Context: an optimization exercise on an open-source flow, tuned for a short achievable clock period and few clock cycles. The choices shown serve that exercise and are no tape-out recipe. Function was checked by simulation only, so behaviour that the tests miss may differ from the original. The series may have gaps, and a smaller design here may also do less where the tests do not look. No activity file was given, so power comes from the tool's default toggle rates.

$ cat flow/config.mk
export PLATFORM = sky130hd
export DESIGN_NAME = CPU
export DESIGN_NICKNAME = CPU
export VERILOG_FILES = /design/flow/design.v
export SDC_FILE = /design/flow/constraint.sdc
export NUM_CORES = 4
export LEC_CHECK = 0
export CAP_MARGIN = 20
export CORE_MARGIN = 2
export CORE_UTILIZATION = 40
export SLEW_MARGIN = 20
$ cat flow/design.v
`timescale 1ns / 1ps
module PC(reset,
          clk,
          i_pc_keep,
          i_pc,
          o_pc);
    input reset;
    input clk;
    input i_pc_keep;
    input [31:0] i_pc;
    output reg [31:0] o_pc;
    reg [31:0] num;
    always@(posedge reset or posedge clk) begin
        if (reset) begin
            o_pc <= 0;
        end
        else if (i_pc_keep) begin
            o_pc <= o_pc;
        end
        else begin
            o_pc <= i_pc;
        end
    end
endmodule
`timescale 1ns / 1ps
module IF_ID_Register(reset,
                      clk,
                      i_pc_4,
                      i_instruction,
                      i_flush,
                      i_keep,
                      o_pc_4,
                      o_instruction);
    input reset;
    input clk;
    input i_flush;
    input i_keep;
    input [31:0] i_pc_4;
    input [31:0] i_instruction;
    output reg [31:0] o_pc_4;
    output reg [31:0] o_instruction;
    reg [31:0] num;
    always @(posedge reset or posedge clk) begin
        if (reset) begin
            o_pc_4        <= 32'b0;
            o_instruction <= 32'b0;
        end
        else begin
            if (i_keep) begin
                o_instruction <= o_instruction;
                o_pc_4        <= o_pc_4;
            end
            else begin  
                if (i_flush) begin
                    o_instruction <= 32'b0;
                end
                else begin
                    o_instruction <= i_instruction;
                end
                o_pc_4 <= i_pc_4;
                num <= num + 1;
            end
        end
    end
endmodule
`timescale 1ns / 1ps
module Control(OpCode,
               Funct,
               PCSource,
               Branch,
               RegWrite,
               RegDst,
               MemRead,
               MemWrite,
               MemtoReg,
               ALUSrcA,
               ALUSrcB,
               Jump,
               ALUOp,
               ExtOp,
               LuiOp);
    input [5:0] OpCode;
    input [5:0] Funct;
    output reg RegWrite;
    output reg MemRead;
    output reg MemWrite;
    output reg ALUSrcA;
    output reg ALUSrcB;
    output reg ExtOp;
    output reg LuiOp;
    output reg [1:0] Jump;
    output reg [1:0] MemtoReg;
    output reg [1:0] RegDst;
    output reg [1:0] PCSource;
    output reg [2:0] ALUOp;
    output reg [2:0] Branch;
    parameter LW_OP  = 6'h23;  
    parameter SW_OP  = 6'h2b;  
    parameter LUI_OP = 6'h0f;  
    parameter ADDI_OP  = 6'h08;  
    parameter ADDIU_OP = 6'h09;  
    parameter ANDI_OP  = 6'h0c;  
    parameter SLTI_OP  = 6'h0a;  
    parameter SLTIU_OP = 6'h0b;  
    parameter BEQ_OP  = 6'h04;  
    parameter BNE_OP  = 6'h05;  
    parameter BLEZ_OP = 6'h06;  
    parameter BGTZ_OP = 6'h07;  
    parameter BLTZ_OP = 6'h01;  
    parameter J_OP   = 6'h02;  
    parameter JAL_OP = 6'h03;  
    parameter R_OP = 6'h00;  
    parameter ADD_FUN  = 6'h20;
    parameter ADDU_FUN = 6'h21;
    parameter SUB_FUN  = 6'h22;
    parameter SUBU_FUN = 6'h23;
    parameter AND_FUN = 6'h24;
    parameter OR_FUN  = 6'h25;
    parameter XOR_FUN = 6'h26;
    parameter NOR_FUN = 6'h27;
    parameter SLL_FUN  = 6'h00;
    parameter SRL_FUN  = 6'h02;
    parameter SRA_FUN  = 6'h03;
    parameter SLT_FUN  = 6'h2a;
    parameter SLTU_FUN = 6'h2b;
    parameter JR_FUN   = 6'h08;
    parameter JALR_FUN = 6'h09;
    always @(*) begin
        case(OpCode)
            J_OP,JAL_OP: begin
                PCSource <= 2'b01;  
            end
            R_OP: begin
                case(Funct)
                    JR_FUN,JALR_FUN:begin
                        PCSource <= 2'b10;  
                    end
                    default:begin
                        PCSource <= 2'b00;  
                    end
                endcase
            end
            default: begin
                PCSource <= 2'b00;  
            end
        endcase
        case(OpCode)
            BEQ_OP:begin
                Branch <= 3'b001;
            end
            BNE_OP:begin
                Branch <= 3'b010;
            end
            BLEZ_OP:begin
                Branch <= 3'b011;
            end
            BGTZ_OP:begin
                Branch <= 3'b100;
            end
            BLTZ_OP:begin
                Branch <= 3'b101;
            end
            default:begin
                Branch <= 3'b000;
            end
        endcase
        case(OpCode)
            SW_OP,BEQ_OP,BNE_OP,BLEZ_OP,BGTZ_OP,BLTZ_OP,J_OP:begin
                RegWrite <= 0;
            end
            R_OP:begin
                case(Funct)
                    JR_FUN:begin
                        RegWrite <= 0;
                    end
                    default:begin
                        RegWrite <= 1;
                    end
                endcase
            end
            default:begin
                RegWrite <= 1;
            end
        endcase
        case(OpCode)
            R_OP:begin
                case(Funct)
                    JALR_FUN:begin
                        RegDst <= 2'b10;  
                    end
                    default:begin
                        RegDst <= 2'b01;  
                    end
                endcase
            end
            JAL_OP:begin
                RegDst <= 2'b10;  
            end
            default:begin
                RegDst <= 2'b00;  
            end
        endcase
        case(OpCode)
            LW_OP:begin
                MemRead <= 1;
            end
            default:begin
                MemRead <= 0;
            end
        endcase
        case(OpCode)
            SW_OP:begin
                MemWrite <= 1;
            end
            default:begin
                MemWrite <= 0;
            end
        endcase
        case(OpCode)
            LW_OP:begin
                MemtoReg <= 2'b01;
            end
            JAL_OP:begin
                MemtoReg <= 2'b10;
            end
            LUI_OP:begin
                MemtoReg <= 2'b11;
            end
            R_OP:begin
                case(Funct)
                    JALR_FUN:begin
                        MemtoReg <= 2'b10;
                    end
                    default:begin
                        MemtoReg <= 2'b00;
                    end
                endcase
            end
            default:begin
                MemtoReg <= 2'b00;
            end
        endcase
        case(OpCode)
            R_OP:begin
                case(Funct)
                    SLL_FUN,SRL_FUN,SRA_FUN:begin
                        ALUSrcA <= 1;
                    end
                    default:begin
                        ALUSrcA <= 0;
                    end
                endcase
            end
            default:begin
                ALUSrcA <= 0;
            end
        endcase
        case(OpCode)
            R_OP,BEQ_OP,BNE_OP,BLEZ_OP,BGTZ_OP,BLTZ_OP:begin
                ALUSrcB <= 0;
            end
            default:begin
                ALUSrcB <= 1;
            end
        endcase
        case(OpCode)
            J_OP,JAL_OP:begin
                Jump <= 2'b01;
            end
            R_OP:begin
                case(Funct)
                    JR_FUN,JALR_FUN:begin
                        Jump <= 2'b10;
                    end
                    default:begin
                        Jump <= 2'b00;
                    end
                endcase
            end
            default:begin
                Jump <= 2'b00;
            end
        endcase
        case(OpCode)
            ANDI_OP:begin
                ExtOp <= 0;
            end
            default:begin
                ExtOp <= 1;
            end
        endcase
        case(OpCode)
            LUI_OP:begin
                LuiOp <= 1;
            end
            default:begin
                LuiOp <= 0;
            end
        endcase
    end
    parameter I1_ALUOP  = 3'b000;  
    parameter I2_ALUOP  = 3'b001;  
    parameter R_ALUOP   = 3'b010;  
    parameter AND_ALUOP = 3'b011;  
    parameter SLT_ALUOP = 3'b100;  
    parameter SLTU_ALUOP = 3'b101;  
    always @(*) begin
        case(OpCode)
            LW_OP,SW_OP,LUI_OP,ADDI_OP,ADDIU_OP:    ALUOp <= I1_ALUOP;
            BEQ_OP,BNE_OP,BLEZ_OP,BGTZ_OP,BLTZ_OP:  ALUOp <= I2_ALUOP;
            ANDI_OP:                                ALUOp <= AND_ALUOP;
            SLTI_OP:                                ALUOp <= SLT_ALUOP;
            SLTIU_OP:                               ALUOp <= SLTU_ALUOP;
            default:                                ALUOp <= R_ALUOP;
        endcase
    end
endmodule
`timescale 1ns / 1ps
module RegisterFile(reset,
                    clk,
                    i_reg_write,
                    i_read_register1,
                    i_read_register2,
                    i_write_register,
                    i_write_data,
                    o_read_data1,
                    o_read_data2);
    input reset, clk;
    input i_reg_write;
    input [4:0] i_read_register1, i_read_register2, i_write_register;
    input [31:0] i_write_data;
    output [31:0] o_read_data1, o_read_data2;
    reg [31:0] RF_data[31:1];
    assign o_read_data1 = (i_read_register1 == 5'b00000)? 32'h00000000: 
    (i_reg_write && i_write_register == i_read_register1)?i_write_data:
    RF_data[i_read_register1];
    assign o_read_data2 = (i_read_register2 == 5'b00000)? 32'h00000000: 
    (i_reg_write && i_write_register == i_read_register2)?i_write_data:
    RF_data[i_read_register2];
    integer i;
    always @(posedge reset or posedge clk) begin
		if (reset) begin
			for (i = 1; i < 32; i = i + 1) begin
				RF_data[i] <= 32'h00000000;
			end
		end else if (i_reg_write && (i_write_register != 5'b00000)) begin
			RF_data[i_write_register] <= i_write_data;
		end
	end
endmodule
`timescale 1ns / 1ps
module ImmediateExtension(i_extop,
                          i_luiop,
                          i_immediate,
                          o_imm_ext,
                          o_imm_ext_shift);
    input i_extop;  
    input i_luiop;  
    input [15:0] i_immediate;
    output [31:0] o_imm_ext;
    output [31:0] o_imm_ext_shift;
    wire [31:0] w_imm_ext;
    assign w_imm_ext       = {i_extop? {16{i_immediate[15]}}: 16'h0000, i_immediate};
    assign o_imm_ext_shift = w_imm_ext << 2;
    assign o_imm_ext       = i_luiop? {i_immediate, 16'h0000}: w_imm_ext;
endmodule
`timescale 1ns / 1ps
module ID_EX_Register(reset,
                      clk,
                      i_flush,
                      i_reg_write,
                      i_mem_to_reg,
                      i_mem_read,
                      i_mem_write,
                      i_reg_dst,
                      i_alu_op,
                      i_alu_src_a,
                      i_alu_src_b,
                      i_branch,
                      i_pc_4,
                      i_data_1,
                      i_data_2,
                      i_imm_ext,
                      i_imm_ext_shift,
                      i_rs,
                      i_rt,
                      i_rd,
                      i_shamt,
                      i_funct,
                      o_reg_write,
                      o_mem_to_reg,
                      o_mem_read,
                      o_mem_write,
                      o_reg_dst,
                      o_alu_op,
                      o_alu_src_a,
                      o_alu_src_b,
                      o_branch,
                      o_pc_4,
                      o_data_1,
                      o_data_2,
                      o_imm_ext,
                      o_imm_ext_shift,
                      o_rs,
                      o_rt,
                      o_rd,
                      o_shamt,
                      o_funct
                      );
    input reset;
    input clk;
    input i_flush;
    input i_reg_write;
    input i_mem_read;
    input i_mem_write;
    input i_alu_src_a;
    input i_alu_src_b;
    input [1:0] i_mem_to_reg;
    input [1:0] i_reg_dst;
    input [2:0] i_branch;
    input [2:0] i_alu_op;
    input [4:0] i_shamt;
    input [4:0] i_rs;
    input [4:0] i_rt;
    input [4:0] i_rd;
    input [5:0] i_funct;
    input [31:0] i_pc_4;
    input [31:0] i_data_1;
    input [31:0] i_data_2;
    input [31:0] i_imm_ext;
    input [31:0] i_imm_ext_shift;
    output reg o_reg_write;
    output reg o_mem_read;
    output reg o_mem_write;
    output reg o_alu_src_a;
    output reg o_alu_src_b;
    output reg [1:0] o_mem_to_reg;
    output reg [1:0] o_reg_dst;
    output reg [2:0] o_branch;
    output reg [2:0] o_alu_op;
    output reg [4:0] o_shamt;
    output reg [4:0] o_rs;
    output reg [4:0] o_rt;
    output reg [4:0] o_rd;
    output reg [5:0] o_funct;
    output reg [31:0] o_pc_4;
    output reg [31:0] o_data_1;
    output reg [31:0] o_data_2;
    output reg [31:0] o_imm_ext;
    output reg [31:0] o_imm_ext_shift;
    always @(posedge clk) begin
        if (!i_flush) begin
            o_reg_write     <= i_reg_write;
            o_mem_write     <= i_mem_write;
            o_mem_read      <= i_mem_read;
            o_alu_src_a     <= i_alu_src_a;
            o_alu_src_b     <= i_alu_src_b;
            o_branch        <= i_branch;
            o_pc_4          <= i_pc_4 ;
            o_data_1        <= i_data_1;
            o_data_2        <= i_data_2 ;
            o_mem_to_reg    <= i_mem_to_reg;
            o_reg_dst       <= i_reg_dst;
            o_alu_op        <= i_alu_op ;
            o_rs            <= i_rs;
            o_rt            <= i_rt;
            o_rd            <= i_rd;
            o_shamt         <= i_shamt;
            o_funct         <= i_funct;
            o_imm_ext       <= i_imm_ext;
            o_imm_ext_shift <= i_imm_ext_shift;
        end
        else begin
            o_reg_write     <= 0;
            o_mem_read      <= 0;
            o_mem_write     <= 0;
            o_alu_src_a     <= 0;
            o_alu_src_b     <= 0;
            o_branch        <= 0;
            o_pc_4          <= 0;
            o_data_1        <= 0;
            o_data_2        <= 0;
            o_mem_to_reg    <= 0;
            o_reg_dst       <= 0;
            o_alu_op        <= 0;
            o_rs            <= 0;
            o_rt            <= 0;
            o_rd            <= 0;
            o_shamt         <= 0;
            o_funct         <= 0;
            o_imm_ext       <= 0;
            o_imm_ext_shift <= 0;
        end
    end
endmodule
module ID_Forward(
    i_IF_ID_Rs,
    i_IF_ID_Rt,
    i_write_register_MEM,
    i_write_register_WB,
    i_EX_MEM_reg_write,
    i_MEM_WB_reg_write,
    o_forward_A,
    o_forward_B
);
input [4:0] i_IF_ID_Rs;
input [4:0] i_IF_ID_Rt;
input [4:0] i_write_register_MEM;
input [4:0] i_write_register_WB;
input i_EX_MEM_reg_write,i_MEM_WB_reg_write;
output [1:0] o_forward_A;
output [1:0] o_forward_B;
assign o_forward_A = (i_EX_MEM_reg_write && (i_write_register_MEM == i_IF_ID_Rs))?2'b01:
                     (i_MEM_WB_reg_write && (i_write_register_WB == i_IF_ID_Rs))?2'b10:
                     2'b00;
assign o_forward_B = (i_EX_MEM_reg_write && (i_write_register_MEM == i_IF_ID_Rt))?2'b01:
                     (i_MEM_WB_reg_write && (i_write_register_WB == i_IF_ID_Rt))?2'b10:
                     2'b00;
endmodule
`timescale 1ns / 1ps
module Hazard(clk,
              reset,
              i_ID_EX_reg_write,
              i_ID_EX_mem_to_reg,
              i_write_register_EX,
              i_ID_EX_Rt,
              i_IF_ID_Rs,
              i_IF_ID_Rt,
              i_EX_MEM_mem_read,
              i_write_register_MEM,
              i_branch,
              i_branch_final,
              i_jump,
              o_IF_ID_flush,
              o_ID_EX_flush,
              o_IF_ID_keep,
              o_pc_keep);
    input clk;
    input reset;
    input i_ID_EX_reg_write;
    input i_EX_MEM_mem_read;
    input i_branch_final;
    input [1:0] i_jump;
    input [1:0] i_ID_EX_mem_to_reg;
    input [2:0] i_branch;
    input [4:0] i_write_register_EX;
    input [4:0] i_ID_EX_Rt;
    input [4:0] i_IF_ID_Rs;
    input [4:0] i_IF_ID_Rt;
    input [4:0] i_write_register_MEM;
    output o_IF_ID_flush;
    output o_ID_EX_flush;
    output o_IF_ID_keep;
    output o_pc_keep;
    reg [31:0] total_stall_or_flush_num;
    wire pc_keep1,pc_keep2,pc_keep3,pc_keep4;
    assign pc_keep1    = ((i_ID_EX_mem_to_reg == 2'b01 || i_ID_EX_mem_to_reg == 2'b11) && ((i_ID_EX_Rt == i_IF_ID_Rs) || (i_ID_EX_Rt == i_IF_ID_Rt)));
    assign pc_keep2    = (i_ID_EX_mem_to_reg == 2'b10 && (i_IF_ID_Rs == 5'b11111 || i_IF_ID_Rt == 5'b11111));
    assign pc_keep3    = ((i_jump == 2'b10 || i_branch) && (i_ID_EX_reg_write && ((i_write_register_EX == i_IF_ID_Rs) || (i_write_register_EX == i_IF_ID_Rt))))?1:0;
    assign pc_keep4    = ((i_jump == 2'b10 || i_branch) && (i_EX_MEM_mem_read && ((i_write_register_MEM == i_IF_ID_Rs) || (i_write_register_MEM == i_IF_ID_Rt))))?1:0;
    assign o_pc_keep   = reset?0:(pc_keep1 || pc_keep2 || pc_keep3 || pc_keep4);
    assign o_IF_ID_keep = o_pc_keep;
    assign o_ID_EX_flush = reset?0:
                           (i_branch_final || o_pc_keep);
    assign o_IF_ID_flush = reset?0:
                           (i_branch_final || i_jump);
endmodule
`timescale 1ns / 1ps
module BranchControl(i_data1,
                     i_data2,
                     i_branch,
                     o_branch);
    input signed [31:0] i_data1;
    input signed [31:0] i_data2;
    input [2:0] i_branch;
    output reg o_branch;
    wire [1:0] w_relation;
    assign w_relation = (i_data1 < i_data2)?2'b00:
    (i_data1 > i_data2)?2'b10:
    2'b01;
    always @(*) begin
        case(i_branch)
            3'b000:begin  
                o_branch <= 0;
            end
            3'b001:begin  
                case(w_relation)
                2'b01:begin
                    o_branch <= 1;
                end
                default:begin
                    o_branch <= 0;
                end
                endcase
            end
            3'b010:begin  
                case(w_relation)
                2'b01:begin
                    o_branch <= 0;
                end
                default:begin
                    o_branch <= 1;
                end
                endcase
            end
            3'b011:begin  
                if (i_data1 < 0 || i_data1 == 0)begin
                    o_branch <= 1;
                end
                else begin
                    o_branch <= 0;
                end
            end
            3'b100:begin  
                if (i_data1>0)begin
                    o_branch <= 1;
                end
                else begin
                    o_branch <= 0;
                end
            end
            3'b101:begin  
                if (i_data1<0)begin
                    o_branch <= 1;
                end
                else begin
                    o_branch <= 0;
                end
            end
            default:begin
                o_branch <= 0;
            end
        endcase
    end
endmodule
`timescale 1ns / 1ps
module ALUControl(i_aluop,
                  i_funct,
                  o_aluconf,
                  o_sign);
    input [2:0] i_aluop;
    input [5:0] i_funct;
    output reg [3:0] o_aluconf;
    output reg o_sign;
    parameter ADD_FUN  = 6'h20;
    parameter ADDU_FUN = 6'h21;
    parameter SUB_FUN  = 6'h22;
    parameter SUBU_FUN = 6'h23;
    parameter AND_FUN = 6'h24;
    parameter OR_FUN  = 6'h25;
    parameter XOR_FUN = 6'h26;
    parameter NOR_FUN = 6'h27;
    parameter SLL_FUN  = 6'h00;
    parameter SRL_FUN  = 6'h02;
    parameter SRA_FUN  = 6'h03;
    parameter SLT_FUN  = 6'h2a;
    parameter SLTU_FUN = 6'h2b;
    parameter JR_FUN   = 6'h08;
    parameter JALR_FUN = 6'h09;
    parameter I1_ALUOP  = 3'b000;  
    parameter I2_ALUOP  = 3'b001;  
    parameter R_ALUOP   = 3'b010;  
    parameter AND_ALUOP = 3'b011;  
    parameter SLT_ALUOP = 3'b100;  
    parameter SLTU_ALUOP = 3'b101;  
    parameter AND_CONF = 4'b0000;  
    parameter OR_CONF  = 4'b0001;  
    parameter ADD_CONF = 4'b0010;  
    parameter SUB_CONF = 4'b0011;  
    parameter SLT_CONF = 4'b0100;  
    parameter NOR_CONF = 4'b0101;  
    parameter XOR_CONF = 4'b0110;  
    parameter SLL_CONF = 4'b0111;  
    parameter SRL_CONF = 4'b1000;  
    parameter SRA_CONF = 4'b1001;  
    always @(*) begin
        case(i_aluop)
        R_ALUOP: begin
            case(i_funct)
                ADDU_FUN,SUBU_FUN,SLTU_FUN: o_sign <= 0;
                default: o_sign                    <= 1;
            endcase
        end
        SLTU_ALUOP:o_sign <= 0;
        default:o_sign <= 1;
        endcase
    end
    always @(*) begin
        case(i_aluop)
        R_ALUOP:begin  
            case(i_funct)
                ADD_FUN,ADDU_FUN:o_aluconf  <= ADD_CONF;
                SUB_FUN,SUBU_FUN:o_aluconf  <= SUB_CONF;
                AND_FUN:o_aluconf <= AND_CONF;
                OR_FUN:o_aluconf  <= OR_CONF;
                XOR_FUN:o_aluconf <= XOR_CONF;
                NOR_FUN:o_aluconf <= NOR_CONF;
                SLT_FUN,SLTU_FUN:o_aluconf  <= SLT_CONF;
                SLL_FUN:o_aluconf  <= SLL_CONF;
                SRL_FUN:o_aluconf  <= SRL_CONF;
                SRA_FUN:o_aluconf  <= SRA_CONF;
                default:o_aluconf  <= ADD_CONF;
            endcase
        end
        I1_ALUOP:  
            o_aluconf <= ADD_CONF;
        I2_ALUOP:  
            o_aluconf <= SUB_CONF;
        AND_ALUOP:  
            o_aluconf <= AND_CONF;
        SLT_ALUOP:  
            o_aluconf <= SLT_CONF;
        SLTU_ALUOP:  
            o_aluconf <= SLT_CONF;
        default:
            o_aluconf <= ADD_CONF;
        endcase
    end
endmodule
`timescale 1ns / 1ps
module ALU(i_alu_conf,
           i_sign,
           i_data_1,
           i_data_2,
           o_result);
    input [3:0] i_alu_conf;
    input i_sign;
    input [31:0] i_data_1;
    input [31:0] i_data_2;
    output reg [31:0] o_result;
    parameter AND_CONF = 4'b0000;  
    parameter OR_CONF  = 4'b0001;  
    parameter ADD_CONF = 4'b0010;  
    parameter SUB_CONF = 4'b0011;  
    parameter SLT_CONF = 4'b0100;  
    parameter NOR_CONF = 4'b0101;  
    parameter XOR_CONF = 4'b0110;  
    parameter SLL_CONF = 4'b0111;  
    parameter SRL_CONF = 4'b1000;  
    parameter SRA_CONF = 4'b1001;  
    always @(*) begin
        case(i_alu_conf)
            AND_CONF: o_result <= i_data_1 & i_data_2;
            OR_CONF: o_result  <= i_data_1 | i_data_2;
            ADD_CONF: o_result <= i_data_1 + i_data_2;
            SUB_CONF: o_result <= i_data_1 - i_data_2;
            SLT_CONF: begin
                if (i_sign) begin  
                    case({i_data_1[31],i_data_2[31]})  
                        2'b01: o_result <= 0;
                        2'b10: o_result <= 1;
                        2'b00: o_result <= (i_data_1<i_data_2);
                        2'b11: o_result <= (i_data_1[30:0]<i_data_2[30:0]);
                    endcase
                end
                else  
                o_result <= (i_data_1 < i_data_2);
            end
            NOR_CONF: o_result <= ~(i_data_1 | i_data_2);
            XOR_CONF: o_result <= (i_data_1 ^ i_data_2);
            SLL_CONF: o_result <= (i_data_2 << i_data_1);
            SRL_CONF: o_result <= (i_data_2 >> i_data_1);
            SRA_CONF: o_result <= ({{32{i_data_2[31]}}, i_data_2} >> i_data_1);  
            default: o_result <= 0;
        endcase
    end
endmodule
`timescale 1ns / 1ps
module EX_Forward(i_ID_EX_Rs,
                  i_ID_EX_Rt,
                  i_write_register_MEM,
                  i_write_register_WB,
                  i_EX_MEM_reg_write,
                  i_MEM_WB_reg_write,
                  o_forward_A,
                  o_forward_B);
    input i_EX_MEM_reg_write;
    input i_MEM_WB_reg_write;
    input [4:0] i_ID_EX_Rs;
    input [4:0] i_ID_EX_Rt;
    input [4:0] i_write_register_MEM;
    input [4:0] i_write_register_WB;
    output [1:0] o_forward_A;
    output [1:0] o_forward_B;
    wire [1:0] w_forward_A;
    wire [1:0] w_forward_B;
    wire w_cond1;
    assign w_cond1 = (i_EX_MEM_reg_write && i_write_register_MEM);
    wire w_cond2;
    assign w_cond2 = (i_MEM_WB_reg_write && i_write_register_WB);
    assign w_forward_A = (w_cond1 && (i_write_register_MEM == i_ID_EX_Rs))?2'b01:2'b00;
    assign w_forward_B = (w_cond1 && (i_write_register_MEM == i_ID_EX_Rt))?2'b01:2'b00;
    assign o_forward_A = (w_cond2 && (i_write_register_WB == i_ID_EX_Rs)&&!w_forward_A)?2'b10:w_forward_A;
    assign o_forward_B = (w_cond2 && (i_write_register_WB == i_ID_EX_Rt)&&!w_forward_B)?2'b10:w_forward_B;
endmodule
`timescale 1ns / 1ps
module EX_MEM_Register(reset,
                       clk,
                       i_reg_write,
                       i_mem_to_reg,
                       i_mem_read,
                       i_mem_write,
                       i_pc_4,
                       i_data_2,
                       i_imm_ext,
                       i_write_register,
                       i_rt,
                       i_rd,
                       i_alu_result,
                       o_reg_write,
                       o_mem_to_reg,
                       o_mem_read,
                       o_mem_write,
                       o_pc_4,
                       o_data_2,
                       o_imm_ext,
                       o_write_register,
                       o_rt,
                       o_rd,
                       o_alu_result);
    input reset;
    input clk;
    input i_reg_write;
    input i_mem_read;
    input i_mem_write;
    input [1:0] i_mem_to_reg;
    input [4:0] i_write_register;
    input [4:0] i_rt;
    input [4:0] i_rd;
    input [31:0] i_pc_4;
    input [31:0] i_data_2;
    input [31:0] i_imm_ext;
    input [31:0] i_alu_result;
    output reg o_reg_write;
    output reg o_mem_read;
    output reg o_mem_write;
    output reg [1:0] o_mem_to_reg;
    output reg [4:0] o_write_register;
    output reg [4:0] o_rt;
    output reg [4:0] o_rd;
    output reg [31:0] o_pc_4;
    output reg [31:0] o_data_2;
    output reg [31:0] o_imm_ext;
    output reg [31:0] o_alu_result;
    always @(posedge clk) begin
            o_reg_write      <= i_reg_write;
            o_mem_write      <= i_mem_write;
            o_mem_read       <= i_mem_read;
            o_pc_4           <= i_pc_4;
            o_data_2         <= i_data_2;
            o_mem_to_reg     <= i_mem_to_reg;
            o_write_register <= i_write_register;
            o_rt             <= i_rt;
            o_rd             <= i_rd;
            o_imm_ext        <= i_imm_ext;
            o_alu_result     <= i_alu_result;
    end
endmodule
`timescale 1ns / 1ps
module MEM_Forward(i_EX_MEM_Rt,
                   i_MEM_WB_Rt,
                   i_EX_MEM_mem_write,
                   i_MEM_WB_mem_to_reg,
                   o_forward);
    input [4:0] i_EX_MEM_Rt;
    input [4:0] i_MEM_WB_Rt;
    input [1:0] i_MEM_WB_mem_to_reg;
    input i_EX_MEM_mem_write;
    output o_forward;
    assign o_forward = (i_EX_MEM_Rt && i_EX_MEM_mem_write && (i_MEM_WB_mem_to_reg == 2'b01 || i_MEM_WB_mem_to_reg == 2'b11) && i_EX_MEM_Rt == i_MEM_WB_Rt)?1:
                       (i_EX_MEM_Rt == 5'b11111 && i_EX_MEM_mem_write && i_MEM_WB_mem_to_reg == 2'b10)?1:0;
endmodule
`timescale 1ns / 1ps
module MEM_WB_Register(reset,
                       clk,
                       i_result,
                       i_mem_read_data,
                       i_pc_4,
                       i_imm_ext_out,
                       i_reg_write,
                       i_mem_to_reg,
                       i_mem_read,
                       i_write_register,
                       i_rt,
                       i_rd,
                       o_result,
                       o_mem_read_data,
                       o_pc_4,
                       o_imm_ext_out,
                       o_reg_write,
                       o_mem_to_reg,
                       o_mem_read,
                       o_write_register,
                       o_rt,
                       o_rd);
    input reset;
    input clk;
    input i_reg_write;
    input i_mem_read;
    input [1:0] i_mem_to_reg;
    input [4:0] i_write_register;
    input [4:0] i_rt;
    input [4:0] i_rd;
    input [31:0] i_result;
    input [31:0] i_mem_read_data;
    input [31:0] i_pc_4;
    input [31:0] i_imm_ext_out;
    output reg o_reg_write;
    output reg o_mem_read;
    output reg [1:0] o_mem_to_reg;
    output reg [4:0] o_write_register;
    output reg [4:0] o_rt;
    output reg [4:0] o_rd;
    output reg [31:0] o_result;
    output reg [31:0] o_mem_read_data;
    output reg [31:0] o_pc_4;
    output reg [31:0] o_imm_ext_out;
    always @(posedge clk) begin
            o_reg_write      <= i_reg_write;
            o_mem_read       <= i_mem_read;
            o_pc_4           <= i_pc_4;
            o_mem_to_reg     <= i_mem_to_reg;
            o_result         <= i_result;
            o_mem_read_data  <= i_mem_read_data;
            o_imm_ext_out    <= i_imm_ext_out;
            o_write_register <= i_write_register;
            o_rt             <= i_rt;
            o_rd             <= i_rd;
    end
endmodule
`timescale 1ns / 1ps
module CPU(reset,
           clk,
           imem_addr,
           imem_data,
           dmem_addr,
           dmem_wdata,
           dmem_we,
           dmem_rdata);
    input reset;
    input clk;
    output [31:0] imem_addr;
    input [31:0] imem_data;
    output [31:0] dmem_addr;
    output [31:0] dmem_wdata;
    output dmem_we;
    input [31:0] dmem_rdata;
    wire [31:0] i_pc;
    wire [31:0] o_pc;
    wire [31:0] pc_IF;
    wire pc_keep;
    PC U_PC(
    .reset(reset),
    .clk(clk),
    .i_pc_keep(pc_keep),
    .i_pc(i_pc),
    .o_pc(o_pc)
    );
    assign pc_IF = o_pc + 4;
    wire [31:0] instruction_IF;
    assign imem_addr      = o_pc;
    assign instruction_IF = imem_data;
    wire flush_IF_ID;
    wire keep_IF_ID;
    wire [31:0] instruction_ID;
    wire [31:0] pc_ID;
    IF_ID_Register U_IF_ID_Register(
    .reset(reset),
    .clk(clk),
    .i_pc_4(pc_IF),
    .i_instruction(instruction_IF),
    .i_flush(flush_IF_ID),
    .i_keep(keep_IF_ID),
    .o_pc_4(pc_ID),
    .o_instruction(instruction_ID)
    );
    wire reg_write_ID;
    wire mem_read_ID;
    wire mem_write_ID;
    wire alu_src_a_ID;
    wire alu_src_b_ID;
    wire ext_op_ID;
    wire lui_op_ID;
    wire [1:0] jump_ID;
    wire [1:0] mem_to_reg_ID;
    wire [1:0] reg_dst_ID;
    wire [1:0] pc_source_ID;
    wire [2:0] alu_op_ID;
    wire [2:0] branch_ID;
    wire [5:0] opcode;
    wire [4:0] rs_ID;
    wire [4:0] rt_ID;
    wire [4:0] rd_ID;
    wire [4:0] shamt_ID;
    wire [5:0] funct_ID;
    wire [15:0] immediate_ID;
    wire [25:0] imm_address_ID;
    assign opcode         = instruction_ID[31:26];
    assign rs_ID          = instruction_ID[25:21];
    assign rt_ID          = instruction_ID[20:16];
    assign rd_ID          = instruction_ID[15:11];
    assign shamt_ID       = instruction_ID[10:6];
    assign funct_ID       = instruction_ID[5:0];
    assign immediate_ID   = {rd_ID,shamt_ID,funct_ID};
    assign imm_address_ID = {rs_ID,rt_ID,immediate_ID};
    wire reg_write_WB;
    wire [4:0] write_register_WB;
    wire [31:0] write_register_data_WB;
    wire [31:0] read_data_1_ID;
    wire [31:0] read_data_2_ID;
    Control U_Control(
    .OpCode(opcode),
    .Funct(funct_ID),
    .PCSource(pc_source_ID),
    .Branch(branch_ID),
    .RegWrite(reg_write_ID),
    .RegDst(reg_dst_ID),
    .MemRead(mem_read_ID),
    .MemWrite(mem_write_ID),
    .MemtoReg(mem_to_reg_ID),
    .ALUSrcA(alu_src_a_ID),
    .ALUSrcB(alu_src_b_ID),
    .Jump(jump_ID),
    .ALUOp(alu_op_ID),
    .ExtOp(ext_op_ID),
    .LuiOp(lui_op_ID)
    );
    RegisterFile U_RegisterFile(
    .reset(reset),
    .clk(clk),
    .i_reg_write(reg_write_WB),
    .i_read_register1(rs_ID),
    .i_read_register2(rt_ID),
    .i_write_register(write_register_WB),
    .i_write_data(write_register_data_WB),
    .o_read_data1(read_data_1_ID),
    .o_read_data2(read_data_2_ID)
    );
    wire [31:0] jump_address;
    assign jump_address = {pc_ID[31:28],imm_address_ID,2'b00};
    wire [31:0] imm_ext_out_ID;
    wire [31:0] imm_ext_shift_ID;
    ImmediateExtension U_ImmediateExtension(
    .i_extop(ext_op_ID),
    .i_luiop(lui_op_ID),
    .i_immediate(immediate_ID),
    .o_imm_ext(imm_ext_out_ID),
    .o_imm_ext_shift(imm_ext_shift_ID)
    );
    wire [31:0] branch_address;
    assign branch_address = pc_ID+imm_ext_shift_ID;
    wire flush_ID_EX;
    wire reg_write_EX;
    wire mem_read_EX;
    wire mem_write_EX;
    wire alu_src_a_EX;
    wire alu_src_b_EX;
    wire ext_op_EX;
    wire lui_op_EX;
    wire [1:0] mem_to_reg_EX;
    wire [1:0] reg_dst_EX;
    wire [2:0] alu_op_EX;
    wire [2:0] branch_EX;
    wire [4:0] rs_EX;
    wire [4:0] rt_EX;
    wire [4:0] rd_EX;
    wire [4:0] shamt_EX;
    wire [5:0] funct_EX;
    wire [31:0] pc_EX;
    wire [31:0] read_data_1_EX;
    wire [31:0] read_data_2_EX;
    wire [31:0] imm_ext_out_EX;
    wire [31:0] imm_ext_shift_EX;
    ID_EX_Register U_ID_EX_Register(
    .reset(reset),
    .clk(clk),
    .i_flush(flush_ID_EX),
    .i_reg_write(reg_write_ID),
    .i_mem_to_reg(mem_to_reg_ID),
    .i_mem_read(mem_read_ID),
    .i_mem_write(mem_write_ID),
    .i_reg_dst(reg_dst_ID),
    .i_alu_op(alu_op_ID),
    .i_alu_src_a(alu_src_a_ID),
    .i_alu_src_b(alu_src_b_ID),
    .i_branch(branch_ID),
    .i_pc_4(pc_ID),
    .i_data_1(read_data_1_ID),
    .i_data_2(read_data_2_ID),
    .i_imm_ext(imm_ext_out_ID),
    .i_imm_ext_shift(imm_ext_shift_ID),
    .i_rs(rs_ID),
    .i_rt(rt_ID),
    .i_rd(rd_ID),
    .i_shamt(shamt_ID),
    .i_funct(funct_ID),
    .o_reg_write(reg_write_EX),
    .o_mem_to_reg(mem_to_reg_EX),
    .o_mem_read(mem_read_EX),
    .o_mem_write(mem_write_EX),
    .o_reg_dst(reg_dst_EX),
    .o_alu_op(alu_op_EX),
    .o_alu_src_a(alu_src_a_EX),
    .o_alu_src_b(alu_src_b_EX),
    .o_branch(branch_EX),
    .o_pc_4(pc_EX),
    .o_data_1(read_data_1_EX),
    .o_data_2(read_data_2_EX),
    .o_imm_ext(imm_ext_out_EX),
    .o_imm_ext_shift(imm_ext_shift_EX),
    .o_rs(rs_EX),
    .o_rt(rt_EX),
    .o_rd(rd_EX),
    .o_shamt(shamt_EX),
    .o_funct(funct_EX)
    );
    wire reg_write_MEM;
    wire mem_read_MEM;
    wire branch_final;
    wire [1:0] forward_A_ID;
    wire [1:0] forward_B_ID;
    wire [4:0] rd_MEM;
    wire [4:0] rd_WB;
    wire [4:0] write_register_MEM;
    wire [4:0] write_register_EX;
    ID_Forward U_ID_Forward(
    .i_IF_ID_Rs(rs_ID),
    .i_IF_ID_Rt(rt_ID),
    .i_write_register_MEM(write_register_MEM),
    .i_write_register_WB(write_register_WB),
    .i_EX_MEM_reg_write(reg_write_MEM),
    .i_MEM_WB_reg_write(reg_write_WB),
    .o_forward_A(forward_A_ID),
    .o_forward_B(forward_B_ID)
    );
    Hazard U_Hazard(
    .clk(clk),
    .reset(reset),
    .i_ID_EX_reg_write(reg_write_EX),
    .i_ID_EX_mem_to_reg(mem_to_reg_EX),
    .i_write_register_EX(write_register_EX),
    .i_ID_EX_Rt(rt_EX),
    .i_IF_ID_Rs(rs_ID),
    .i_IF_ID_Rt(rt_ID),
    .i_EX_MEM_mem_read(mem_read_MEM),
    .i_write_register_MEM(write_register_MEM),
    .i_branch(branch_ID),
    .i_branch_final(branch_final),
    .i_jump(jump_ID),
    .o_IF_ID_flush(flush_IF_ID),
    .o_ID_EX_flush(flush_ID_EX),
    .o_IF_ID_keep(keep_IF_ID),
    .o_pc_keep(pc_keep)
    );
    wire [31:0] compare_data_1;
    wire [31:0] compare_data_2;
    wire [31:0] alu_out_MEM;
    wire [31:0] mem_read_data_WB;
    assign compare_data_1 = (forward_A_ID == 2'b01)?alu_out_MEM:
    (forward_A_ID == 2'b10)?write_register_data_WB:
    read_data_1_ID;
    assign compare_data_2 = (forward_B_ID == 2'b01)?alu_out_MEM:
    (forward_B_ID == 2'b10)?write_register_data_WB:
    read_data_2_ID;
    BranchControl U_BranchControl(
    .i_data1(compare_data_1),
    .i_data2(compare_data_2),
    .i_branch(branch_ID),
    .o_branch(branch_final)
    );
    wire [3:0] alu_conf;
    wire sign;
    ALUControl U_ALUControl(
    .i_aluop(alu_op_EX),
    .i_funct(funct_EX),
    .o_aluconf(alu_conf),
    .o_sign(sign)
    );
    wire [31:0] alu_in1;
    wire [31:0] alu_in2;
    wire [31:0] alu_out_EX;
    ALU U_ALU(
    .i_alu_conf(alu_conf),
    .i_sign(sign),
    .i_data_1(alu_in1),
    .i_data_2(alu_in2),
    .o_result(alu_out_EX)
    );
    wire [1:0] forward_A_EX;
    wire [1:0] forward_B_EX;
    EX_Forward U_EX_Forward(
    .i_ID_EX_Rs(rs_EX),
    .i_ID_EX_Rt(rt_EX),
    .i_write_register_MEM(write_register_MEM),
    .i_write_register_WB(write_register_WB),
    .i_EX_MEM_reg_write(reg_write_MEM),
    .i_MEM_WB_reg_write(reg_write_WB),
    .o_forward_A(forward_A_EX),
    .o_forward_B(forward_B_EX)
    );
    wire mem_write_MEM;
    wire [1:0] mem_to_reg_MEM;
    wire [4:0] rt_MEM;
    wire [31:0] pc_MEM;
    wire [31:0] read_data_2_MEM;
    wire [31:0] imm_ext_out_MEM;
    wire [31:0] w_result_1;
    wire [31:0] w_result_2;
    EX_MEM_Register U_EX_MEM_Register(
    .reset(reset),
    .clk(clk),
    .i_reg_write(reg_write_EX),
    .i_mem_to_reg(mem_to_reg_EX),
    .i_mem_read(mem_read_EX),
    .i_mem_write(mem_write_EX),
    .i_pc_4(pc_EX),
    .i_data_2(w_result_2),
    .i_imm_ext(imm_ext_out_EX),
    .i_write_register(write_register_EX),
    .i_rt(rt_EX),
    .i_rd(rd_EX),
    .i_alu_result(alu_out_EX),
    .o_reg_write(reg_write_MEM),
    .o_mem_to_reg(mem_to_reg_MEM),
    .o_mem_read(mem_read_MEM),
    .o_mem_write(mem_write_MEM),
    .o_pc_4(pc_MEM),
    .o_data_2(read_data_2_MEM),
    .o_imm_ext(imm_ext_out_MEM),
    .o_write_register(write_register_MEM),
    .o_rt(rt_MEM),
    .o_rd(rd_MEM),
    .o_alu_result(alu_out_MEM)
    );
    wire [31:0] forward_num_MEM;
    assign write_register_EX = (reg_dst_EX == 2'b00)?rt_EX:
    (reg_dst_EX == 2'b01)?rd_EX:
    (reg_dst_EX == 2'b10)?5'b11111:
    rt_EX;
    assign w_result_1 = (forward_A_EX == 2'b00)?read_data_1_EX:
    (forward_A_EX == 2'b01)?forward_num_MEM:
    (forward_A_EX == 2'b10)?write_register_data_WB:
    read_data_1_EX;
    assign w_result_2 = (forward_B_EX == 2'b00)?read_data_2_EX:
    (forward_B_EX == 2'b01)?forward_num_MEM:
    (forward_B_EX == 2'b10)?write_register_data_WB:
    read_data_2_EX;
    assign alu_in1 = (alu_src_a_EX == 0)?w_result_1:shamt_EX;
    assign alu_in2 = (alu_src_b_EX == 0)?w_result_2:imm_ext_out_EX;
    assign forward_num_MEM = (mem_to_reg_MEM == 2'b00)?alu_out_MEM:
    (mem_to_reg_MEM == 2'b10)?pc_MEM:
    (mem_to_reg_MEM == 2'b11)?imm_ext_out_MEM:
    alu_out_MEM;
    wire [31:0] mem_write_data;
    assign dmem_addr  = alu_out_MEM;
    assign dmem_wdata = mem_write_data;
    assign dmem_we    = mem_write_MEM;
    wire mem_read_WB;
    wire forward_MEM;
    wire [1:0] mem_to_reg_WB;
    wire [4:0] rt_WB;
    MEM_Forward U_MEM_Forward(
    .i_EX_MEM_Rt(rt_MEM),
    .i_MEM_WB_Rt(rt_WB),
    .i_EX_MEM_mem_write(mem_write_MEM),
    .i_MEM_WB_mem_to_reg(mem_to_reg_WB),
    .o_forward(forward_MEM)
    );
    wire [31:0] alu_out_WB;
    wire [31:0] pc_WB;
    wire [31:0] imm_ext_out_WB;
    wire [31:0] mem_read_data_final_MEM;
    MEM_WB_Register U_MEM_WB_Register(
    .reset(reset),
    .clk(clk),
    .i_result(alu_out_MEM),
    .i_mem_read_data(mem_read_data_final_MEM),
    .i_pc_4(pc_MEM),
    .i_imm_ext_out(imm_ext_out_MEM),
    .i_reg_write(reg_write_MEM),
    .i_mem_to_reg(mem_to_reg_MEM),
    .i_mem_read(mem_read_MEM),
    .i_write_register(write_register_MEM),
    .i_rt(rt_MEM),
    .i_rd(rd_MEM),
    .o_result(alu_out_WB),
    .o_mem_read_data(mem_read_data_WB),
    .o_pc_4(pc_WB),
    .o_imm_ext_out(imm_ext_out_WB),
    .o_reg_write(reg_write_WB),
    .o_mem_to_reg(mem_to_reg_WB),
    .o_mem_read(mem_read_WB),
    .o_write_register(write_register_WB),
    .o_rt(rt_WB),
    .o_rd(rd_WB)
    );
    assign mem_read_data_final_MEM = dmem_rdata;
    assign mem_write_data          = (forward_MEM == 0)?read_data_2_MEM:write_register_data_WB;
    assign write_register_data_WB = (mem_to_reg_WB == 2'b00)?alu_out_WB:
    (mem_to_reg_WB == 2'b01)?mem_read_data_WB:
    (mem_to_reg_WB == 2'b10)?pc_WB:
    (mem_to_reg_WB == 2'b11)?imm_ext_out_WB:
    alu_out_WB;
    wire [31:0] w_pc;
    wire [31:0] jump_reg_address;
    assign jump_reg_address = (forward_A_ID == 2'b01)?alu_out_MEM:
                              (forward_A_ID == 2'b10)?write_register_data_WB:
                              read_data_1_ID;
    assign w_pc = (pc_source_ID == 2'b01)?jump_address:
                  (pc_source_ID == 2'b10)?jump_reg_address:
                  pc_IF;
    assign i_pc = (branch_final == 0)?w_pc:branch_address;
endmodule
$ cat flow/constraint.sdc
create_clock -name core_clock -period 8.7 [get_ports {clk}]
set_input_delay 1.7400 -clock core_clock [delete_from_list [all_inputs] [get_ports {clk}]]
set_output_delay 1.7400 -clock core_clock [all_outputs]
set_load 0.01 [all_outputs]
$ cat flow/run.sh
#!/bin/bash
# synth_recipe.tcl (not shown) runs the flow's synth.tcl, then flattens the netlist and writes it again
# the make line also repeats each setting of config.mk as NAME=value (left out here)
make -C /OpenROAD-flow-scripts/flow DESIGN_CONFIG=/design/flow/config.mk WORK_HOME=/design/flow/orfs CLKGATE_MAP_FILE= SYNTH_SCRIPT=/design/flow/synth_recipe.tcl finish
==> results.toml, run 1 <==
[cells_and_area]
multi_input_area_share_pct = 45.2
largest_reg_flops = 992
largestClassByArea = "multi-input gates"
clock_area_share_pct = 6.36
multi_input_cells = 7027
ff_latch_area_sq_um = 36300
final_cell_mix = "nand2_1, o21ai_0, dfrtp_1, nor2_1, dfxtp_1"
seq_share_pct = 38.4
n_clock_buffer = 236
diodes = 38
nFlopsAndLatches = 1542
n_all_buffers = 594
fillCellCount = 19861
buffer_area_share_pct = 5.66
final_net_count = 9755
top_register = "U_RegisterFile.RF_data"
layout_commonest_cell = "nand2_1"
multi_input_area_sq_um = 42700
n_all_inverters = 183

[worst_setup_path]
regToRegSetupSlack_ps = 640
required_ps = 9470
worstReg2RegStart = "U_IF_ID_Register.o_instruction[24]"
r2r_end = "U_ID_EX_Register.o_data_2[5]"
reg2regPathDepth = 21
cp-end-kind = "flop"
startpoint_type = "flop"
cp.arrival_ps = 8830
startpoint = "U_IF_ID_Register.o_instruction[24]"
cp_max_fo = 49
crit_path_end = "U_ID_EX_Register.o_data_2[5]"
crit_type = "reg -> reg"

[clocking]
clk-insertion-delay-late_ps = 890
holdBufCountCts = 0
cts.clk_slew.worst_paths_ps = 70
clock-root-buffer = "clkbuf_16"
cts.path.max_buffers = 3
clock-sinks = 1542
h-tree-depth = 4
cts_buffers = 174
cts_tree = "yes"
postCtsSetupRepairBufs = 0

[pwr]
ir_drop_mv = 0.238
power.leakage_nw = 41.4
p_int_mw = 19.5
power_density_nw_per_um2 = 391
comb_power_share_pct = 40.9
finalPower_mw = 37.0
seq_power_share_pct = 37.8
p_sw_mw = 17.5
netSwitchingFraction_pct = 47.3
pwr-share-clk_pct = 21.2

[synth]
synth_area_per_cell_sq_um = 8.55
synth_top_family_by_area = "compound AO/OA/AOI/OAI gates"
muxShareOfSynthArea_pct = 4.31
yosysWarnings = 11
synthArstFlopShare_pct = 70.6
ys_seq_elements = 1542
ys_seq_area_share_pct = 44.1
synth_cell_types = 95
synth-simple-area-share_pct = 18.9
netlist_area_sq_um = 82300
synthAdderAreaFrac_pct = 2.57
synth_xor_xnor_area_share_pct = 1.37
syn_inst = 9626
synth_ff_type = "dfrtp_1"

[floorplanning]
start_util_pct = 40.2
io_pins = 163
tap_cells = 2688
die_w_microns = 458
dieArea_sq_um = 209000

[timing]
final-setup-viol-count = 0
max_freq_mhz = 124
slew_headroom_pct = 10.6
period_share_pct = 92.6
report.final.slew_viol_count = 0
final_hold_viol_count = 0
skew_ps = 64.2
fin_tns_setup_ps = 0
fin_ws_ps = 641
worstMarginPinSlew_ps = 1340
rsz0062_at_grt = "false"

[grt]
gr-usage-met2_pct = 62.9
grt_max_degree = 157
grt_pass1_wl_mm = 675
grt_busiest_layer = "met2"
grtUsageMet1_pct = 61.9
track_usage_pct = 46.2
grt_pass1_vias = 79153
use_met3_pct = 17.2
overflow = 0

[route]
initialDrtViolationCount = 14943
ant_nets = 0
first_pass_iters = 12
totalWireLength_mm = 500
vias = 86066
met2RoutedLength_mm = 195
vias_per_cell = 6.95
drc = 0

[job]
drv_cap = 0

[worst_hold_path]
hp-start = "U_EX_MEM_Register.o_imm_ext[20]"
min_path_type = "reg -> reg"
hold_depth = 0
min_to = "U_MEM_WB_Register.o_imm_ext_out[20]"

[place]
dpl_cell_area_sq_um = 88300
dp.final_hpwl_mm = 347
gp_congestion = 1.05

[run_status]
status = "timing/DRC/antenna clean"
Testbench counts for the RTL of run 1, summed over its fixed seeds: cycles 34,129.
run 1: power by group through the flow:
stage	combinational (mW)	sequential, mW	clock (mW)
after global placement	14.4	13.9	0
after floorplan	8.40	12.0	0
after CTS	14.5	13.8	7.83
after global routing	15.9	14.1	8.12
final	15.1	14.0	7.84
after detailed placement	14.5	13.8	0
run 1: synth_stat cells, types with 20 or more instances:
master	n	area [sq um]
o21bai_1	20	150
a211oi_1	50	375
o22ai_1	59	369
and3_1	344	2150
a221oi_1	199	1740
a222oi_1	37	370
mux2_2	58	653
a2111oi_0	91	797
and2_1	63	394
a31oi_1	67	419
a21oi_1	415	2080
inv_1	179	672
o32a_1	35	350
dfxtp_1	454	9090
o21ai_0	1236	6190
ha_1	164	2050
a21o_1	39	293
buf_2	54	270
nand2b_1	29	181
mux2i_1	252	2520
a221o_1	33	330
buf_1	64	240
o211ai_1	48	360
or3_1	30	188
a22oi_1	332	2490
nand3b_1	22	165
nor2b_1	30	188
o31ai_1	43	323
o21ai_1	24	120
dfrtp_1	1088	27200
nor2_1	625	2350
nor3_1	88	440
nand3_1	269	1350
nand4_1	190	1190
or4_1	28	210
xor2_1	47	412
o21a_1	22	165
xnor2_1	82	718
a22o_1	124	1090
nand2_1	1481	5560
a211o_1	35	307
nor4_1	93	582
clkbuf_1	747	2800
run 1: critical path, cell delays in order (launching register included):
cell,delay (ps)
dfrtp_2,1000
nand3b_1,280
nor2_1,1020
buf_4,510
a22o_1,290
nor4_1,90
a21oi_1,700
a221o_1,700
ha_1,390
a22oi_1,220
nand3_1,120
a21oi_1,180
o221ai_1,160
o2111ai_1,350
o21ai_0,160
and3_1,270
o41ai_4,440
buf_4,220
buf_12,230
o21ai_2,80
buf_4,260
nor2_1,160
run 1: kinds of logic after synthesis:
family	Yosys count
fa+ha+maj	167
compound gates	3044
flops	1542
mux	327
buf+inv	1057
simple gates	3360
xor+xnor	129
run 1: metrics by stage:
| stage | cells | hold WS [ps] | utilization (%) |
|---|---|---|---|
| after global routing | 12352 | 324 | 46.2 |
| after CTS | 12344 | 314 | 46.1 |
| final | 12386 | 319 | 46.2 |
| after detailed placement | 12030 | 312 | 43.2 |
| after floorplan | 9626 | 310 | - |
| after global placement | 12028 | 312 | 43.1 |
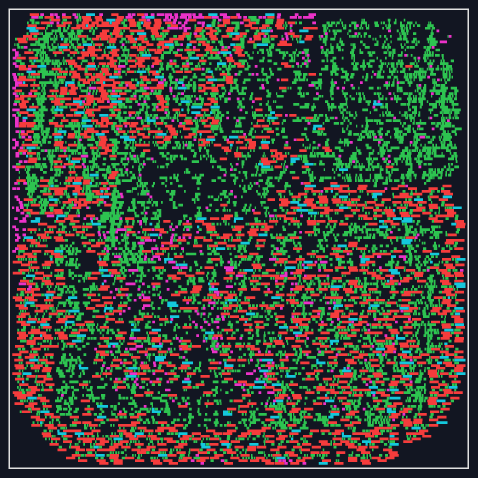
(run_1/class_map.png)
Scale: 1 px per micron.
legend:
  red:
    class: sequential cells
    cells: 1,542
    share_of_their_area: 40%
  cyan:
    class: clock drivers and dummy loads
    cells: 314
    share_of_their_area: 6.6%
  green:
    class: remaining logic cells
    cells: 7,210
    share_of_their_area: 48%
  magenta:
    class: remaining buffers and delay cells
    cells: 594
    share_of_their_area: 5.9%
core area: 205,000 sq um
Row Count: 166
Util after Layout: 46.2%
Final Instance Area: 94,500 sq um

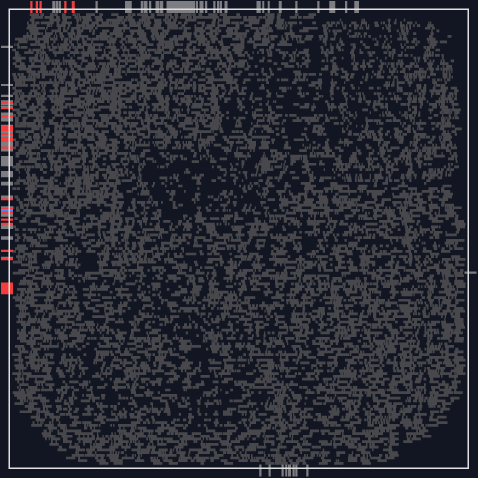
(run_1/pinout.png)
Scale: 1 px per micron. Pins as bars across the die edge, other pins in gray.
legend:
  blue:
    port: reset
    pins: 1
    direction: input
    edge: left
  red:
    port: imem_data
    pins: 32
    direction: input
    edge: 26 left, 6 top
all pins by edge: 79 top, 74 left, 9 bottom, 1 right
Die Y: 458 microns
I/O Buffers: 162

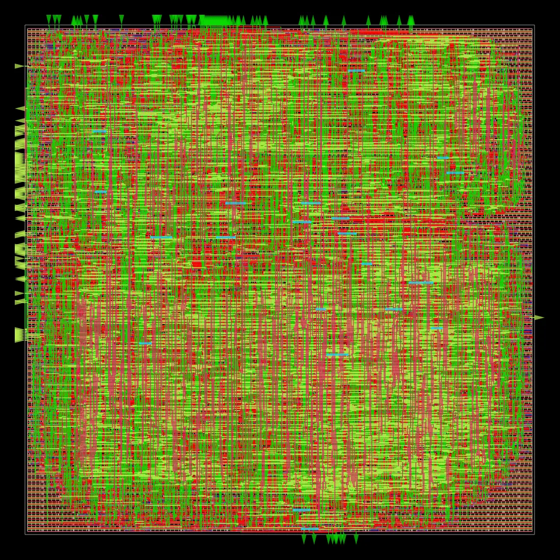
(run_1/routed.png)
max layer used: met5
DR WL met3: 70.3 mm
drt wl/cell: 40.3 microns
DRT met1 WL: 196 mm

==> run 2: a larger rewrite; changed files in full <==
==> flow/design.v <==
`timescale 1ns / 1ps
module RegisterFile(reset,
                    clk,
                    i_reg_write,
                    i_read_select1,
                    i_read_select2,
                    i_write_register,
                    i_write_data,
                    o_read_data1,
                    o_read_data2);
    input reset, clk;
    input i_reg_write;
    input [31:0] i_read_select1, i_read_select2;
    input [4:0] i_write_register;
    input [31:0] i_write_data;
    output reg [31:0] o_read_data1, o_read_data2;
    reg [31:0] RF_data[31:1];
    integer i;
    always @(*) begin
        o_read_data1 = 32'h00000000;
        o_read_data2 = 32'h00000000;
        for (i = 1; i < 32; i = i + 1) begin
            o_read_data1 = o_read_data1 | ({32{i_read_select1[i]}} & RF_data[i]);
            o_read_data2 = o_read_data2 | ({32{i_read_select2[i]}} & RF_data[i]);
        end
    end
    always @(posedge reset or posedge clk) begin
        if (reset) begin
            for (i = 1; i < 32; i = i + 1) begin
                RF_data[i] <= 32'h00000000;
            end
        end else if (i_reg_write && (i_write_register != 5'b00000)) begin
            RF_data[i_write_register] <= i_write_data;
        end
    end
endmodule
`timescale 1ns / 1ps
module Adder32(i_a, i_b, i_cin, o_sum, o_cout);
    input [31:0] i_a;
    input [31:0] i_b;
    input i_cin;
    output [31:0] o_sum;
    output o_cout;
    wire [31:0] p0 = i_a ^ i_b;
    wire [31:0] g0 = (i_a & i_b) | {31'b0, p0[0] & i_cin};
    wire [191:0] g;
    wire [191:0] p;
    assign g[31:0] = g0;
    assign p[31:0] = p0;
    genvar l, j;
    generate
        for (l = 0; l < 5; l = l + 1) begin : g_lvl
            for (j = 0; j < 32; j = j + 1) begin : g_bit
                if (j >= (1 << l)) begin : g_comb
                    assign g[32*(l+1) + j] = g[32*l + j] | (p[32*l + j] & g[32*l + j - (1 << l)]);
                    assign p[32*(l+1) + j] = p[32*l + j] & p[32*l + j - (1 << l)];
                end else begin : g_pass
                    assign g[32*(l+1) + j] = g[32*l + j];
                    assign p[32*(l+1) + j] = p[32*l + j];
                end
            end
        end
    endgenerate
    assign o_sum  = p0 ^ {g[190:160], i_cin};
    assign o_cout = g[191];
endmodule
module ALU(i_sel_add,
           i_sel_sub,
           i_sel_slt,
           i_sel_sltu,
           i_sel_and,
           i_sel_or,
           i_sel_xor,
           i_sel_nor,
           i_sel_sll,
           i_sel_srl,
           i_sel_sra,
           i_shamt,
           i_data_1,
           i_data_2,
           i_shift_data,
           o_sum,
           o_diff,
           o_other,
           o_result);
    input i_sel_add, i_sel_sub, i_sel_slt, i_sel_sltu;
    input i_sel_and, i_sel_or, i_sel_xor, i_sel_nor;
    input i_sel_sll, i_sel_srl, i_sel_sra;
    input [4:0] i_shamt;
    input [31:0] i_data_1;
    input [31:0] i_data_2;
    input [31:0] i_shift_data;
    output [31:0] o_sum;
    output [31:0] o_diff;
    output [31:0] o_other;
    output [31:0] o_result;
    wire [31:0] w_add;
    wire [31:0] w_sub;
    wire w_add_c;
    wire w_sub_c;
    Adder32 U_ADD(.i_a(i_data_1), .i_b(i_data_2),  .i_cin(1'b0), .o_sum(w_add), .o_cout(w_add_c));
    Adder32 U_SUB(.i_a(i_data_1), .i_b(~i_data_2), .i_cin(1'b1), .o_sum(w_sub), .o_cout(w_sub_c));
    wire w_sltu = ~w_sub_c;
    wire w_slt  = (i_data_1[31] & ~i_data_2[31]) |
                  (~(i_data_1[31] ^ i_data_2[31]) & w_sub[31]);
    wire [31:0] w_sll = i_shift_data << i_shamt;
    wire [31:0] w_srl = i_shift_data >> i_shamt;
    wire [63:0] w_sra64 = {{32{i_shift_data[31]}}, i_shift_data} >> i_shamt;
    wire [31:0] w_sra = w_sra64[31:0];
    assign o_sum  = w_add;
    assign o_diff = w_sub;
    wire [31:0] w_fast = ({32{i_sel_and}}  & (i_data_1 & i_data_2))
                    | ({32{i_sel_or}}   & (i_data_1 | i_data_2))
                    | ({32{i_sel_xor}}  & (i_data_1 ^ i_data_2))
                    | ({32{i_sel_nor}}  & ~(i_data_1 | i_data_2))
                    | ({32{i_sel_sll}}  & w_sll)
                    | ({32{i_sel_srl}}  & w_srl)
                    | ({32{i_sel_sra}}  & w_sra);
    assign o_other  = {31'b0, (i_sel_slt & w_slt) | (i_sel_sltu & w_sltu)} | w_fast;
    assign o_result = ({32{i_sel_add}} & w_add)
                    | ({32{i_sel_sub}} & w_sub)
                    | o_other;
endmodule
`timescale 1ns / 1ps
module CPU(reset,
           clk,
           imem_addr,
           imem_data,
           dmem_addr,
           dmem_wdata,
           dmem_we,
           dmem_rdata);
    input reset;
    input clk;
    output [31:0] imem_addr;
    input [31:0] imem_data;
    output [31:0] dmem_addr;
    output [31:0] dmem_wdata;
    output dmem_we;
    input [31:0] dmem_rdata;
    wire        mispredict_EX;
    wire [31:0] redirect_pc_EX;
    wire        redirect_ID;
    wire [31:0] btarget_ID;
    wire [31:0] rtarget_ID;
    wire        stall_ID;
    reg  [31:0] pc;
    wire [31:0] pcp4_IF = pc + 32'd4;
    assign imem_addr = pc;
    wire [5:0] op_IF    = imem_data[31:26];
    wire [5:0] fn_IF    = imem_data[5:0];
    wire       rtype_IF = (op_IF == 6'h00);
    wire       jmp_IF   = (op_IF[5:1] == 5'b00001);                                    
    wire       link_IF  = (op_IF == 6'h03) || (rtype_IF && fn_IF == 6'h09);            
    wire [31:0] jtarget_IF = {pcp4_IF[31:28], imem_data[25:0], 2'b00};
    reg [31:0] shadow_ra;
    localparam NB = 4;
    localparam NR = 4;
    reg [NB-1:0] btb_v;
    reg [29:0]   btb_tag [0:NB-1];
    reg [29:0]   btb_tgt [0:NB-1];
    reg [1:0]    btb_ptr;
    reg [NR-1:0] ret_v;
    reg [29:0]   ret_tag [0:NR-1];
    reg [1:0]    ret_ptr;
    reg          btb_hit;
    reg [29:0]   btb_out;
    integer k;
    always @(*) begin
        btb_hit = 1'b0;
        btb_out = 30'b0;
        for (k = 0; k < NB; k = k + 1) begin
            if (btb_v[k] && btb_tag[k] == pc[31:2]) begin
                btb_hit = 1'b1;
                btb_out = btb_out | btb_tgt[k];
            end
        end
        for (k = 0; k < NR; k = k + 1) begin
            if (ret_v[k] && ret_tag[k] == pc[31:2]) begin
                btb_hit = 1'b1;
                btb_out = btb_out | shadow_ra[31:2];
            end
        end
    end
    wire        pred_IF  = btb_hit;
    wire        hold_IF  = redirect_ID | stall_ID | btb_hit;
    wire [31:0] early_pc = redirect_ID ? rtarget_ID :
                           stall_ID    ? pc :
                           btb_hit     ? {btb_out, 2'b00} :
                           pcp4_IF;
    wire [31:0] fetch_pc = hold_IF ? early_pc :
                           jmp_IF  ? jtarget_IF :
                           pcp4_IF;
    wire [31:0] next_pc  = mispredict_EX ? redirect_pc_EX : fetch_pc;
    always @(posedge clk or posedge reset) begin
        if (reset) pc <= 32'd0;
        else       pc <= next_pc;
    end
    always @(posedge clk or posedge reset) begin
        if (reset) shadow_ra <= 32'd0;
        else if (link_IF && !stall_ID && !redirect_ID) shadow_ra <= pcp4_IF;
    end
    reg        valid_ID;
    reg [31:0] ins_ID;
    reg [31:0] pc_ID;
    reg [31:0] pcp4_ID;
    reg        pred_ID;
    reg [31:0] ptgt_ID;
    reg [31:0] rs_sel_ID;
    reg [31:0] rt_sel_ID;
    always @(posedge clk or posedge reset) begin
        if (reset)                              valid_ID <= 1'b0;
        else if (mispredict_EX || redirect_ID)  valid_ID <= 1'b0;
        else if (!stall_ID)                     valid_ID <= 1'b1;
    end
    always @(posedge clk) begin
        if (!stall_ID) begin
            ins_ID    <= imem_data;
            pc_ID     <= pc;
            pcp4_ID   <= pcp4_IF;
            pred_ID   <= pred_IF;
            ptgt_ID   <= shadow_ra;
            rs_sel_ID <= 32'd1 << imem_data[25:21];
            rt_sel_ID <= 32'd1 << imem_data[20:16];
        end
    end
    wire [5:0]  op  = ins_ID[31:26];
    wire [4:0]  rs  = ins_ID[25:21];
    wire [4:0]  rt  = ins_ID[20:16];
    wire [4:0]  rd  = ins_ID[15:11];
    wire [4:0]  sh  = ins_ID[10:6];
    wire [5:0]  fn  = ins_ID[5:0];
    wire [15:0] imm = ins_ID[15:0];
    wire rtype   = (op == 6'h00);
    wire r_jr    = rtype && fn == 6'h08;
    wire r_jalr  = rtype && fn == 6'h09;
    wire r_sub   = rtype && (fn == 6'h22 || fn == 6'h23);
    wire r_and   = rtype && fn == 6'h24;
    wire r_or    = rtype && fn == 6'h25;
    wire r_xor   = rtype && fn == 6'h26;
    wire r_nor   = rtype && fn == 6'h27;
    wire r_slt   = rtype && fn == 6'h2a;
    wire r_sltu  = rtype && fn == 6'h2b;
    wire r_sll   = rtype && fn == 6'h00;
    wire r_srl   = rtype && fn == 6'h02;
    wire r_sra   = rtype && fn == 6'h03;
    wire r_add   = rtype && !(r_jr || r_jalr || r_sub || r_and || r_or || r_xor || r_nor ||
                              r_slt || r_sltu || r_sll || r_srl || r_sra);
    wire r_alu   = rtype && !(r_jr || r_jalr);
    wire i_j     = (op == 6'h02);
    wire i_jal   = (op == 6'h03);
    wire i_beq   = (op == 6'h04);
    wire i_bne   = (op == 6'h05);
    wire i_blez  = (op == 6'h06);
    wire i_bgtz  = (op == 6'h07);
    wire i_bltz  = (op == 6'h01);
    wire i_addi  = (op == 6'h08) || (op == 6'h09);
    wire i_slti  = (op == 6'h0a);
    wire i_sltiu = (op == 6'h0b);
    wire i_andi  = (op == 6'h0c);
    wire i_lui   = (op == 6'h0f);
    wire i_lw    = (op == 6'h23);
    wire i_sw    = (op == 6'h2b);
    wire i_cond  = i_beq || i_bne || i_blez || i_bgtz || i_bltz;
    wire i_imm   = i_addi || i_slti || i_sltiu || i_andi || i_lui || i_lw || i_sw;
    wire link    = i_jal || r_jalr;
    wire [4:0] dest = link ? 5'd31 :
                      r_alu ? rd :
                      (i_addi || i_slti || i_sltiu || i_andi || i_lui || i_lw) ? rt :
                      5'd0;
    wire use_rs = !(i_j || i_jal || i_lui);
    wire use_rt = r_alu || i_beq || i_bne;
    reg        valid_EX;
    reg [4:0]  dest_EX;
    reg        wrd_EX;
    reg        ld_EX;
    reg        wr_MEM;
    reg [4:0]  dest_MEM;
    reg        ld_MEM;
    reg [31:0] res_MEM;
    reg        wr_WB;
    reg [4:0]  dest_WB;
    reg [31:0] val_WB;
    wire [31:0] alu_out;
    wire [31:0] alu_sum;
    wire [31:0] alu_diff;
    wire [31:0] alu_other;
    reg         sel_add_EX, sel_sub_EX;
    wire wr_EX = valid_EX && wrd_EX;
    assign stall_ID = valid_ID && valid_EX && ld_EX && wrd_EX &&
                      ((use_rs && dest_EX == rs) || (use_rt && dest_EX == rt));
    wire [31:0] rf1;
    wire [31:0] rf2;
    RegisterFile U_RegisterFile(
    .reset(reset),
    .clk(clk),
    .i_reg_write(wr_WB),
    .i_read_select1(rs_sel_ID),
    .i_read_select2(rt_sel_ID),
    .i_write_register(dest_WB),
    .i_write_data(val_WB),
    .o_read_data1(rf1),
    .o_read_data2(rf2)
    );
    wire [31:0] val_MEM = ld_MEM ? dmem_rdata : res_MEM;
    wire [31:0] rsv = (wr_MEM && dest_MEM == rs) ? val_MEM :
                      (wr_WB  && dest_WB  == rs) ? val_WB  :
                      rf1;
    wire [31:0] rtv = (wr_MEM && dest_MEM == rt) ? val_MEM :
                      (wr_WB  && dest_WB  == rt) ? val_WB  :
                      rf2;
    wire xs = wr_EX && !ld_EX && dest_EX == rs;
    wire xt = wr_EX && !ld_EX && dest_EX == rt;
    wire ld_sd = wr_EX && ld_EX && dest_EX == rt;
    wire [31:0] immext = i_lui  ? {imm, 16'h0000} :
                         i_andi ? {16'h0000, imm} :
                         {{16{imm[15]}}, imm};
    wire [31:0] a_in = i_lui ? 32'd0 : link ? pcp4_ID : rsv;
    wire [31:0] b_in = i_imm ? immext : link ? 32'd0 : rtv;
    wire        a_x  = xs && !(i_lui || link);
    wire        b_x  = xt && !(i_imm || link);
    wire static_taken = i_cond && (imm[15] || i_bne || (i_beq && rs == rt));
    wire btarget_c;
    Adder32 U_BTARGET(.i_a(pcp4_ID), .i_b({{14{imm[15]}}, imm, 2'b00}), .i_cin(1'b0),
                      .o_sum(btarget_ID), .o_cout(btarget_c));
    wire jr31 = r_jr && rs == 5'd31;
    assign redirect_ID = valid_ID && !pred_ID && (static_taken || jr31) && !stall_ID;
    assign rtarget_ID  = jr31 ? shadow_ra : btarget_ID;
    always @(posedge clk or posedge reset) begin
        if (reset) begin
            btb_v   <= {NB{1'b0}};
            btb_ptr <= 2'd0;
            ret_v   <= {NR{1'b0}};
            ret_ptr <= 2'd0;
        end else if (redirect_ID) begin
            if (jr31) begin
                ret_v[ret_ptr] <= 1'b1;
                ret_ptr        <= ret_ptr + 2'd1;
            end else begin
                btb_v[btb_ptr] <= 1'b1;
                btb_ptr        <= btb_ptr + 2'd1;
            end
        end
    end
    always @(posedge clk) begin
        if (redirect_ID) begin
            if (jr31) begin
                ret_tag[ret_ptr] <= pc_ID[31:2];
            end else begin
                btb_tag[btb_ptr] <= pc_ID[31:2];
                btb_tgt[btb_ptr] <= btarget_ID[31:2];
            end
        end
    end
    reg [31:0] a_EX, b_EX, s_EX, t_EX;
    reg        ld_sd_EX;
    reg [4:0]  sh_EX;
    reg        sel_slt_EX, sel_sltu_EX;
    reg        sel_and_EX, sel_or_EX, sel_xor_EX, sel_nor_EX;
    reg        sel_sll_EX, sel_srl_EX, sel_sra_EX;
    reg        st_EX;
    reg        beq_EX, bne_EX, blez_EX, bgtz_EX, bltz_EX, cond_EX, jr_EX;
    reg        pred_EX;
    reg [31:0] ptgt_EX;
    reg [31:0] alt_EX;
    always @(posedge clk or posedge reset) begin
        if (reset) valid_EX <= 1'b0;
        else       valid_EX <= valid_ID && !stall_ID && !mispredict_EX;
    end
    always @(posedge clk) begin
        a_EX     <= ({32{a_x & sel_add_EX}} & alu_sum) | ({32{a_x & sel_sub_EX}} & alu_diff) |
                    (a_x ? alu_other : a_in);
        b_EX     <= ({32{b_x & sel_add_EX}} & alu_sum) | ({32{b_x & sel_sub_EX}} & alu_diff) |
                    (b_x ? alu_other : b_in);
        s_EX     <= ({32{xs & sel_add_EX}} & alu_sum) | ({32{xs & sel_sub_EX}} & alu_diff) |
                    (xs ? alu_other : rsv);
        t_EX     <= ({32{xt & sel_add_EX}} & alu_sum) | ({32{xt & sel_sub_EX}} & alu_diff) |
                    (xt ? alu_other : rtv);
        ld_sd_EX <= ld_sd;
        sh_EX    <= sh;
        sel_add_EX  <= r_add || i_addi || i_lw || i_sw || i_lui || link;
        sel_sub_EX  <= r_sub;
        sel_slt_EX  <= r_slt || i_slti;
        sel_sltu_EX <= r_sltu || i_sltiu;
        sel_and_EX  <= r_and || i_andi;
        sel_or_EX   <= r_or;
        sel_xor_EX  <= r_xor;
        sel_nor_EX  <= r_nor;
        sel_sll_EX  <= r_sll;
        sel_srl_EX  <= r_srl;
        sel_sra_EX  <= r_sra;
        dest_EX <= dest;
        wrd_EX  <= (dest != 5'd0);
        ld_EX   <= i_lw;
        st_EX   <= i_sw;
        beq_EX  <= i_beq;
        bne_EX  <= i_bne;
        blez_EX <= i_blez;
        bgtz_EX <= i_bgtz;
        bltz_EX <= i_bltz;
        cond_EX <= i_cond;
        jr_EX   <= r_jr || r_jalr;
        pred_EX <= pred_ID || redirect_ID;
        ptgt_EX <= pred_ID ? ptgt_ID : shadow_ra;
        alt_EX  <= (i_cond && !(pred_ID || redirect_ID)) ? btarget_ID : pcp4_ID;
    end
    ALU U_ALU(
    .i_sel_add(sel_add_EX),
    .i_sel_sub(sel_sub_EX),
    .i_sel_slt(sel_slt_EX),
    .i_sel_sltu(sel_sltu_EX),
    .i_sel_and(sel_and_EX),
    .i_sel_or(sel_or_EX),
    .i_sel_xor(sel_xor_EX),
    .i_sel_nor(sel_nor_EX),
    .i_sel_sll(sel_sll_EX),
    .i_sel_srl(sel_srl_EX),
    .i_sel_sra(sel_sra_EX),
    .i_shamt(sh_EX),
    .i_data_1(a_EX),
    .i_data_2(b_EX),
    .i_shift_data(t_EX),
    .o_sum(alu_sum),
    .o_diff(alu_diff),
    .o_other(alu_other),
    .o_result(alu_out)
    );
    wire s_eq_t = (s_EX == t_EX);
    wire s_zero = (s_EX == 32'd0);
    wire s_neg  = s_EX[31];
    wire taken  = (beq_EX && s_eq_t) || (bne_EX && !s_eq_t) ||
                  (blez_EX && (s_neg || s_zero)) || (bgtz_EX && !(s_neg || s_zero)) ||
                  (bltz_EX && s_neg);
    assign mispredict_EX = valid_EX && (cond_EX ? (taken != pred_EX) :
                                        jr_EX   ? (!pred_EX || s_EX != ptgt_EX) :
                                        pred_EX);
    assign redirect_pc_EX = jr_EX ? s_EX : alt_EX;
    wire [31:0] sd = ld_sd_EX ? dmem_rdata : t_EX;
    reg        st_MEM;
    reg [31:0] sd_MEM;
    reg [31:0] addr_MEM;
    always @(posedge clk or posedge reset) begin
        if (reset) begin
            wr_MEM <= 1'b0;
            st_MEM <= 1'b0;
        end else begin
            wr_MEM <= wr_EX;
            st_MEM <= valid_EX && st_EX;
        end
    end
    always @(posedge clk) begin
        res_MEM  <= alu_out;
        addr_MEM <= alu_sum;
        sd_MEM   <= sd;
        dest_MEM <= dest_EX;
        ld_MEM   <= ld_EX;
    end
    assign dmem_addr  = addr_MEM;
    assign dmem_wdata = sd_MEM;
    assign dmem_we    = st_MEM;
    always @(posedge clk or posedge reset) begin
        if (reset) wr_WB <= 1'b0;
        else       wr_WB <= wr_MEM;
    end
    always @(posedge clk) begin
        val_WB  <= val_MEM;
        dest_WB <= dest_MEM;
    end
endmodule
==> flow/config.mk <==
export PLATFORM = sky130hd
export DESIGN_NAME = CPU
export DESIGN_NICKNAME = CPU
export VERILOG_FILES = /design/flow/design.v
export SDC_FILE = /design/flow/constraint.sdc
export NUM_CORES = 4
export LEC_CHECK = 0
export CAP_MARGIN = 20
export CORE_MARGIN = 2
export CORE_UTILIZATION = 40
export SETUP_SLACK_MARGIN = 5
export SLEW_MARGIN = 20
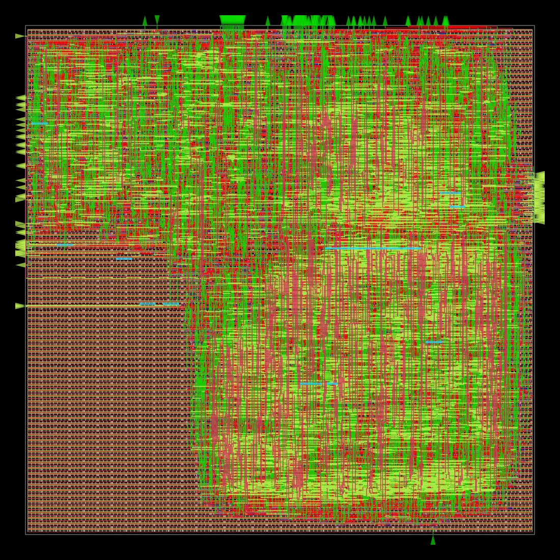
(run_2/routed.png)
DR WL met3: 67.9 mm
gr usage total: 35.8%
met2 routed WL: 187 mm
via count: 83,221

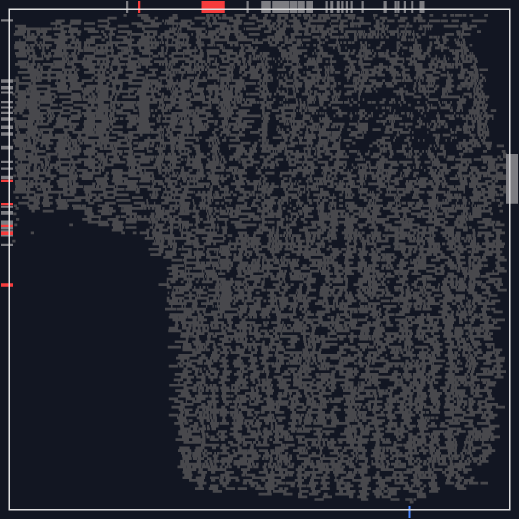
(run_2/pinout.png)
Scale: 1 px per micron. Pins as bars across the die edge, other pins in gray.
legend:
  red:
    port: imem_data
    pins: 32
    direction: input
    edge: 25 top, 7 left
  blue:
    port: reset
    pins: 1
    direction: input
    edge: bottom
all pins by edge: 87 top, 39 left, 36 right, 1 bottom
Die Y: 499 microns
Die Span X: 499 microns

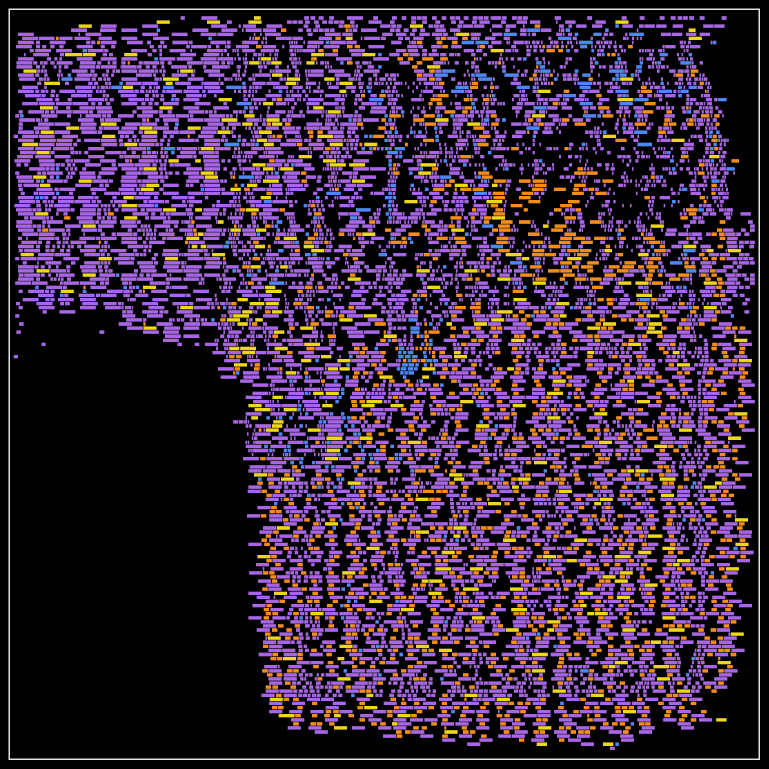
(run_2/sizing.png)
Scale: 1.5 px per micron.
legend:
  purple:
    size: x1 and smaller
    cells: 6,396
    share: 74%
    most_used: dfrtp_1
  blue:
    size: x3 and x4
    cells: 435
    share: 5.0%
    most_used: buf_4
  orange:
    size: x2
    cells: 1,464
    share: 17%
    most_used: mux2_2
  yellow:
    size: x6 and larger
    cells: 347
    share: 4.0%
    most_used: clkbuf_16
fin worst setup slack: 4770 ps
area grow syn2layout: 15.9%
non-clock buffer count: 550
Final Instance Area: 114,000 sq um

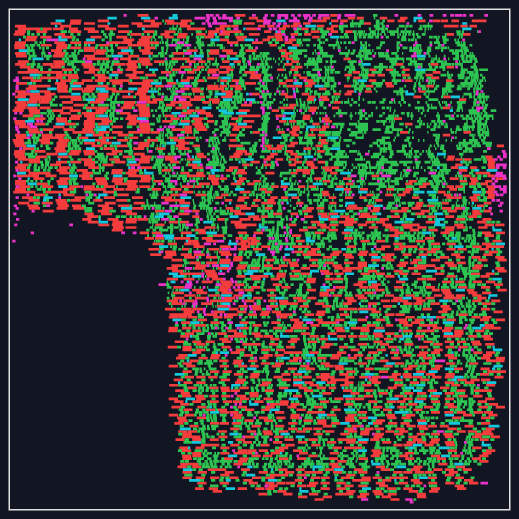
(run_2/class_map.png)
Scale: 1 px per micron.
legend:
  green:
    class: remaining logic cells
    cells: 5,710
    share_of_their_area: 42%
  cyan:
    class: clock drivers and dummy loads
    cells: 396
    share_of_their_area: 6.6%
  magenta:
    class: remaining buffers and delay cells
    cells: 550
    share_of_their_area: 4.9%
  red:
    class: sequential cells
    cells: 1,986
    share_of_their_area: 46%
core area: 243,000 sq um
Row Count: 181
sequential cell area share: 44.7%
Util after Layout: 46.7%

==> run 2 against run 1 <==
Against the previous run: critical path type unchanged; cell count shrank 4.1%; sequential share of layout area grew 6.2 points; critical path depth shrank 11; routed wire length shrank 7.2%; flip-flop and latch count grew 444; worst hold slack gained 66 ps; utilization grew 0.45 points; largest power group is now sequential cells; synthesized area grew 19%; clock power grew 21%; largest cell class is now flip-flops and latches.
==> results.toml, run 2 <==
[worst_setup_path]
cp_max_fo = 19
required_ps = 9460
crit_type = "reg -> reg"
startpoint_type = "flop"
cp-end-kind = "flop"
worstReg2RegStart = "rt_sel_ID[12]"

[synth]
syn_inst = 8409
synth_cell_types = 98
post-synth-top-count-cell = "mux2_2"
synthTopCellsByCount = "mux2_2, dfrtp_1, edfxtp_1"
synth-simple-area-share_pct = 7.90
synth_area_per_cell_sq_um = 11.7
ys_seq_area_share_pct = 51.6
synth_top_family_by_area = "compound AO/OA/AOI/OAI gates"
synthAdderAreaFrac_pct = 1.84
netlist_area_sq_um = 98000
synth.area.top_cells = "dfrtp_1, edfxtp_1, mux2_2"
synthArstFlopShare_pct = 54.0
muxShareOfSynthArea_pct = 15.2
synth_xor_xnor_area_share_pct = 3.90

[place]
gp_congestion = 1.04
dp.cells = 11331
io_buffers = 162
dpl_cell_area_sq_um = 103000

[timing]
final_hold_viol_count = 0
period_share_pct = 45.2
slew_headroom_pct = 14.2
report.final.slew_viol_count = 0
skew_ps = 115
worstMarginPinSlew_ps = 1280

[cells_and_area]
final_net_count = 8665
largest_reg_flops = 992
final_cell_mix = "mux2_2, dfrtp_1, edfxtp_1, a22oi_1, nor2_1"
top_register = "U_RegisterFile.RF_data"
layout_commonest_cell = "mux2_2"
finalNonFillerCells = 11874

[route]
ant_nets = 0
vias_per_cell = 7.01
first_pass_iters = 12
initialDrtViolationCount = 13678
totalWireLength_mm = 464
drc = 0

[clocking]
clk-insertion-delay-late_ps = 930
cts_buffers = 209
cts.clk_slew.worst_paths_ps = 60
cts.path.max_buffers = 3
clock-sinks = 1986
clock-root-buffer = "clkbuf_16"

[grt]
grt_busiest_layer = "met2"
grtUsageMet1_pct = 46.0
overflow = 0
grt_pass1_wl_mm = 632
grt_pass1_vias = 79007
gr-usage-met2_pct = 49.9

[run_status]
status = "timing/DRC/antenna clean"

[pwr]
ir_drop_mv = 0.266
power_density_nw_per_um2 = 236

[job]
drv_cap = 0

[floorplanning]
dieArea_sq_um = 249000
io_pins = 163

[worst_hold_path]
min_path_type = "reg -> reg"
Testbench counts for the RTL of run 2, summed over its fixed seeds: cycles 31,064.
[run 2: timing repair]
action / 4_1_cts / 5_1_grt
hold endpoints to repair: 0 / 0
buffers inserted: 50 / 58
gates cloned: 2 / 6
pin swaps: 27 / 43
hold buffers: 0 / 0
endpoints found under the setup margin: 724 / 274
gates resized for setup: 320 / 163
[run 2: logic make-up after synthesis]
logic type	count (synthesis)
flip-flops	1986
buffers and inverters	939
XOR/XNOR	436
adder cells (fa/ha/maj)	142
multiplexers	1274
AND/OR/NAND/NOR	1565
AO/OA/AOI/OAI	2067
[run 2: cell type report]
class,count,area (sq um)
flip-flops and latches,1986,50700
multi-input cells,5487,45300
clock inverters,108,1420
diodes,30,75.1
well taps,3202,4010
fillers,21882,130000
repair buffers,550,5330
inverters,223,873
clock buffers,288,5840
[run 2: metal layers]
| metal | part of all wire, % | routed length, microns |
|---|---|---|
| met3 | 15 | 67900 |
| met5 | 0.050 | 233 |
| met2 | 40 | 187000 |
| met1 | 37 | 170000 |
| met4 | 8.4 | 38800 |
[run 2: critical path, stage by stage, from the launching register on]
cell      delay, ps
edfxtp_1        360
buf_4           340
buf_4           360
a22o_1          290
a221oi_1        390
nand4_1         200
nor3_2          610
a21oi_1         250
a211oi_1        610
o22a_1          310
a21oi_1          80
[run 2: final timing paths]
check,endpoint,slack [ps]
max,b_EX[23],4770
min,dest_WB[1],380
max reg2reg,b_EX[23],4770
min reg2reg,dest_WB[1],380
max in group asynchronous,U_RegisterFile.RF_data[8][14],5260
min in group asynchronous,U_RegisterFile.RF_data[8][24],1280
[run 2: power breakdown]
part | switching (mW) | internal [mW]
clock | 4.13 | 5.39
combinational | 3.56 | 2.02
sequential | 1.03 | 10.6
total | 8.72 | 18.0
[run 2: stage by stage]
step	TNS, ps	hold WS (ps)
6_report	0	385
5_1_grt	0	402
4_1_cts	0	388
3_5_place_dp	0	379
3_3_place_gp	0	380
2_1_floorplan	-8411590	365
## Run 3: large edit since run 2, in outline
flow/design.v: 469 -> 617 lines; modules unchanged: 2
  Control: new, 115 lines
  ALU: edited, 57 -> 61 lines
  CPU: edited, 345 -> 373 lines
==> module Control as of run 3 <==
module Control(i_instruction,
               o_rtype_alu,
               o_jr,
               o_jr31,
               o_link,
               o_j,
               o_beq,
               o_bne,
               o_blez,
               o_bgtz,
               o_bltz,
               o_cond,
               o_static_taken,
               o_zero_test,
               o_lui,
               o_andi,
               o_imm,
               o_lw,
               o_sw,
               o_use_rs,
               o_use_rt,
               o_dest,
               o_sel_add,
               o_sel_sub,
               o_sel_slt,
               o_sel_sltu,
               o_sel_and,
               o_sel_or,
               o_sel_xor,
               o_sel_nor,
               o_sel_sll,
               o_sel_srl,
               o_sel_sra);
    input [31:0] i_instruction;
    output o_rtype_alu, o_jr, o_jr31, o_link, o_j;
    output o_beq, o_bne, o_blez, o_bgtz, o_bltz, o_cond, o_static_taken, o_zero_test;
    output o_lui, o_andi, o_imm, o_lw, o_sw, o_use_rs, o_use_rt;
    output [4:0] o_dest;
    output o_sel_add, o_sel_sub, o_sel_slt, o_sel_sltu;
    output o_sel_and, o_sel_or, o_sel_xor, o_sel_nor;
    output o_sel_sll, o_sel_srl, o_sel_sra;
    wire [5:0]  op  = i_instruction[31:26];
    wire [4:0]  rs  = i_instruction[25:21];
    wire [4:0]  rt  = i_instruction[20:16];
    wire [4:0]  rd  = i_instruction[15:11];
    wire [5:0]  fn  = i_instruction[5:0];
    wire        neg = i_instruction[15];
    wire rtype   = (op == 6'h00);
    wire r_jr    = rtype && fn == 6'h08;
    wire r_jalr  = rtype && fn == 6'h09;
    wire r_sub   = rtype && (fn == 6'h22 || fn == 6'h23);
    wire r_and   = rtype && fn == 6'h24;
    wire r_or    = rtype && fn == 6'h25;
    wire r_xor   = rtype && fn == 6'h26;
    wire r_nor   = rtype && fn == 6'h27;
    wire r_slt   = rtype && fn == 6'h2a;
    wire r_sltu  = rtype && fn == 6'h2b;
    wire r_sll   = rtype && fn == 6'h00;
    wire r_srl   = rtype && fn == 6'h02;
    wire r_sra   = rtype && fn == 6'h03;
    wire r_add   = rtype && !(r_jr || r_jalr || r_sub || r_and || r_or || r_xor || r_nor ||
                              r_slt || r_sltu || r_sll || r_srl || r_sra);
    wire r_alu   = rtype && !(r_jr || r_jalr);
    wire i_j     = (op == 6'h02);
    wire i_jal   = (op == 6'h03);
    wire i_beq   = (op == 6'h04);
    wire i_bne   = (op == 6'h05);
    wire i_blez  = (op == 6'h06);
    wire i_bgtz  = (op == 6'h07);
    wire i_bltz  = (op == 6'h01);
    wire i_addi  = (op == 6'h08) || (op == 6'h09);
    wire i_slti  = (op == 6'h0a);
    wire i_sltiu = (op == 6'h0b);
    wire i_andi  = (op == 6'h0c);
    wire i_lui   = (op == 6'h0f);
    wire i_lw    = (op == 6'h23);
    wire i_sw    = (op == 6'h2b);
    wire i_cond  = i_beq || i_bne || i_blez || i_bgtz || i_bltz;
    wire link    = i_jal || r_jalr;
    assign o_rtype_alu = r_alu;
    assign o_jr        = r_jr || r_jalr;
    assign o_jr31      = r_jr && rs == 5'd31;
    assign o_link      = link;
    assign o_j         = i_j;
    assign o_beq       = i_beq;
    assign o_bne       = i_bne;
    assign o_blez      = i_blez;
    assign o_bgtz      = i_bgtz;
    assign o_bltz      = i_bltz;
    assign o_cond      = i_cond;
    assign o_static_taken = i_cond && (neg || i_bne || (i_beq && rs == rt));
    assign o_zero_test = i_bgtz || i_blez || ((i_bne || i_beq) && rt == 5'd0);
    assign o_lui       = i_lui;
    assign o_andi      = i_andi;
    assign o_imm       = i_addi || i_slti || i_sltiu || i_andi || i_lui || i_lw || i_sw;
    assign o_lw        = i_lw;
    assign o_sw        = i_sw;
    assign o_use_rs    = !(i_j || i_jal || i_lui);
    assign o_use_rt    = r_alu || i_beq || i_bne;
    assign o_dest      = link ? 5'd31 :
                         r_alu ? rd :
                         (i_addi || i_slti || i_sltiu || i_andi || i_lui || i_lw) ? rt :
                         5'd0;
    assign o_sel_add   = r_add || i_addi || i_lw || i_sw || i_lui || link;
    assign o_sel_sub   = r_sub;
    assign o_sel_slt   = r_slt || i_slti;
    assign o_sel_sltu  = r_sltu || i_sltiu;
    assign o_sel_and   = r_and || i_andi;
    assign o_sel_or    = r_or;
    assign o_sel_xor   = r_xor;
    assign o_sel_nor   = r_nor;
    assign o_sel_sll   = r_sll;
    assign o_sel_srl   = r_srl;
    assign o_sel_sra   = r_sra;
endmodule
==> module ALU as of run 3 <==
module ALU(i_sel_add,
           i_sel_sub,
           i_sel_slt,
           i_sel_sltu,
           i_sel_and,
           i_sel_or,
           i_sel_xor,
           i_sel_nor,
           i_sel_sll,
           i_sel_srl,
           i_sel_sra,
           i_shamt,
           i_data_1,
           i_data_2,
           i_shift_data,
           o_sum,
           o_diff,
           o_other,
           o_lt,
           o_result);
    input i_sel_add, i_sel_sub, i_sel_slt, i_sel_sltu;
    input i_sel_and, i_sel_or, i_sel_xor, i_sel_nor;
    input i_sel_sll, i_sel_srl, i_sel_sra;
    input [4:0] i_shamt;
    input [31:0] i_data_1;
    input [31:0] i_data_2;
    input [31:0] i_shift_data;
    output [31:0] o_sum;
    output [31:0] o_diff;
    output [31:0] o_other;
    output o_lt;
    output [31:0] o_result;
    wire [31:0] w_add;
    wire [31:0] w_sub;
    wire w_add_c;
    wire w_sub_c;
    Adder32 U_ADD(.i_a(i_data_1), .i_b(i_data_2),  .i_cin(1'b0), .o_sum(w_add), .o_cout(w_add_c));
    Adder32 U_SUB(.i_a(i_data_1), .i_b(~i_data_2), .i_cin(1'b1), .o_sum(w_sub), .o_cout(w_sub_c));
    wire w_sltu = ~w_sub_c;
    wire w_slt  = (i_data_1[31] & ~i_data_2[31]) |
                  (~(i_data_1[31] ^ i_data_2[31]) & w_sub[31]);
    wire [31:0] w_sll = i_shift_data << i_shamt;
    wire [31:0] w_srl = i_shift_data >> i_shamt;
    wire [63:0] w_sra64 = {{32{i_shift_data[31]}}, i_shift_data} >> i_shamt;
    wire [31:0] w_sra = w_sra64[31:0];
    assign o_sum  = w_add;
    assign o_diff = w_sub;
    wire [31:0] w_fast = ({32{i_sel_and}}  & (i_data_1 & i_data_2))
                    | ({32{i_sel_or}}   & (i_data_1 | i_data_2))
                    | ({32{i_sel_xor}}  & (i_data_1 ^ i_data_2))
                    | ({32{i_sel_nor}}  & ~(i_data_1 | i_data_2))
                    | ({32{i_sel_sll}}  & w_sll)
                    | ({32{i_sel_srl}}  & w_srl)
                    | ({32{i_sel_sra}}  & w_sra);
    assign o_other  = w_fast;
    assign o_lt     = (i_sel_slt & w_slt) | (i_sel_sltu & w_sltu);
    assign o_result = ({32{i_sel_add}} & w_add)
                    | ({32{i_sel_sub}} & w_sub)
                    | {31'b0, o_lt}
                    | o_other;
endmodule
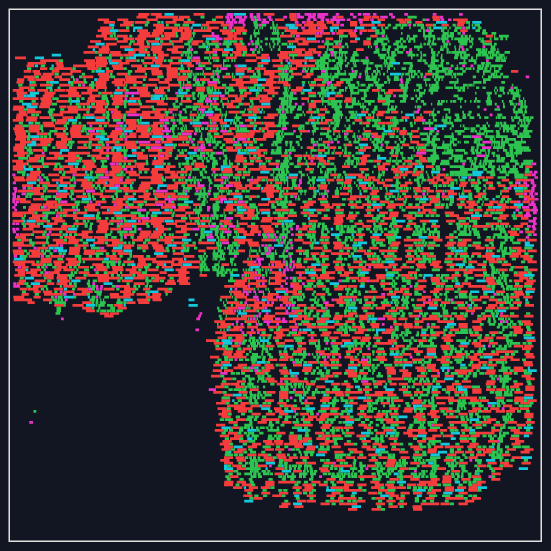
(run_3/class_map.png)
Scale: 1 px per micron.
legend:
  cyan:
    class: clock drivers and dummy loads
    cells: 450
    share_of_their_area: 6.4%
  green:
    class: remaining logic cells
    cells: 5,878
    share_of_their_area: 39%
  magenta:
    class: remaining buffers and delay cells
    cells: 595
    share_of_their_area: 4.8%
  red:
    class: sequential cells
    cells: 2,350
    share_of_their_area: 49%
Row Count: 193
sequential cell area share: 47.6%
core area: 276,000 sq um
Final Instance Area: 128,000 sq um
Util after Layout: 46.2%

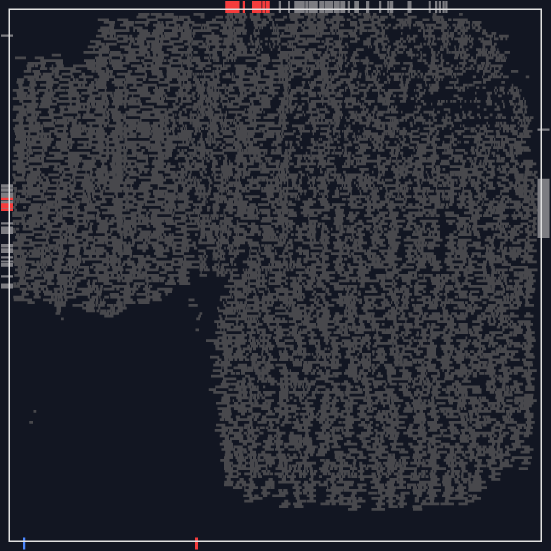
(run_3/pinout.png)
Scale: 1 px per micron. Pins as bars across the die edge, other pins in gray.
legend:
  red:
    port: imem_data
    pins: 32
    direction: input
    edge: 25 top, 5 left, 2 bottom
  blue:
    port: reset
    pins: 1
    direction: input
    edge: bottom
all pins by edge: 80 top, 44 right, 36 left, 3 bottom
Die Span X: 531 microns
Die Y: 531 microns

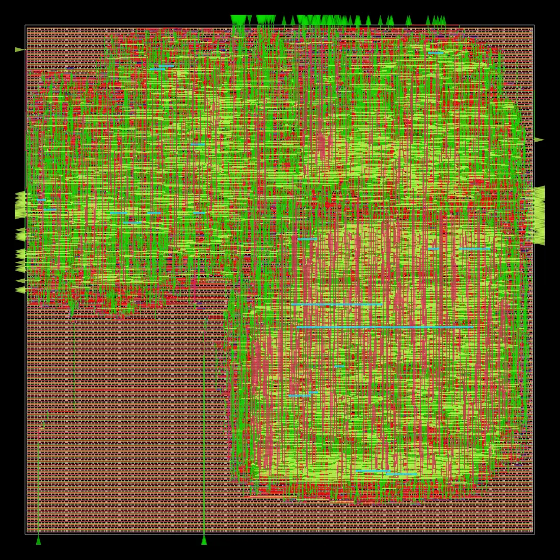
(run_3/routed.png)
DR WL met3: 72.2 mm
drt wl/cell: 38.6 microns
WL final: 503 mm
DRT met1 WL: 185 mm

==> run 3 against run 2 <==
Against the previous run: die area is 13% higher; highest routed layer unchanged; maximum frequency shrank 5.3%; worst hold slack worse by 63 ps; synthesized area up 13%; cell count grew 9.6%; flip-flop and latch count is 364 higher; sequential share of layout area is 2.9 points higher; clock power rose by about 10%; synthesized cell count grew 6.7%; largest cell class unchanged.
==> results.toml, run 3 <==
[grt]
track_usage_pct = 34.4
grt_pass1_vias = 84214
grt_max_degree = 181
antenna_found_initial = 48
overflow = 0
grt_pass1_wl_mm = 682

[synth]
netlist_area_sq_um = 111000
synthArstFlopShare_pct = 46.0
ys_seq_area_share_pct = 54.6
synth-edff-count = 816
post-synth-top-count-cell = "mux2_2"
syn_inst = 8976
synth_ff_type = "dfrtp_1"
synth_top_cell_area_share_pct = 24.4
synth.area.top_cells = "dfrtp_1, edfxtp_1, mux2_2"
synth_cell_types = 112
synth_area_per_cell_sq_um = 12.4
yosysTopAreaCell = "dfrtp_1"
synthTopCellsByCount = "mux2_2, dfrtp_1, edfxtp_1"

[floorplanning]
dieArea_sq_um = 282000
io_pins = 163

[worst_hold_path]
hold_depth = 0
min_path_type = "reg -> reg"
min_to = "dest_WB[4]"

[place]
io_buffers = 162
dp.cells = 12376
gp_congestion = 0.988

[timing]
worstMarginPinSlew_ps = 1250
report.final.slew_viol_count = 0
final-setup-viol-count = 0
period_share_pct = 47.7
rsz0062_at_grt = "true"
skew_ps = 103
final_hold_viol_count = 0
slew_headroom_pct = 16.8

[run_status]
status = "timing/DRC/antenna clean"

[pwr]
finalPower_mw = 31.3
ir_drop_mv = 0.263
power_density_nw_per_um2 = 245

[cells_and_area]
largest_reg_flops = 992
fillCellCount = 24725
top_register = "U_RegisterFile.RF_data"
area_growth_pct = 15.1
drive_gt1_share_pct = 25.9
final_net_count = 9278
layout_commonest_cell = "mux2_2"
finalNonFillerCells = 13012
final_cell_mix = "mux2_2, dfrtp_1, edfxtp_1, nor2_1, dfxtp_1"

[clocking]
clk-insertion-delay-late_ps = 960
cts_buffers = 247
clock-sinks = 2350
clock-root-buffer = "clkbuf_16"
cts.path.max_buffers = 4
cts.clk_slew.worst_paths_ps = 70
holdBufCountCts = 0

[worst_setup_path]
critPathMaxStageDelay_ps = 430
crit_chain = "inv_1, ha_4, nor2_4, nand2_4, nor3_4, a2111o_1, nand3_2, o41a_4, a31oi_4, nand2_2, a21oi_4, o31ai_4, fa_1, a22oi_2, nand2_1, a31oi_1, o2111ai_1, inv_1, a311oi_1, o21ba_2"
slowest_stage = "fa_1"
startpoint_type = "flop"
crit_type = "reg -> reg"
r2r_end = "a_EX[0]"
cp_max_fo = 7
cp-end-kind = "flop"
critPathMostFrequentCell = "inv_1"
worstReg2RegStart = "a_EX[10]"
regToRegSetupSlack_ps = 4550
required_ps = 9520

[route]
first_pass_iters = 14
initialDrtViolationCount = 15766
ant_nets = 0
vias_per_cell = 6.88
vias = 89465
drc = 0

[job]
drv_cap = 0
Testbench counts for the RTL of run 3, summed over its fixed seeds: cycles 30,635.
==> run 3: how the worst max path moves through the flow <==
stage	start	to	slack (ps)	depth (start not counted)
finish	a_EX[10]	a_EX[0]	4550	20
global placement	a_EX[12]	a_EX[31]	3780	18
CTS	b_EX[1]	a_EX[31]	4620	18
detailed placement	a_EX[1]	a_EX[31]	3800	18
floorplan	reset	U_RegisterFile.RF_data[10][0]	-7940	1
global route	b_EX[10]	t_EX[31]	4470	18
==> run 3: cells by family after synthesis <==
group | after synthesis | synth area share (%)
adders and majority gates | 140 | 1.61
buffers and inverters | 940 | 3.68
xor gates and xnor gates | 564 | 4.45
and+or+nand+nor | 1497 | 6.71
DFF | 2350 | 54.6
AOI/OAI and AO/OA | 2098 | 14.4
muxes | 1387 | 14.5
==> run 3: layout make-up <==
type | count | area [sq um] | area share [%]
diodes | 34 | 85.1 | 0.0667
clock buffers | 357 | 7100 | 5.56
clock inverters | 93 | 776 | 0.608
inverters | 189 | 737 | 0.577
multi-input cells | 5689 | 47700 | 37.4
flip-flops and latches | 2350 | 60700 | 47.6
well taps | 3705 | 4640 | 3.63
repair buffers | 595 | 5860 | 4.59
==> run 3: worst max-delay path, delay by kind of cell (launching register included) <==
| family | cells | cell delay (ps) |
|---|---|---|
| AO/OA/AOI/OAI | 10 | 1990 |
| buffers and inverters | 2 | 210 |
| AND/OR/NAND/NOR | 6 | 780 |
| adder cells (fa/ha/maj) | 2 | 710 |
| flip-flops | 1 | 350 |
==> run 3: repair_timing <==
action | 4_1_cts | 5_1_grt
setup endpoints to repair | 378 | 201
buffers inserted | 103 | 29
cloned | 9 | 11
resized for setup | 353 | 130
pin swaps | 47 | 24
==> run 3: power breakdown <==
group | internal [mW] | switching, mW | total, mW
registers | 12.8 | 1.48 | 14.3
logic | 2.49 | 3.97 | 6.47
clock network | 5.89 | 4.65 | 10.5
==> run 3: routing by layer <==
layer	global-route usage [%]	routed length, microns	vias to the layer above
li1	-	-	34475
met1	44.4	185000	45334
met2	49.1	207000	7542
met3	12.9	72200	2074
met4	19.9	37500	40
met5	0.444	561	-
==> run 3: metrics by stage <==
step	TNS (ps)	area [sq um]	setup WS (ps)	hold WS, ps
4_1_cts	0	127000	4620	329
5_1_grt	0	128000	4470	347
3_3_place_gp	0	116000	3780	330
2_1_floorplan	-8572220	111000	-7940	323
3_5_place_dp	0	116000	3800	327
6_report	0	128000	4550	321
==> inputs of run 4 (changes only) <==
--- a/flow/config.mk
+++ b/flow/config.mk
@@ -10,3 +10,4 @@
 export CORE_UTILIZATION = 40
 export SETUP_SLACK_MARGIN = 5
 export SLEW_MARGIN = 20
+export SYNTH_HIERARCHICAL = 1
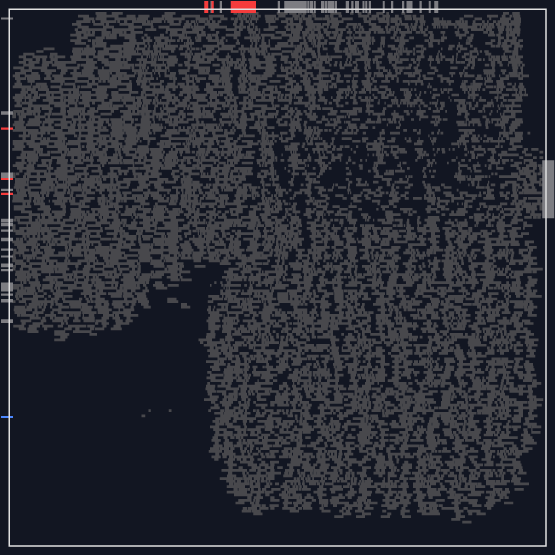
(run_4/pinout.png)
Scale: 1 px per micron. Pins as bars across the die edge, other pins in gray.
legend:
  blue:
    port: reset
    pins: 1
    direction: input
    edge: left
  red:
    port: imem_data
    pins: 32
    direction: input
    edge: 29 top, 3 left
Die Y: 535 microns
Die Span X: 535 microns

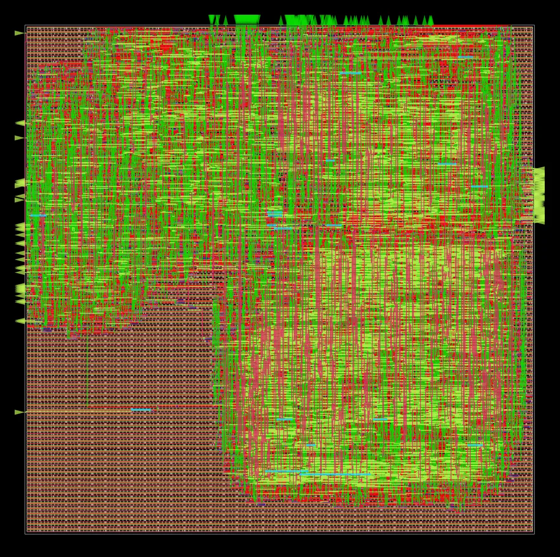
(run_4/routed.png)
drt wl/cell: 39.1 microns
gr usage total: 35.0%
DRT met1 WL: 193 mm
met2 routed WL: 212 mm
via count: 90,336

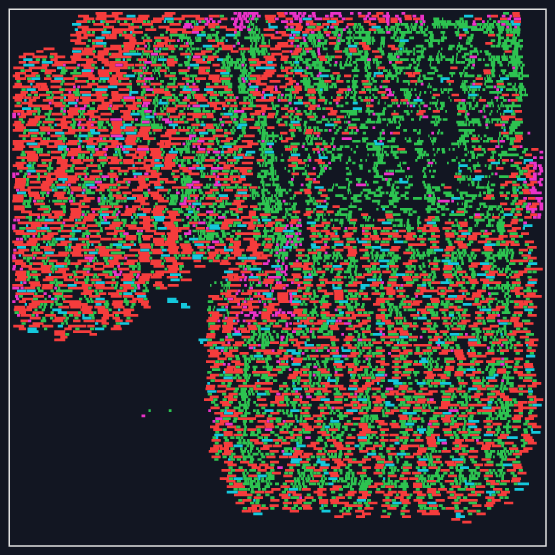
(run_4/class_map.png)
Scale: 1 px per micron.
legend:
  red:
    class: sequential cells
    cells: 2,350
    share_of_their_area: 48%
  magenta:
    class: remaining buffers and delay cells
    cells: 633
    share_of_their_area: 4.9%
  green:
    class: remaining logic cells
    cells: 6,005
    share_of_their_area: 40%
  cyan:
    class: clock drivers and dummy loads
    cells: 472
    share_of_their_area: 7.0%
Row Count: 195
sequential cell area share: 46.4%
Util after Layout: 46.4%

==> run 4 against run 3 <==
Against the previous run: still clean; cell count increased by 1.7%; synthesized cell count increased by 1.1%; register-to-register slack improved by 270 ps; worst hold slack improved by 13 ps; global-route usage increased by 0.61 points; utilization increased by 0.22 points; flip-flop and latch count unchanged; first-iteration DRC count decreased by 6.4%; clock skew decreased by 18 ps; routed wire length increased by 2.9%; sequential share of layout area decreased by 1.1 points; synthesized area increased by 1.7%; highest routed layer unchanged.
==> results.toml, run 4 <==
[clocking]
clock-root-buffer = "clkbuf_16"
holdBufCountCts = 0
cts.clk_slew.worst_paths_ps = 60
cts.path.max_buffers = 4
clock-sinks = 2350
cts_buffers = 267

[job]
drv_cap = 0

[floorplanning]
dieArea_sq_um = 286000

[worst_setup_path]
startpoint_type = "flop"
required_ps = 9400
path_delay_family = "simple AND/OR/NAND/NOR gates"
crit_chain = "buf_4, buf_4, a22o_1, a221oi_1, nand3_1, or4_1, mux2i_4, nand2_1, o211ai_1, o21ai_4, mux2i_2, nor2_1"
critPathMaxStageDelay_ps = 680
critPathMostFrequentCell = "buf_4"
crit_type = "reg -> reg"
cp_max_fo = 17
slowest_stage = "or4_1"
cp-end-kind = "flop"

[place]
io_buffers = 162
gp_congestion = 1.02
dp.cells = 12566

[cells_and_area]
final_cell_mix = "mux2_2, dfrtp_1, a22oi_1, edfxtp_1, xnor2_1"
finalNonFillerCells = 13230
layout_commonest_cell = "mux2_2"
largest_reg_flops = 992
drive_gt1_share_pct = 27.2
top_register = "U_RegisterFile.RF_data"
area_growth_pct = 15.8

[synth]
syn_inst = 9073
synth_area_per_cell_sq_um = 12.4

[worst_hold_path]
min_path_type = "reg -> reg"

[route]
ant_nets = 0
totalWireLength_mm = 517
vias_per_cell = 6.83
drc = 0

[timing]
fin_tns_setup_ps = 0
slew_headroom_pct = 15.7
final_hold_viol_count = 0
worstMarginPinSlew_ps = 1260

[grt]
grt_pass1_wl_mm = 706
grt_pass1_vias = 87145
grt_max_degree = 192
overflow = 0

[pwr]
power_density_nw_per_um2 = 247
finalPower_mw = 32.3

[run_status]
status = "timing/DRC/antenna clean"
[run 4: report_power, final]
group / internal, mW / total, mW / switching (mW)
logic: 2.59 / 6.47 / 3.88
registers: 12.8 / 14.2 / 1.44
clock network: 6.79 / 11.5 / 4.75
total: 22.2 / 32.3 / 10.1
[run 4: worst paths after layout]
check / start / slack (ps) / cells past startpoint / endpoint
setup / recovery: rs_sel_ID[1] / 4830 / 12 / a_EX[28]
hold / removal: dec_ID[26] / 330 / 0 / sel_sub_EX
setup reg to reg: rs_sel_ID[1] / 4830 / 12 / a_EX[28]
hold reg to reg: dec_ID[26] / 330 / 0 / sel_sub_EX
max in group asynchronous: reset / 5330 / 5 / U_RegisterFile.RF_data[4][27]
min in group asynchronous: reset / 1390 / 2 / U_RegisterFile.RF_data[13][2]
[run 4: final cells by class]
type	instances	area (sq um)	area share, %
Multi-Input combinational cell	5877	49900	38.1
Clock inverter	97	1170	0.896
Clock buffer	375	7590	5.81
Inverter	128	505	0.387
Timing Repair Buffer	633	6140	4.70
Antenna cell	27	67.6	0.0517
Sequential cell	2350	60700	46.4
Tap cell	3743	4680	3.58
[run 4: stage by stage]
step	hold WS (ps)	setup slack, ps	cell area [sq um]
floorplan	323	-6710	113000
global placement	326	3470	119000
detailed placement	329	3640	119000
CTS	342	4840	130000
global route	345	4830	131000
finish	335	4830	131000
[run 4: routing by layer]
metal / track usage (%) / vias to the layer above / wire (microns)
li1: - / 35128 / -
met1: 45.3 / 45733 / 193000
met2: 49.9 / 7375 / 212000
met3: 12.1 / 2064 / 68900
met4: 21.9 / 36 / 41900
met5: 0.133 / - / 336
[run 4: timing repair]
action,CTS,global route
setup endpoints to repair,242,133
pin swaps,38,37
buffers inserted,121,34
gates resized for setup,307,121
gates cloned,7,1
==> inputs of run 5 (changes only) <==
--- a/flow/design.v
+++ b/flow/design.v
@@ -308,10 +308,11 @@
                            stall_ID    ? pc :
                            btb_hit     ? {btb_out, 2'b00} :
                            pcp4_IF;
-    wire [31:0] fetch_pc = hold_IF ? early_pc :
-                           jmp_IF  ? jtarget_IF :
+    wire [31:0] other_pc = mispredict_EX ? redirect_pc_EX :
+                           hold_IF       ? early_pc :
                            pcp4_IF;
-    wire [31:0] next_pc  = mispredict_EX ? redirect_pc_EX : fetch_pc;
+    wire        take_jmp = jmp_IF && !hold_IF && !mispredict_EX;
+    wire [31:0] next_pc  = take_jmp ? jtarget_IF : other_pc;
     always @(posedge clk or posedge reset) begin
         if (reset) pc <= 32'd0;
         else       pc <= next_pc;
@@ -411,15 +412,13 @@
     reg [4:0]  dest_MEM;
     reg        ld_MEM;
     reg [31:0] res_MEM;
-    reg        wr_WB;
-    reg [4:0]  dest_WB;
-    reg [31:0] val_WB;
     wire [31:0] alu_out;
     wire [31:0] alu_sum;
     wire [31:0] alu_diff;
     wire [31:0] alu_other;
     wire        alu_lt;
     reg         sel_add_EX, sel_sub_EX;
+    reg [31:0]  a_EX, b_EX, s_EX, t_EX;
     wire wr_EX = valid_EX && wrd_EX;
     assign stall_ID = valid_ID && valid_EX && ld_EX && wrd_EX &&
                       ((use_rs && dest_EX == rs) || (use_rt && dest_EX == rt));
@@ -428,20 +427,18 @@
     RegisterFile U_RegisterFile(
     .reset(reset),
     .clk(clk),
-    .i_reg_write(wr_WB),
+    .i_reg_write(wr_MEM),
     .i_read_select1(rs_sel_ID),
     .i_read_select2(rt_sel_ID),
-    .i_write_register(dest_WB),
-    .i_write_data(val_WB),
+    .i_write_register(dest_MEM),
+    .i_write_data(val_MEM),
     .o_read_data1(rf1),
     .o_read_data2(rf2)
     );
     wire [31:0] val_MEM = ld_MEM ? dmem_rdata : res_MEM;
     wire [31:0] rsv = (wr_MEM && dest_MEM == rs) ? val_MEM :
-                      (wr_WB  && dest_WB  == rs) ? val_WB  :
                       rf1;
     wire [31:0] rtv = (wr_MEM && dest_MEM == rt) ? val_MEM :
-                      (wr_WB  && dest_WB  == rt) ? val_WB  :
                       rf2;
     wire xs = wr_EX && !ld_EX && dest_EX == rs;
     wire xt = wr_EX && !ld_EX && dest_EX == rt;
@@ -456,8 +453,20 @@
     wire btarget_c;
     Adder32 U_BTARGET(.i_a(pcp4_ID), .i_b({{14{imm[15]}}, imm, 2'b00}), .i_cin(1'b0),
                       .o_sum(btarget_ID), .o_cout(btarget_c));
-    assign redirect_ID = valid_ID && !pred_ID && (static_taken || jr31) && !stall_ID;
-    assign rtarget_ID  = jr31 ? shadow_ra : btarget_ID;
+    wire        zero_test = dec_ID[12];
+    wire [31:0] zx_p  = a_EX ^ b_EX;
+    wire [31:0] zx_o  = a_EX | b_EX;
+    wire        z_add = !zx_p[0] && (zx_p[31:1] == zx_o[30:0]);
+    wire        z_sub = (zx_p == 32'd0);
+    wire        z_res = sel_add_EX ? z_add : z_sub;
+    wire        z_use = xs && (sel_add_EX || sel_sub_EX) && zero_test;
+    wire        z_taken = (dec_ID[5] || dec_ID[7]) ? z_res : !z_res;    
+    wire        br_pred = z_use ? z_taken : (pred_ID || static_taken);
+    wire redirect_br  = i_cond && (br_pred != pred_ID);
+    wire li_jr        = r_jrx && xs && sel_add_EX && (a_EX == 32'd0);
+    wire redirect_ret = (jr31 || li_jr) && !pred_ID;
+    assign redirect_ID = valid_ID && !stall_ID && (redirect_br || redirect_ret);
+    assign rtarget_ID  = li_jr ? b_EX : jr31 ? shadow_ra : pred_ID ? pcp4_ID : btarget_ID;
     reg        btb_ins, ret_ins;
     reg [29:0] ins_tag, ins_tgt;
     wire       ins_EX;
@@ -466,8 +475,8 @@
             btb_ins <= 1'b0;
             ret_ins <= 1'b0;
         end else begin
-            btb_ins <= ins_EX || (redirect_ID && !jr31);
-            ret_ins <= !ins_EX && redirect_ID && jr31;
+            btb_ins <= ins_EX || (redirect_ID && i_cond && br_pred);
+            ret_ins <= !ins_EX && redirect_ID && jr31 && !li_jr;
         end
     end
     always @(posedge clk) begin
@@ -496,7 +505,6 @@
             ret_tag[ret_ptr] <= ins_tag;
         end
     end
-    reg [31:0] a_EX, b_EX, s_EX, t_EX;
     reg        ld_sd_EX;
     reg [4:0]  sh_EX;
     reg        sel_slt_EX, sel_sltu_EX;
@@ -545,10 +553,10 @@
         bltz_EX <= dec_ID[9];
         cond_EX <= i_cond;
         jr_EX   <= r_jrx;
-        pred_EX <= pred_ID || redirect_ID;
-        ptgt_EX <= pred_ID ? ptgt_ID : shadow_ra;
+        pred_EX <= i_cond ? br_pred : (pred_ID || jr31 || li_jr);
+        ptgt_EX <= pred_ID ? ptgt_ID : li_jr ? b_EX : shadow_ra;
         pc_EX   <= pc_ID;
-        alt_EX  <= (i_cond && !(pred_ID || redirect_ID)) ? btarget_ID : pcp4_ID;
+        alt_EX  <= (i_cond && !br_pred) ? btarget_ID : pcp4_ID;
     end
     ALU U_ALU(
     .i_sel_add(sel_add_EX),
@@ -606,12 +614,4 @@
     assign dmem_addr  = addr_MEM;
     assign dmem_wdata = sd_MEM;
     assign dmem_we    = st_MEM;
-    always @(posedge clk or posedge reset) begin
-        if (reset) wr_WB <= 1'b0;
-        else       wr_WB <= wr_MEM;
-    end
-    always @(posedge clk) begin
-        val_WB  <= val_MEM;
-        dest_WB <= dest_MEM;
-    end
 endmodule
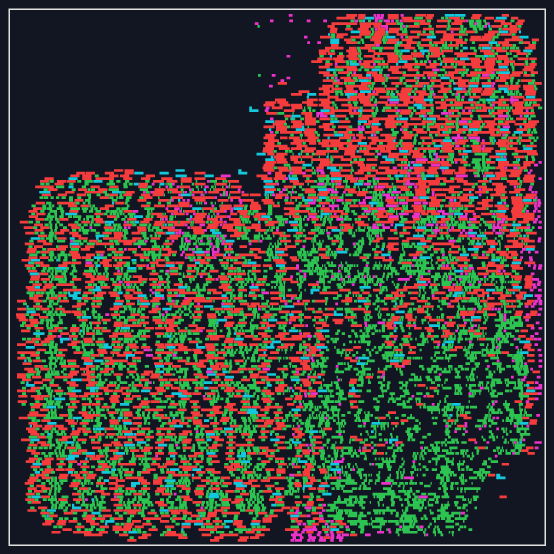
(run_5/class_map.png)
Scale: 1 px per micron.
legend:
  magenta:
    class: remaining buffers and delay cells
    cells: 685
    share_of_their_area: 5.3%
  green:
    class: remaining logic cells
    cells: 6,231
    share_of_their_area: 41%
  red:
    class: sequential cells
    cells: 2,313
    share_of_their_area: 47%
  cyan:
    class: clock drivers and dummy loads
    cells: 455
    share_of_their_area: 6.6%
Util after Layout: 47.0%
Final Instance Area: 131,000 sq um
Row Count: 194
sequential cell area share: 45.7%

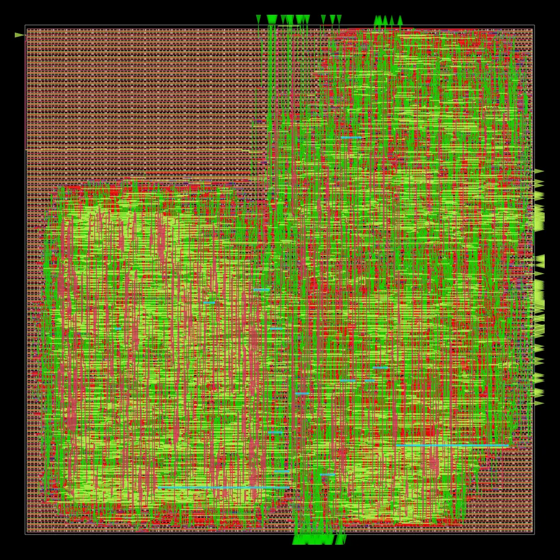
(run_5/routed.png)
met2 routed WL: 224 mm
WL final: 534 mm

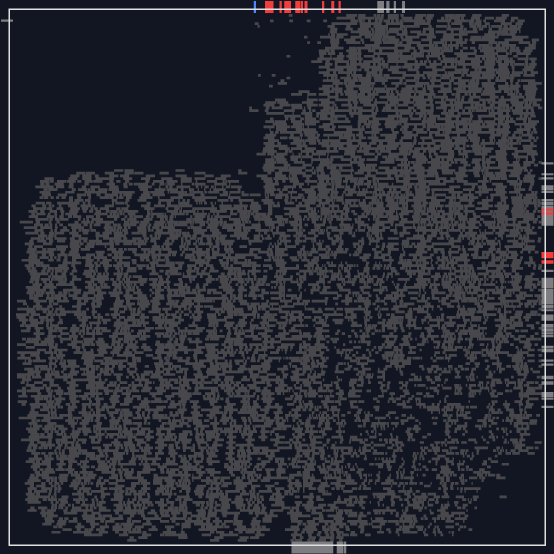
(run_5/pinout.png)
Scale: 1 px per micron. Pins as bars across the die edge, other pins in gray.
legend:
  red:
    port: imem_data
    pins: 32
    direction: input
    edge: 24 top, 8 right
  blue:
    port: reset
    pins: 1
    direction: input
    edge: top
all pins by edge: 76 right, 50 bottom, 36 top, 1 left
Die Y: 534 microns
Die Span X: 534 microns

==> run 5 against run 4 <==
Against the previous run: maximum frequency fell by 0.86%; register-to-register slack got worse by 30 ps; routed wire length grew 3.3%; worst hold slack lost 32 ps; still clean on timing, DRC and antenna; via count up 2.3%; synthesized cell count rose by 2.3%; combinational power up 4.2%; global-route usage up 0.91 points; critical endpoint is now b_EX[0]; worst setup slack got worse by 34 ps; clock skew is 71 ps higher; cell count up 1.6%.
==> results.toml, run 5 <==
[worst_setup_path]
critPathMaxStageDelay_ps = 520
regToRegSetupSlack_ps = 4790
startpoint_type = "flop"
worstReg2RegStart = "b_EX[0]"
cp_max_fo = 5
path_delay_family = "compound AO/OA/AOI/OAI gates"
reg2regPathDepth = 16
required_ps = 9510
slowest_stage = "or4b_4"
r2r_end = "b_EX[0]"
crit_type = "reg -> reg"
crit_chain = "inv_4, fa_2, fa_2, a21o_1, a221oi_4, or4b_4, a311oi_4, buf_6, o21ai_4, or3_4, a21oi_2, o21ai_4, a211o_1, a21oi_2, o21ai_2, a22o_1"
cp-end-kind = "flop"
worstPathBufferInverterCount = 2

[cells_and_area]
largest_reg_flops = 992
ff_latch_area_sq_um = 60000
drive_gt1_share_pct = 26.4
finalNonFillerCells = 13447
multi_input_area_sq_um = 50600
fillCellCount = 25031
top_register = "U_RegisterFile.RF_data"
layout_commonest_cell = "mux2_2"
area_growth_pct = 16.7
final_cell_mix = "mux2_2, dfrtp_1, a22oi_1, edfxtp_1, buf_4"

[timing]
rsz0062_at_grt = "true"
period_share_pct = 44.9
slew_headroom_pct = 16.3
worstMarginPinSlew_ps = 1230
fin_tns_setup_ps = 0
final_hold_viol_count = 0
report.final.slew_viol_count = 0

[clocking]
cts.clk_slew.worst_paths_ps = 70
cts_tree = "yes"
cts_buffers = 244
clock-root-buffer = "clkbuf_16"
cts.path.max_buffers = 4
holdBufCountCts = 0
clock-sinks = 2313
clk-insertion-delay-late_ps = 1000

[place]
io_buffers = 162
dpl_cell_area_sq_um = 118000
dp.cells = 12713
gp_congestion = 1.05

[floorplanning]
dieArea_sq_um = 286000
start_util_pct = 40.3

[grt]
grt_pass1_wl_mm = 721
track_usage_pct = 35.9
grt_max_degree = 185
overflow = 0
grt_pass1_vias = 87339
antenna_found_initial = 50

[worst_hold_path]
hp-start = "pc_ID[27]"
hold_depth = 0
min_path_type = "reg -> reg"
min_to = "pc_EX[27]"

[route]
drc = 0
first_pass_iters = 11
wl_per_cell_microns = 39.7
vias_per_cell = 6.87
initialDrtViolationCount = 15239
ant_nets = 0
vias = 92369

[pwr]
power_density_nw_per_um2 = 240
finalPower_mw = 31.5
p_int_mw = 21.5
p_sw_mw = 10.0
comb_power_share_pct = 21.4
seq_power_share_pct = 43.8
netSwitchingFraction_pct = 31.9
pwr-share-clk_pct = 34.8

[job]
drv_cap = 0

[run_status]
status = "timing/DRC/antenna clean"

[synth]
netlist_area_sq_um = 113000
synth_area_per_cell_sq_um = 12.1
syn_inst = 9278
yosysWarnings = 9
Testbench counts for the RTL of run 5, summed over its fixed seeds: cycles 29,751.
==> run 5: cell type report <==
cell class                 count  area share, %
sequential                  2313           45.7
multi-input combinational   6003           38.5
clock buffer                 356           5.34
timing repair buffer         685           5.10
tap                         3724           3.55
clock inverter                99           1.02
inverter                     228          0.658
antenna                       39         0.0743
==> run 5: power groups by stage <==
stage	clock, mW	sequential (mW)	combinational (mW)
6_report	11.0	13.8	6.74
3_3_place_gp	0	14.0	5.32
5_1_grt	11.4	13.9	6.98
2_1_floorplan	0	13.3	3.35
3_5_place_dp	0	14.0	5.35
4_1_cts	11.0	13.8	6.32
==> run 5: stage by stage <==
stage	setup slack [ps]	hold slack [ps]
3_3_place_gp	3650	325
5_1_grt	4740	347
2_1_floorplan	-6710	323
3_5_place_dp	3520	328
4_1_cts	4810	322
6_report	4790	302
==> run 5: worst max path at each step <==
stage	end	startpoint	slack, ps	cells after the start
2_1_floorplan	U_RegisterFile.RF_data[10][0]	reset	-6710	1
3_3_place_gp	pc[15]	b_EX[27]	3650	13
3_5_place_dp	pc[10]	b_EX[27]	3520	13
4_1_cts	b_EX[0]	b_EX[0]	4810	16
5_1_grt	b_EX[0]	b_EX[0]	4740	16
6_report	b_EX[0]	b_EX[0]	4790	16
==> run 5: per-layer routing <==
metal	wire, microns	vias up	GRT usage, %
met1	198000	46775	46.0
li1	-	35855	-
met4	38500	28	21.2
met3	73600	2143	13.0
met5	400	-	0.483
met2	224000	7568	51.9
==> run 5: what timing repair did <==
| item | in CTS | in global routing |
|---|---|---|
| setup buffers | 163 | 58 |
| setup endpoints to repair | 310 | 104 |
| endpoints found under the hold margin | 0 | 0 |
| gates resized for setup | 383 | 213 |
| cloned | 7 | 9 |
| pin swaps | 54 | 83 |
==> inputs of run 6 (changes only) <==
==> flow/flow/run.sh (new file) <==
#!/bin/bash
# The standard layout, with stronger buffers on the ports: ORFS's default
# port buffer here is a slow delay cell, which sits on every path from an
# input (the memories' read data arrive 20% of the period after the edge).
# Every tool's output goes to standard.log and to ORFS's own logs under orfs/.
export BUFFER_PORTS_ARGS="-buffer_cell sky130_fd_sc_hd__buf_4"
bash standard.sh > standard.log 2>&1
status=$?
tail -20 standard.log
exit $status
==> flow/standard.sh (new file) <==
#!/bin/bash
# synth_recipe.tcl (not shown) runs the flow's synth.tcl, then flattens the netlist and writes it again
# the make line also repeats each setting of config.mk as NAME=value (left out here)
make -C /OpenROAD-flow-scripts/flow DESIGN_CONFIG=/design/flow/config.mk WORK_HOME=/design/flow/orfs CLKGATE_MAP_FILE= SYNTH_SCRIPT=/design/flow/synth_recipe.tcl "${@:-finish}"
removed: flow/run.sh
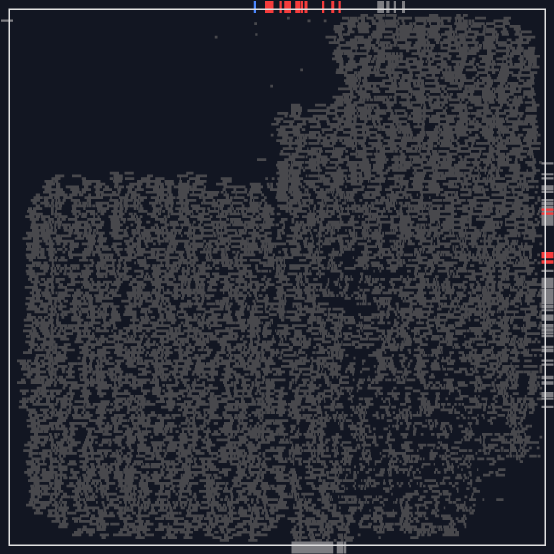
(run_6/pinout.png)
Scale: 1 px per micron. Pins as bars across the die edge, other pins in gray.
legend:
  red:
    port: imem_data
    pins: 32
    direction: input
    edge: 24 top, 8 right
  blue:
    port: reset
    pins: 1
    direction: input
    edge: top
all pins by edge: 76 right, 50 bottom, 36 top, 1 left

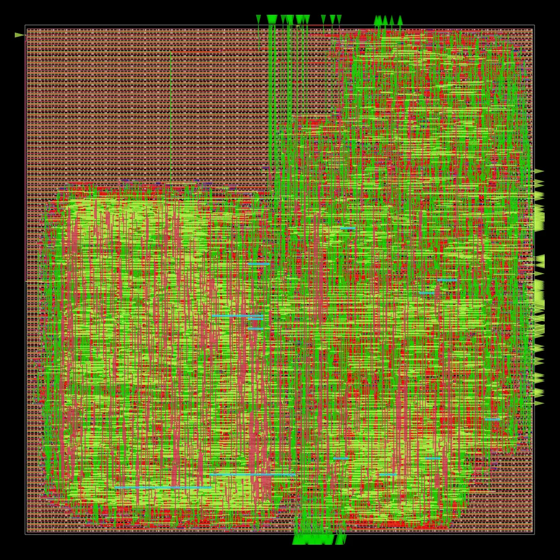
(run_6/routed.png)
DRT met1 WL: 191 mm
met2 routed WL: 217 mm
via count: 90,991
DR WL met3: 72.9 mm
drt wl/cell: 39.1 microns

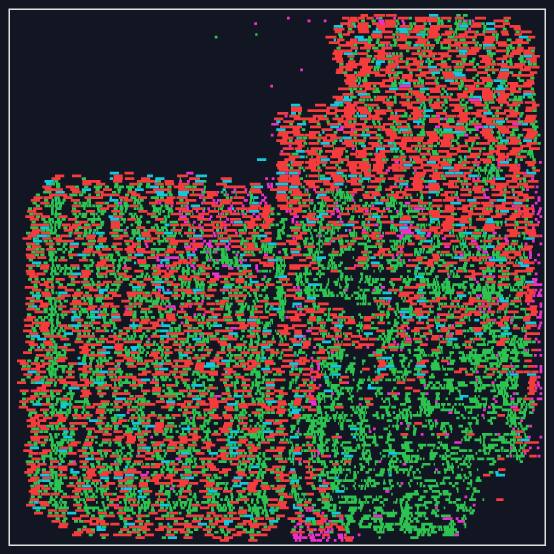
(run_6/class_map.png)
Scale: 1 px per micron.
legend:
  cyan:
    class: clock drivers and dummy loads
    cells: 479
    share_of_their_area: 7.2%
  green:
    class: remaining logic cells
    cells: 6,229
    share_of_their_area: 41%
  red:
    class: sequential cells
    cells: 2,313
    share_of_their_area: 48%
  magenta:
    class: remaining buffers and delay cells
    cells: 509
    share_of_their_area: 3.6%
Final Instance Area: 130,000 sq um
Util after Layout: 46.4%

==> run 6 against run 5 <==
Against the previous run: utilization fell by 0.60 points; sequential share of layout area grew 0.62 points; die area stayed put; first-iteration DRC count decreased by 4.1%; synthesized area unchanged; critical path depth is the same; largest cell class unchanged.
==> results.toml, run 6 <==
[run_status]
status = "timing/DRC/antenna clean"

[cells_and_area]
layout_commonest_cell = "mux2_2"
drive_gt1_share_pct = 26.8
finalNonFillerCells = 13273
top_register = "U_RegisterFile.RF_data"
largest_reg_flops = 992
final_cell_mix = "mux2_2, dfrtp_1, a22oi_1, edfxtp_1, buf_4"

[worst_hold_path]
hold_depth = 0
min_path_type = "reg -> reg"

[grt]
overflow = 0
grt_max_degree = 171
antenna_found_initial = 52
track_usage_pct = 34.9
grt_pass1_wl_mm = 705

[worst_setup_path]
cp-end-kind = "flop"
crit_type = "reg -> reg"
reg2regPathDepth = 16
startpoint_type = "flop"
cp_max_fo = 6

[timing]
fin_tns_setup_ps = 0
report.final.slew_viol_count = 0
slew_headroom_pct = 15.1
hold-worst-slack_ps = 331
fin_ws_ps = 4780
rsz0062_at_grt = "true"
final_hold_viol_count = 0
worstMarginPinSlew_ps = 1240

[place]
pre_cts_slack_ps = 3900
io_buffers = 162
dp.cells = 12694
gp_congestion = 1.02

[floorplanning]
die_w_microns = 534
fp-row-count = 194
dieArea_sq_um = 286000

[route]
totalWireLength_mm = 518
drc = 0
vias_per_cell = 6.86

[clocking]
clock-sinks = 2313
holdBufCountCts = 0
clk-insertion-delay-late_ps = 910
cts.path.max_buffers = 4
cts.clk_slew.worst_paths_ps = 60
cts_tree = "yes"
clock-root-buffer = "clkbuf_16"
cts_buffers = 268

[pwr]
p_int_mw = 21.4
p_sw_mw = 9.77
comb_power_share_pct = 18.6
netSwitchingFraction_pct = 31.3
pwr-share-clk_pct = 37.3

[job]
drv_cap = 0

[synth]
synth_area_per_cell_sq_um = 12.1
syn_inst = 9278
yosysWarnings = 9
netlist_area_sq_um = 113000
-- run 6: routing by layer --
metal  GRT usage, %  routed length, microns
met4           19.8                   37200
met2           50.9                  217000
met1           44.2                  191000
met3           13.5                   72900
met5          0.466                     390
-- run 6: worst max-delay path: stages (launching register included) --
cell and delay [ps]:
dfxtp_2 490, inv_1 110, ha_1 380, a21oi_1 250, o211ai_1 230, o21a_2 310, o31ai_4 370, a311oi_2 180
a2bb2oi_2 180, nor2b_1 160, o21ai_2 190, o21ai_4 120, a211o_1 280, a21oi_4 170, o21ai_2 120, mux2i_1 190
nor2_1 70
-- run 6: layout make-up --
type	instances	area [sq um]
antenna	19	47.5
clock buffer	359	7570
clock inverter	120	1380
fill	25283	150000
inverter	228	866
multi-input combinational	6001	50600
sequential	2313	60100
tap	3724	4660
timing repair buffer	509	4490
-- run 6: metrics by stage --
stage	instance area, sq um	power, mW
floorplan	113000	16.6
global placement	118000	19.2
detailed placement	118000	19.2
CTS	128000	30.9
global route	130000	32.0
finish	130000	31.2
-- run 6: path summary, 6_finish.rpt --
kind / from / to / slack [ps]
hold reg to reg: pc_ID[16] / pc_EX[16] / 330
setup reg to reg: b_EX[8] / a_EX[0] / 4780
hold / removal: pc_ID[16] / pc_EX[16] / 330
min in group asynchronous: reset / ret_v[2] / 990
setup / recovery: b_EX[8] / a_EX[0] / 4780
max in group asynchronous: reset / U_RegisterFile.RF_data[16][19] / 5600
-- run 6: power by group through the flow --
stage / clock, mW / combinational, mW / sequential, mW
6_report: 11.6 / 5.79 / 13.8
3_3_place_gp: 0 / 5.26 / 13.9
4_1_cts: 11.7 / 5.47 / 13.7
5_1_grt: 12.1 / 6.07 / 13.8
2_1_floorplan: 0 / 3.35 / 13.3
3_5_place_dp: 0 / 5.27 / 13.9
-- run 6: what timing repair did --
| item | 4_1_cts | 5_1_grt |
|---|---|---|
| gates resized for setup | 270 | 238 |
| buffers inserted | 29 | 44 |
| endpoints found under the setup margin | 269 | 130 |
| cloned | 2 | 4 |
| pin swaps | 34 | 69 |

==> re-timing with driven ports <==
How much do the figures lean on ideal ports? The routed layouts below were timed once more, with nothing changed but the port constraints.
Step 1 assumes that a clkbuf_16 drives the clock port and a buf_2 every other input.
Step 2 moves the port delays by t, midway between the first and last clock arrival at a register: inputs arrive t later, outputs are due t later. That takes back most of the time a late clock gives input paths.
a / b / c = ideal ports / drivers / drivers and shift; a / b = the first two.
run	t, ns	setup slack, ns	worst setup path after step 2
run 1	0.958	0.641 / 0.641 / 0.641	register to register
run 2	0.957	4.772 / 4.772 / 4.267	input to register
run 3	1.006	4.553 / 4.553 / 4.262	input to register
run 4	0.934	4.826 / 4.826 / 4.362	input to register
run 5	1.004	4.792 / 4.792 / 4.004	input to register
run 6	0.980	4.781 / 4.781 / 4.271	input to register
After both steps every run listed still meets setup and hold. The setup slack of run 5, which loses most, moves by 0.000 ns with the drivers and by -0.788 ns with both steps.
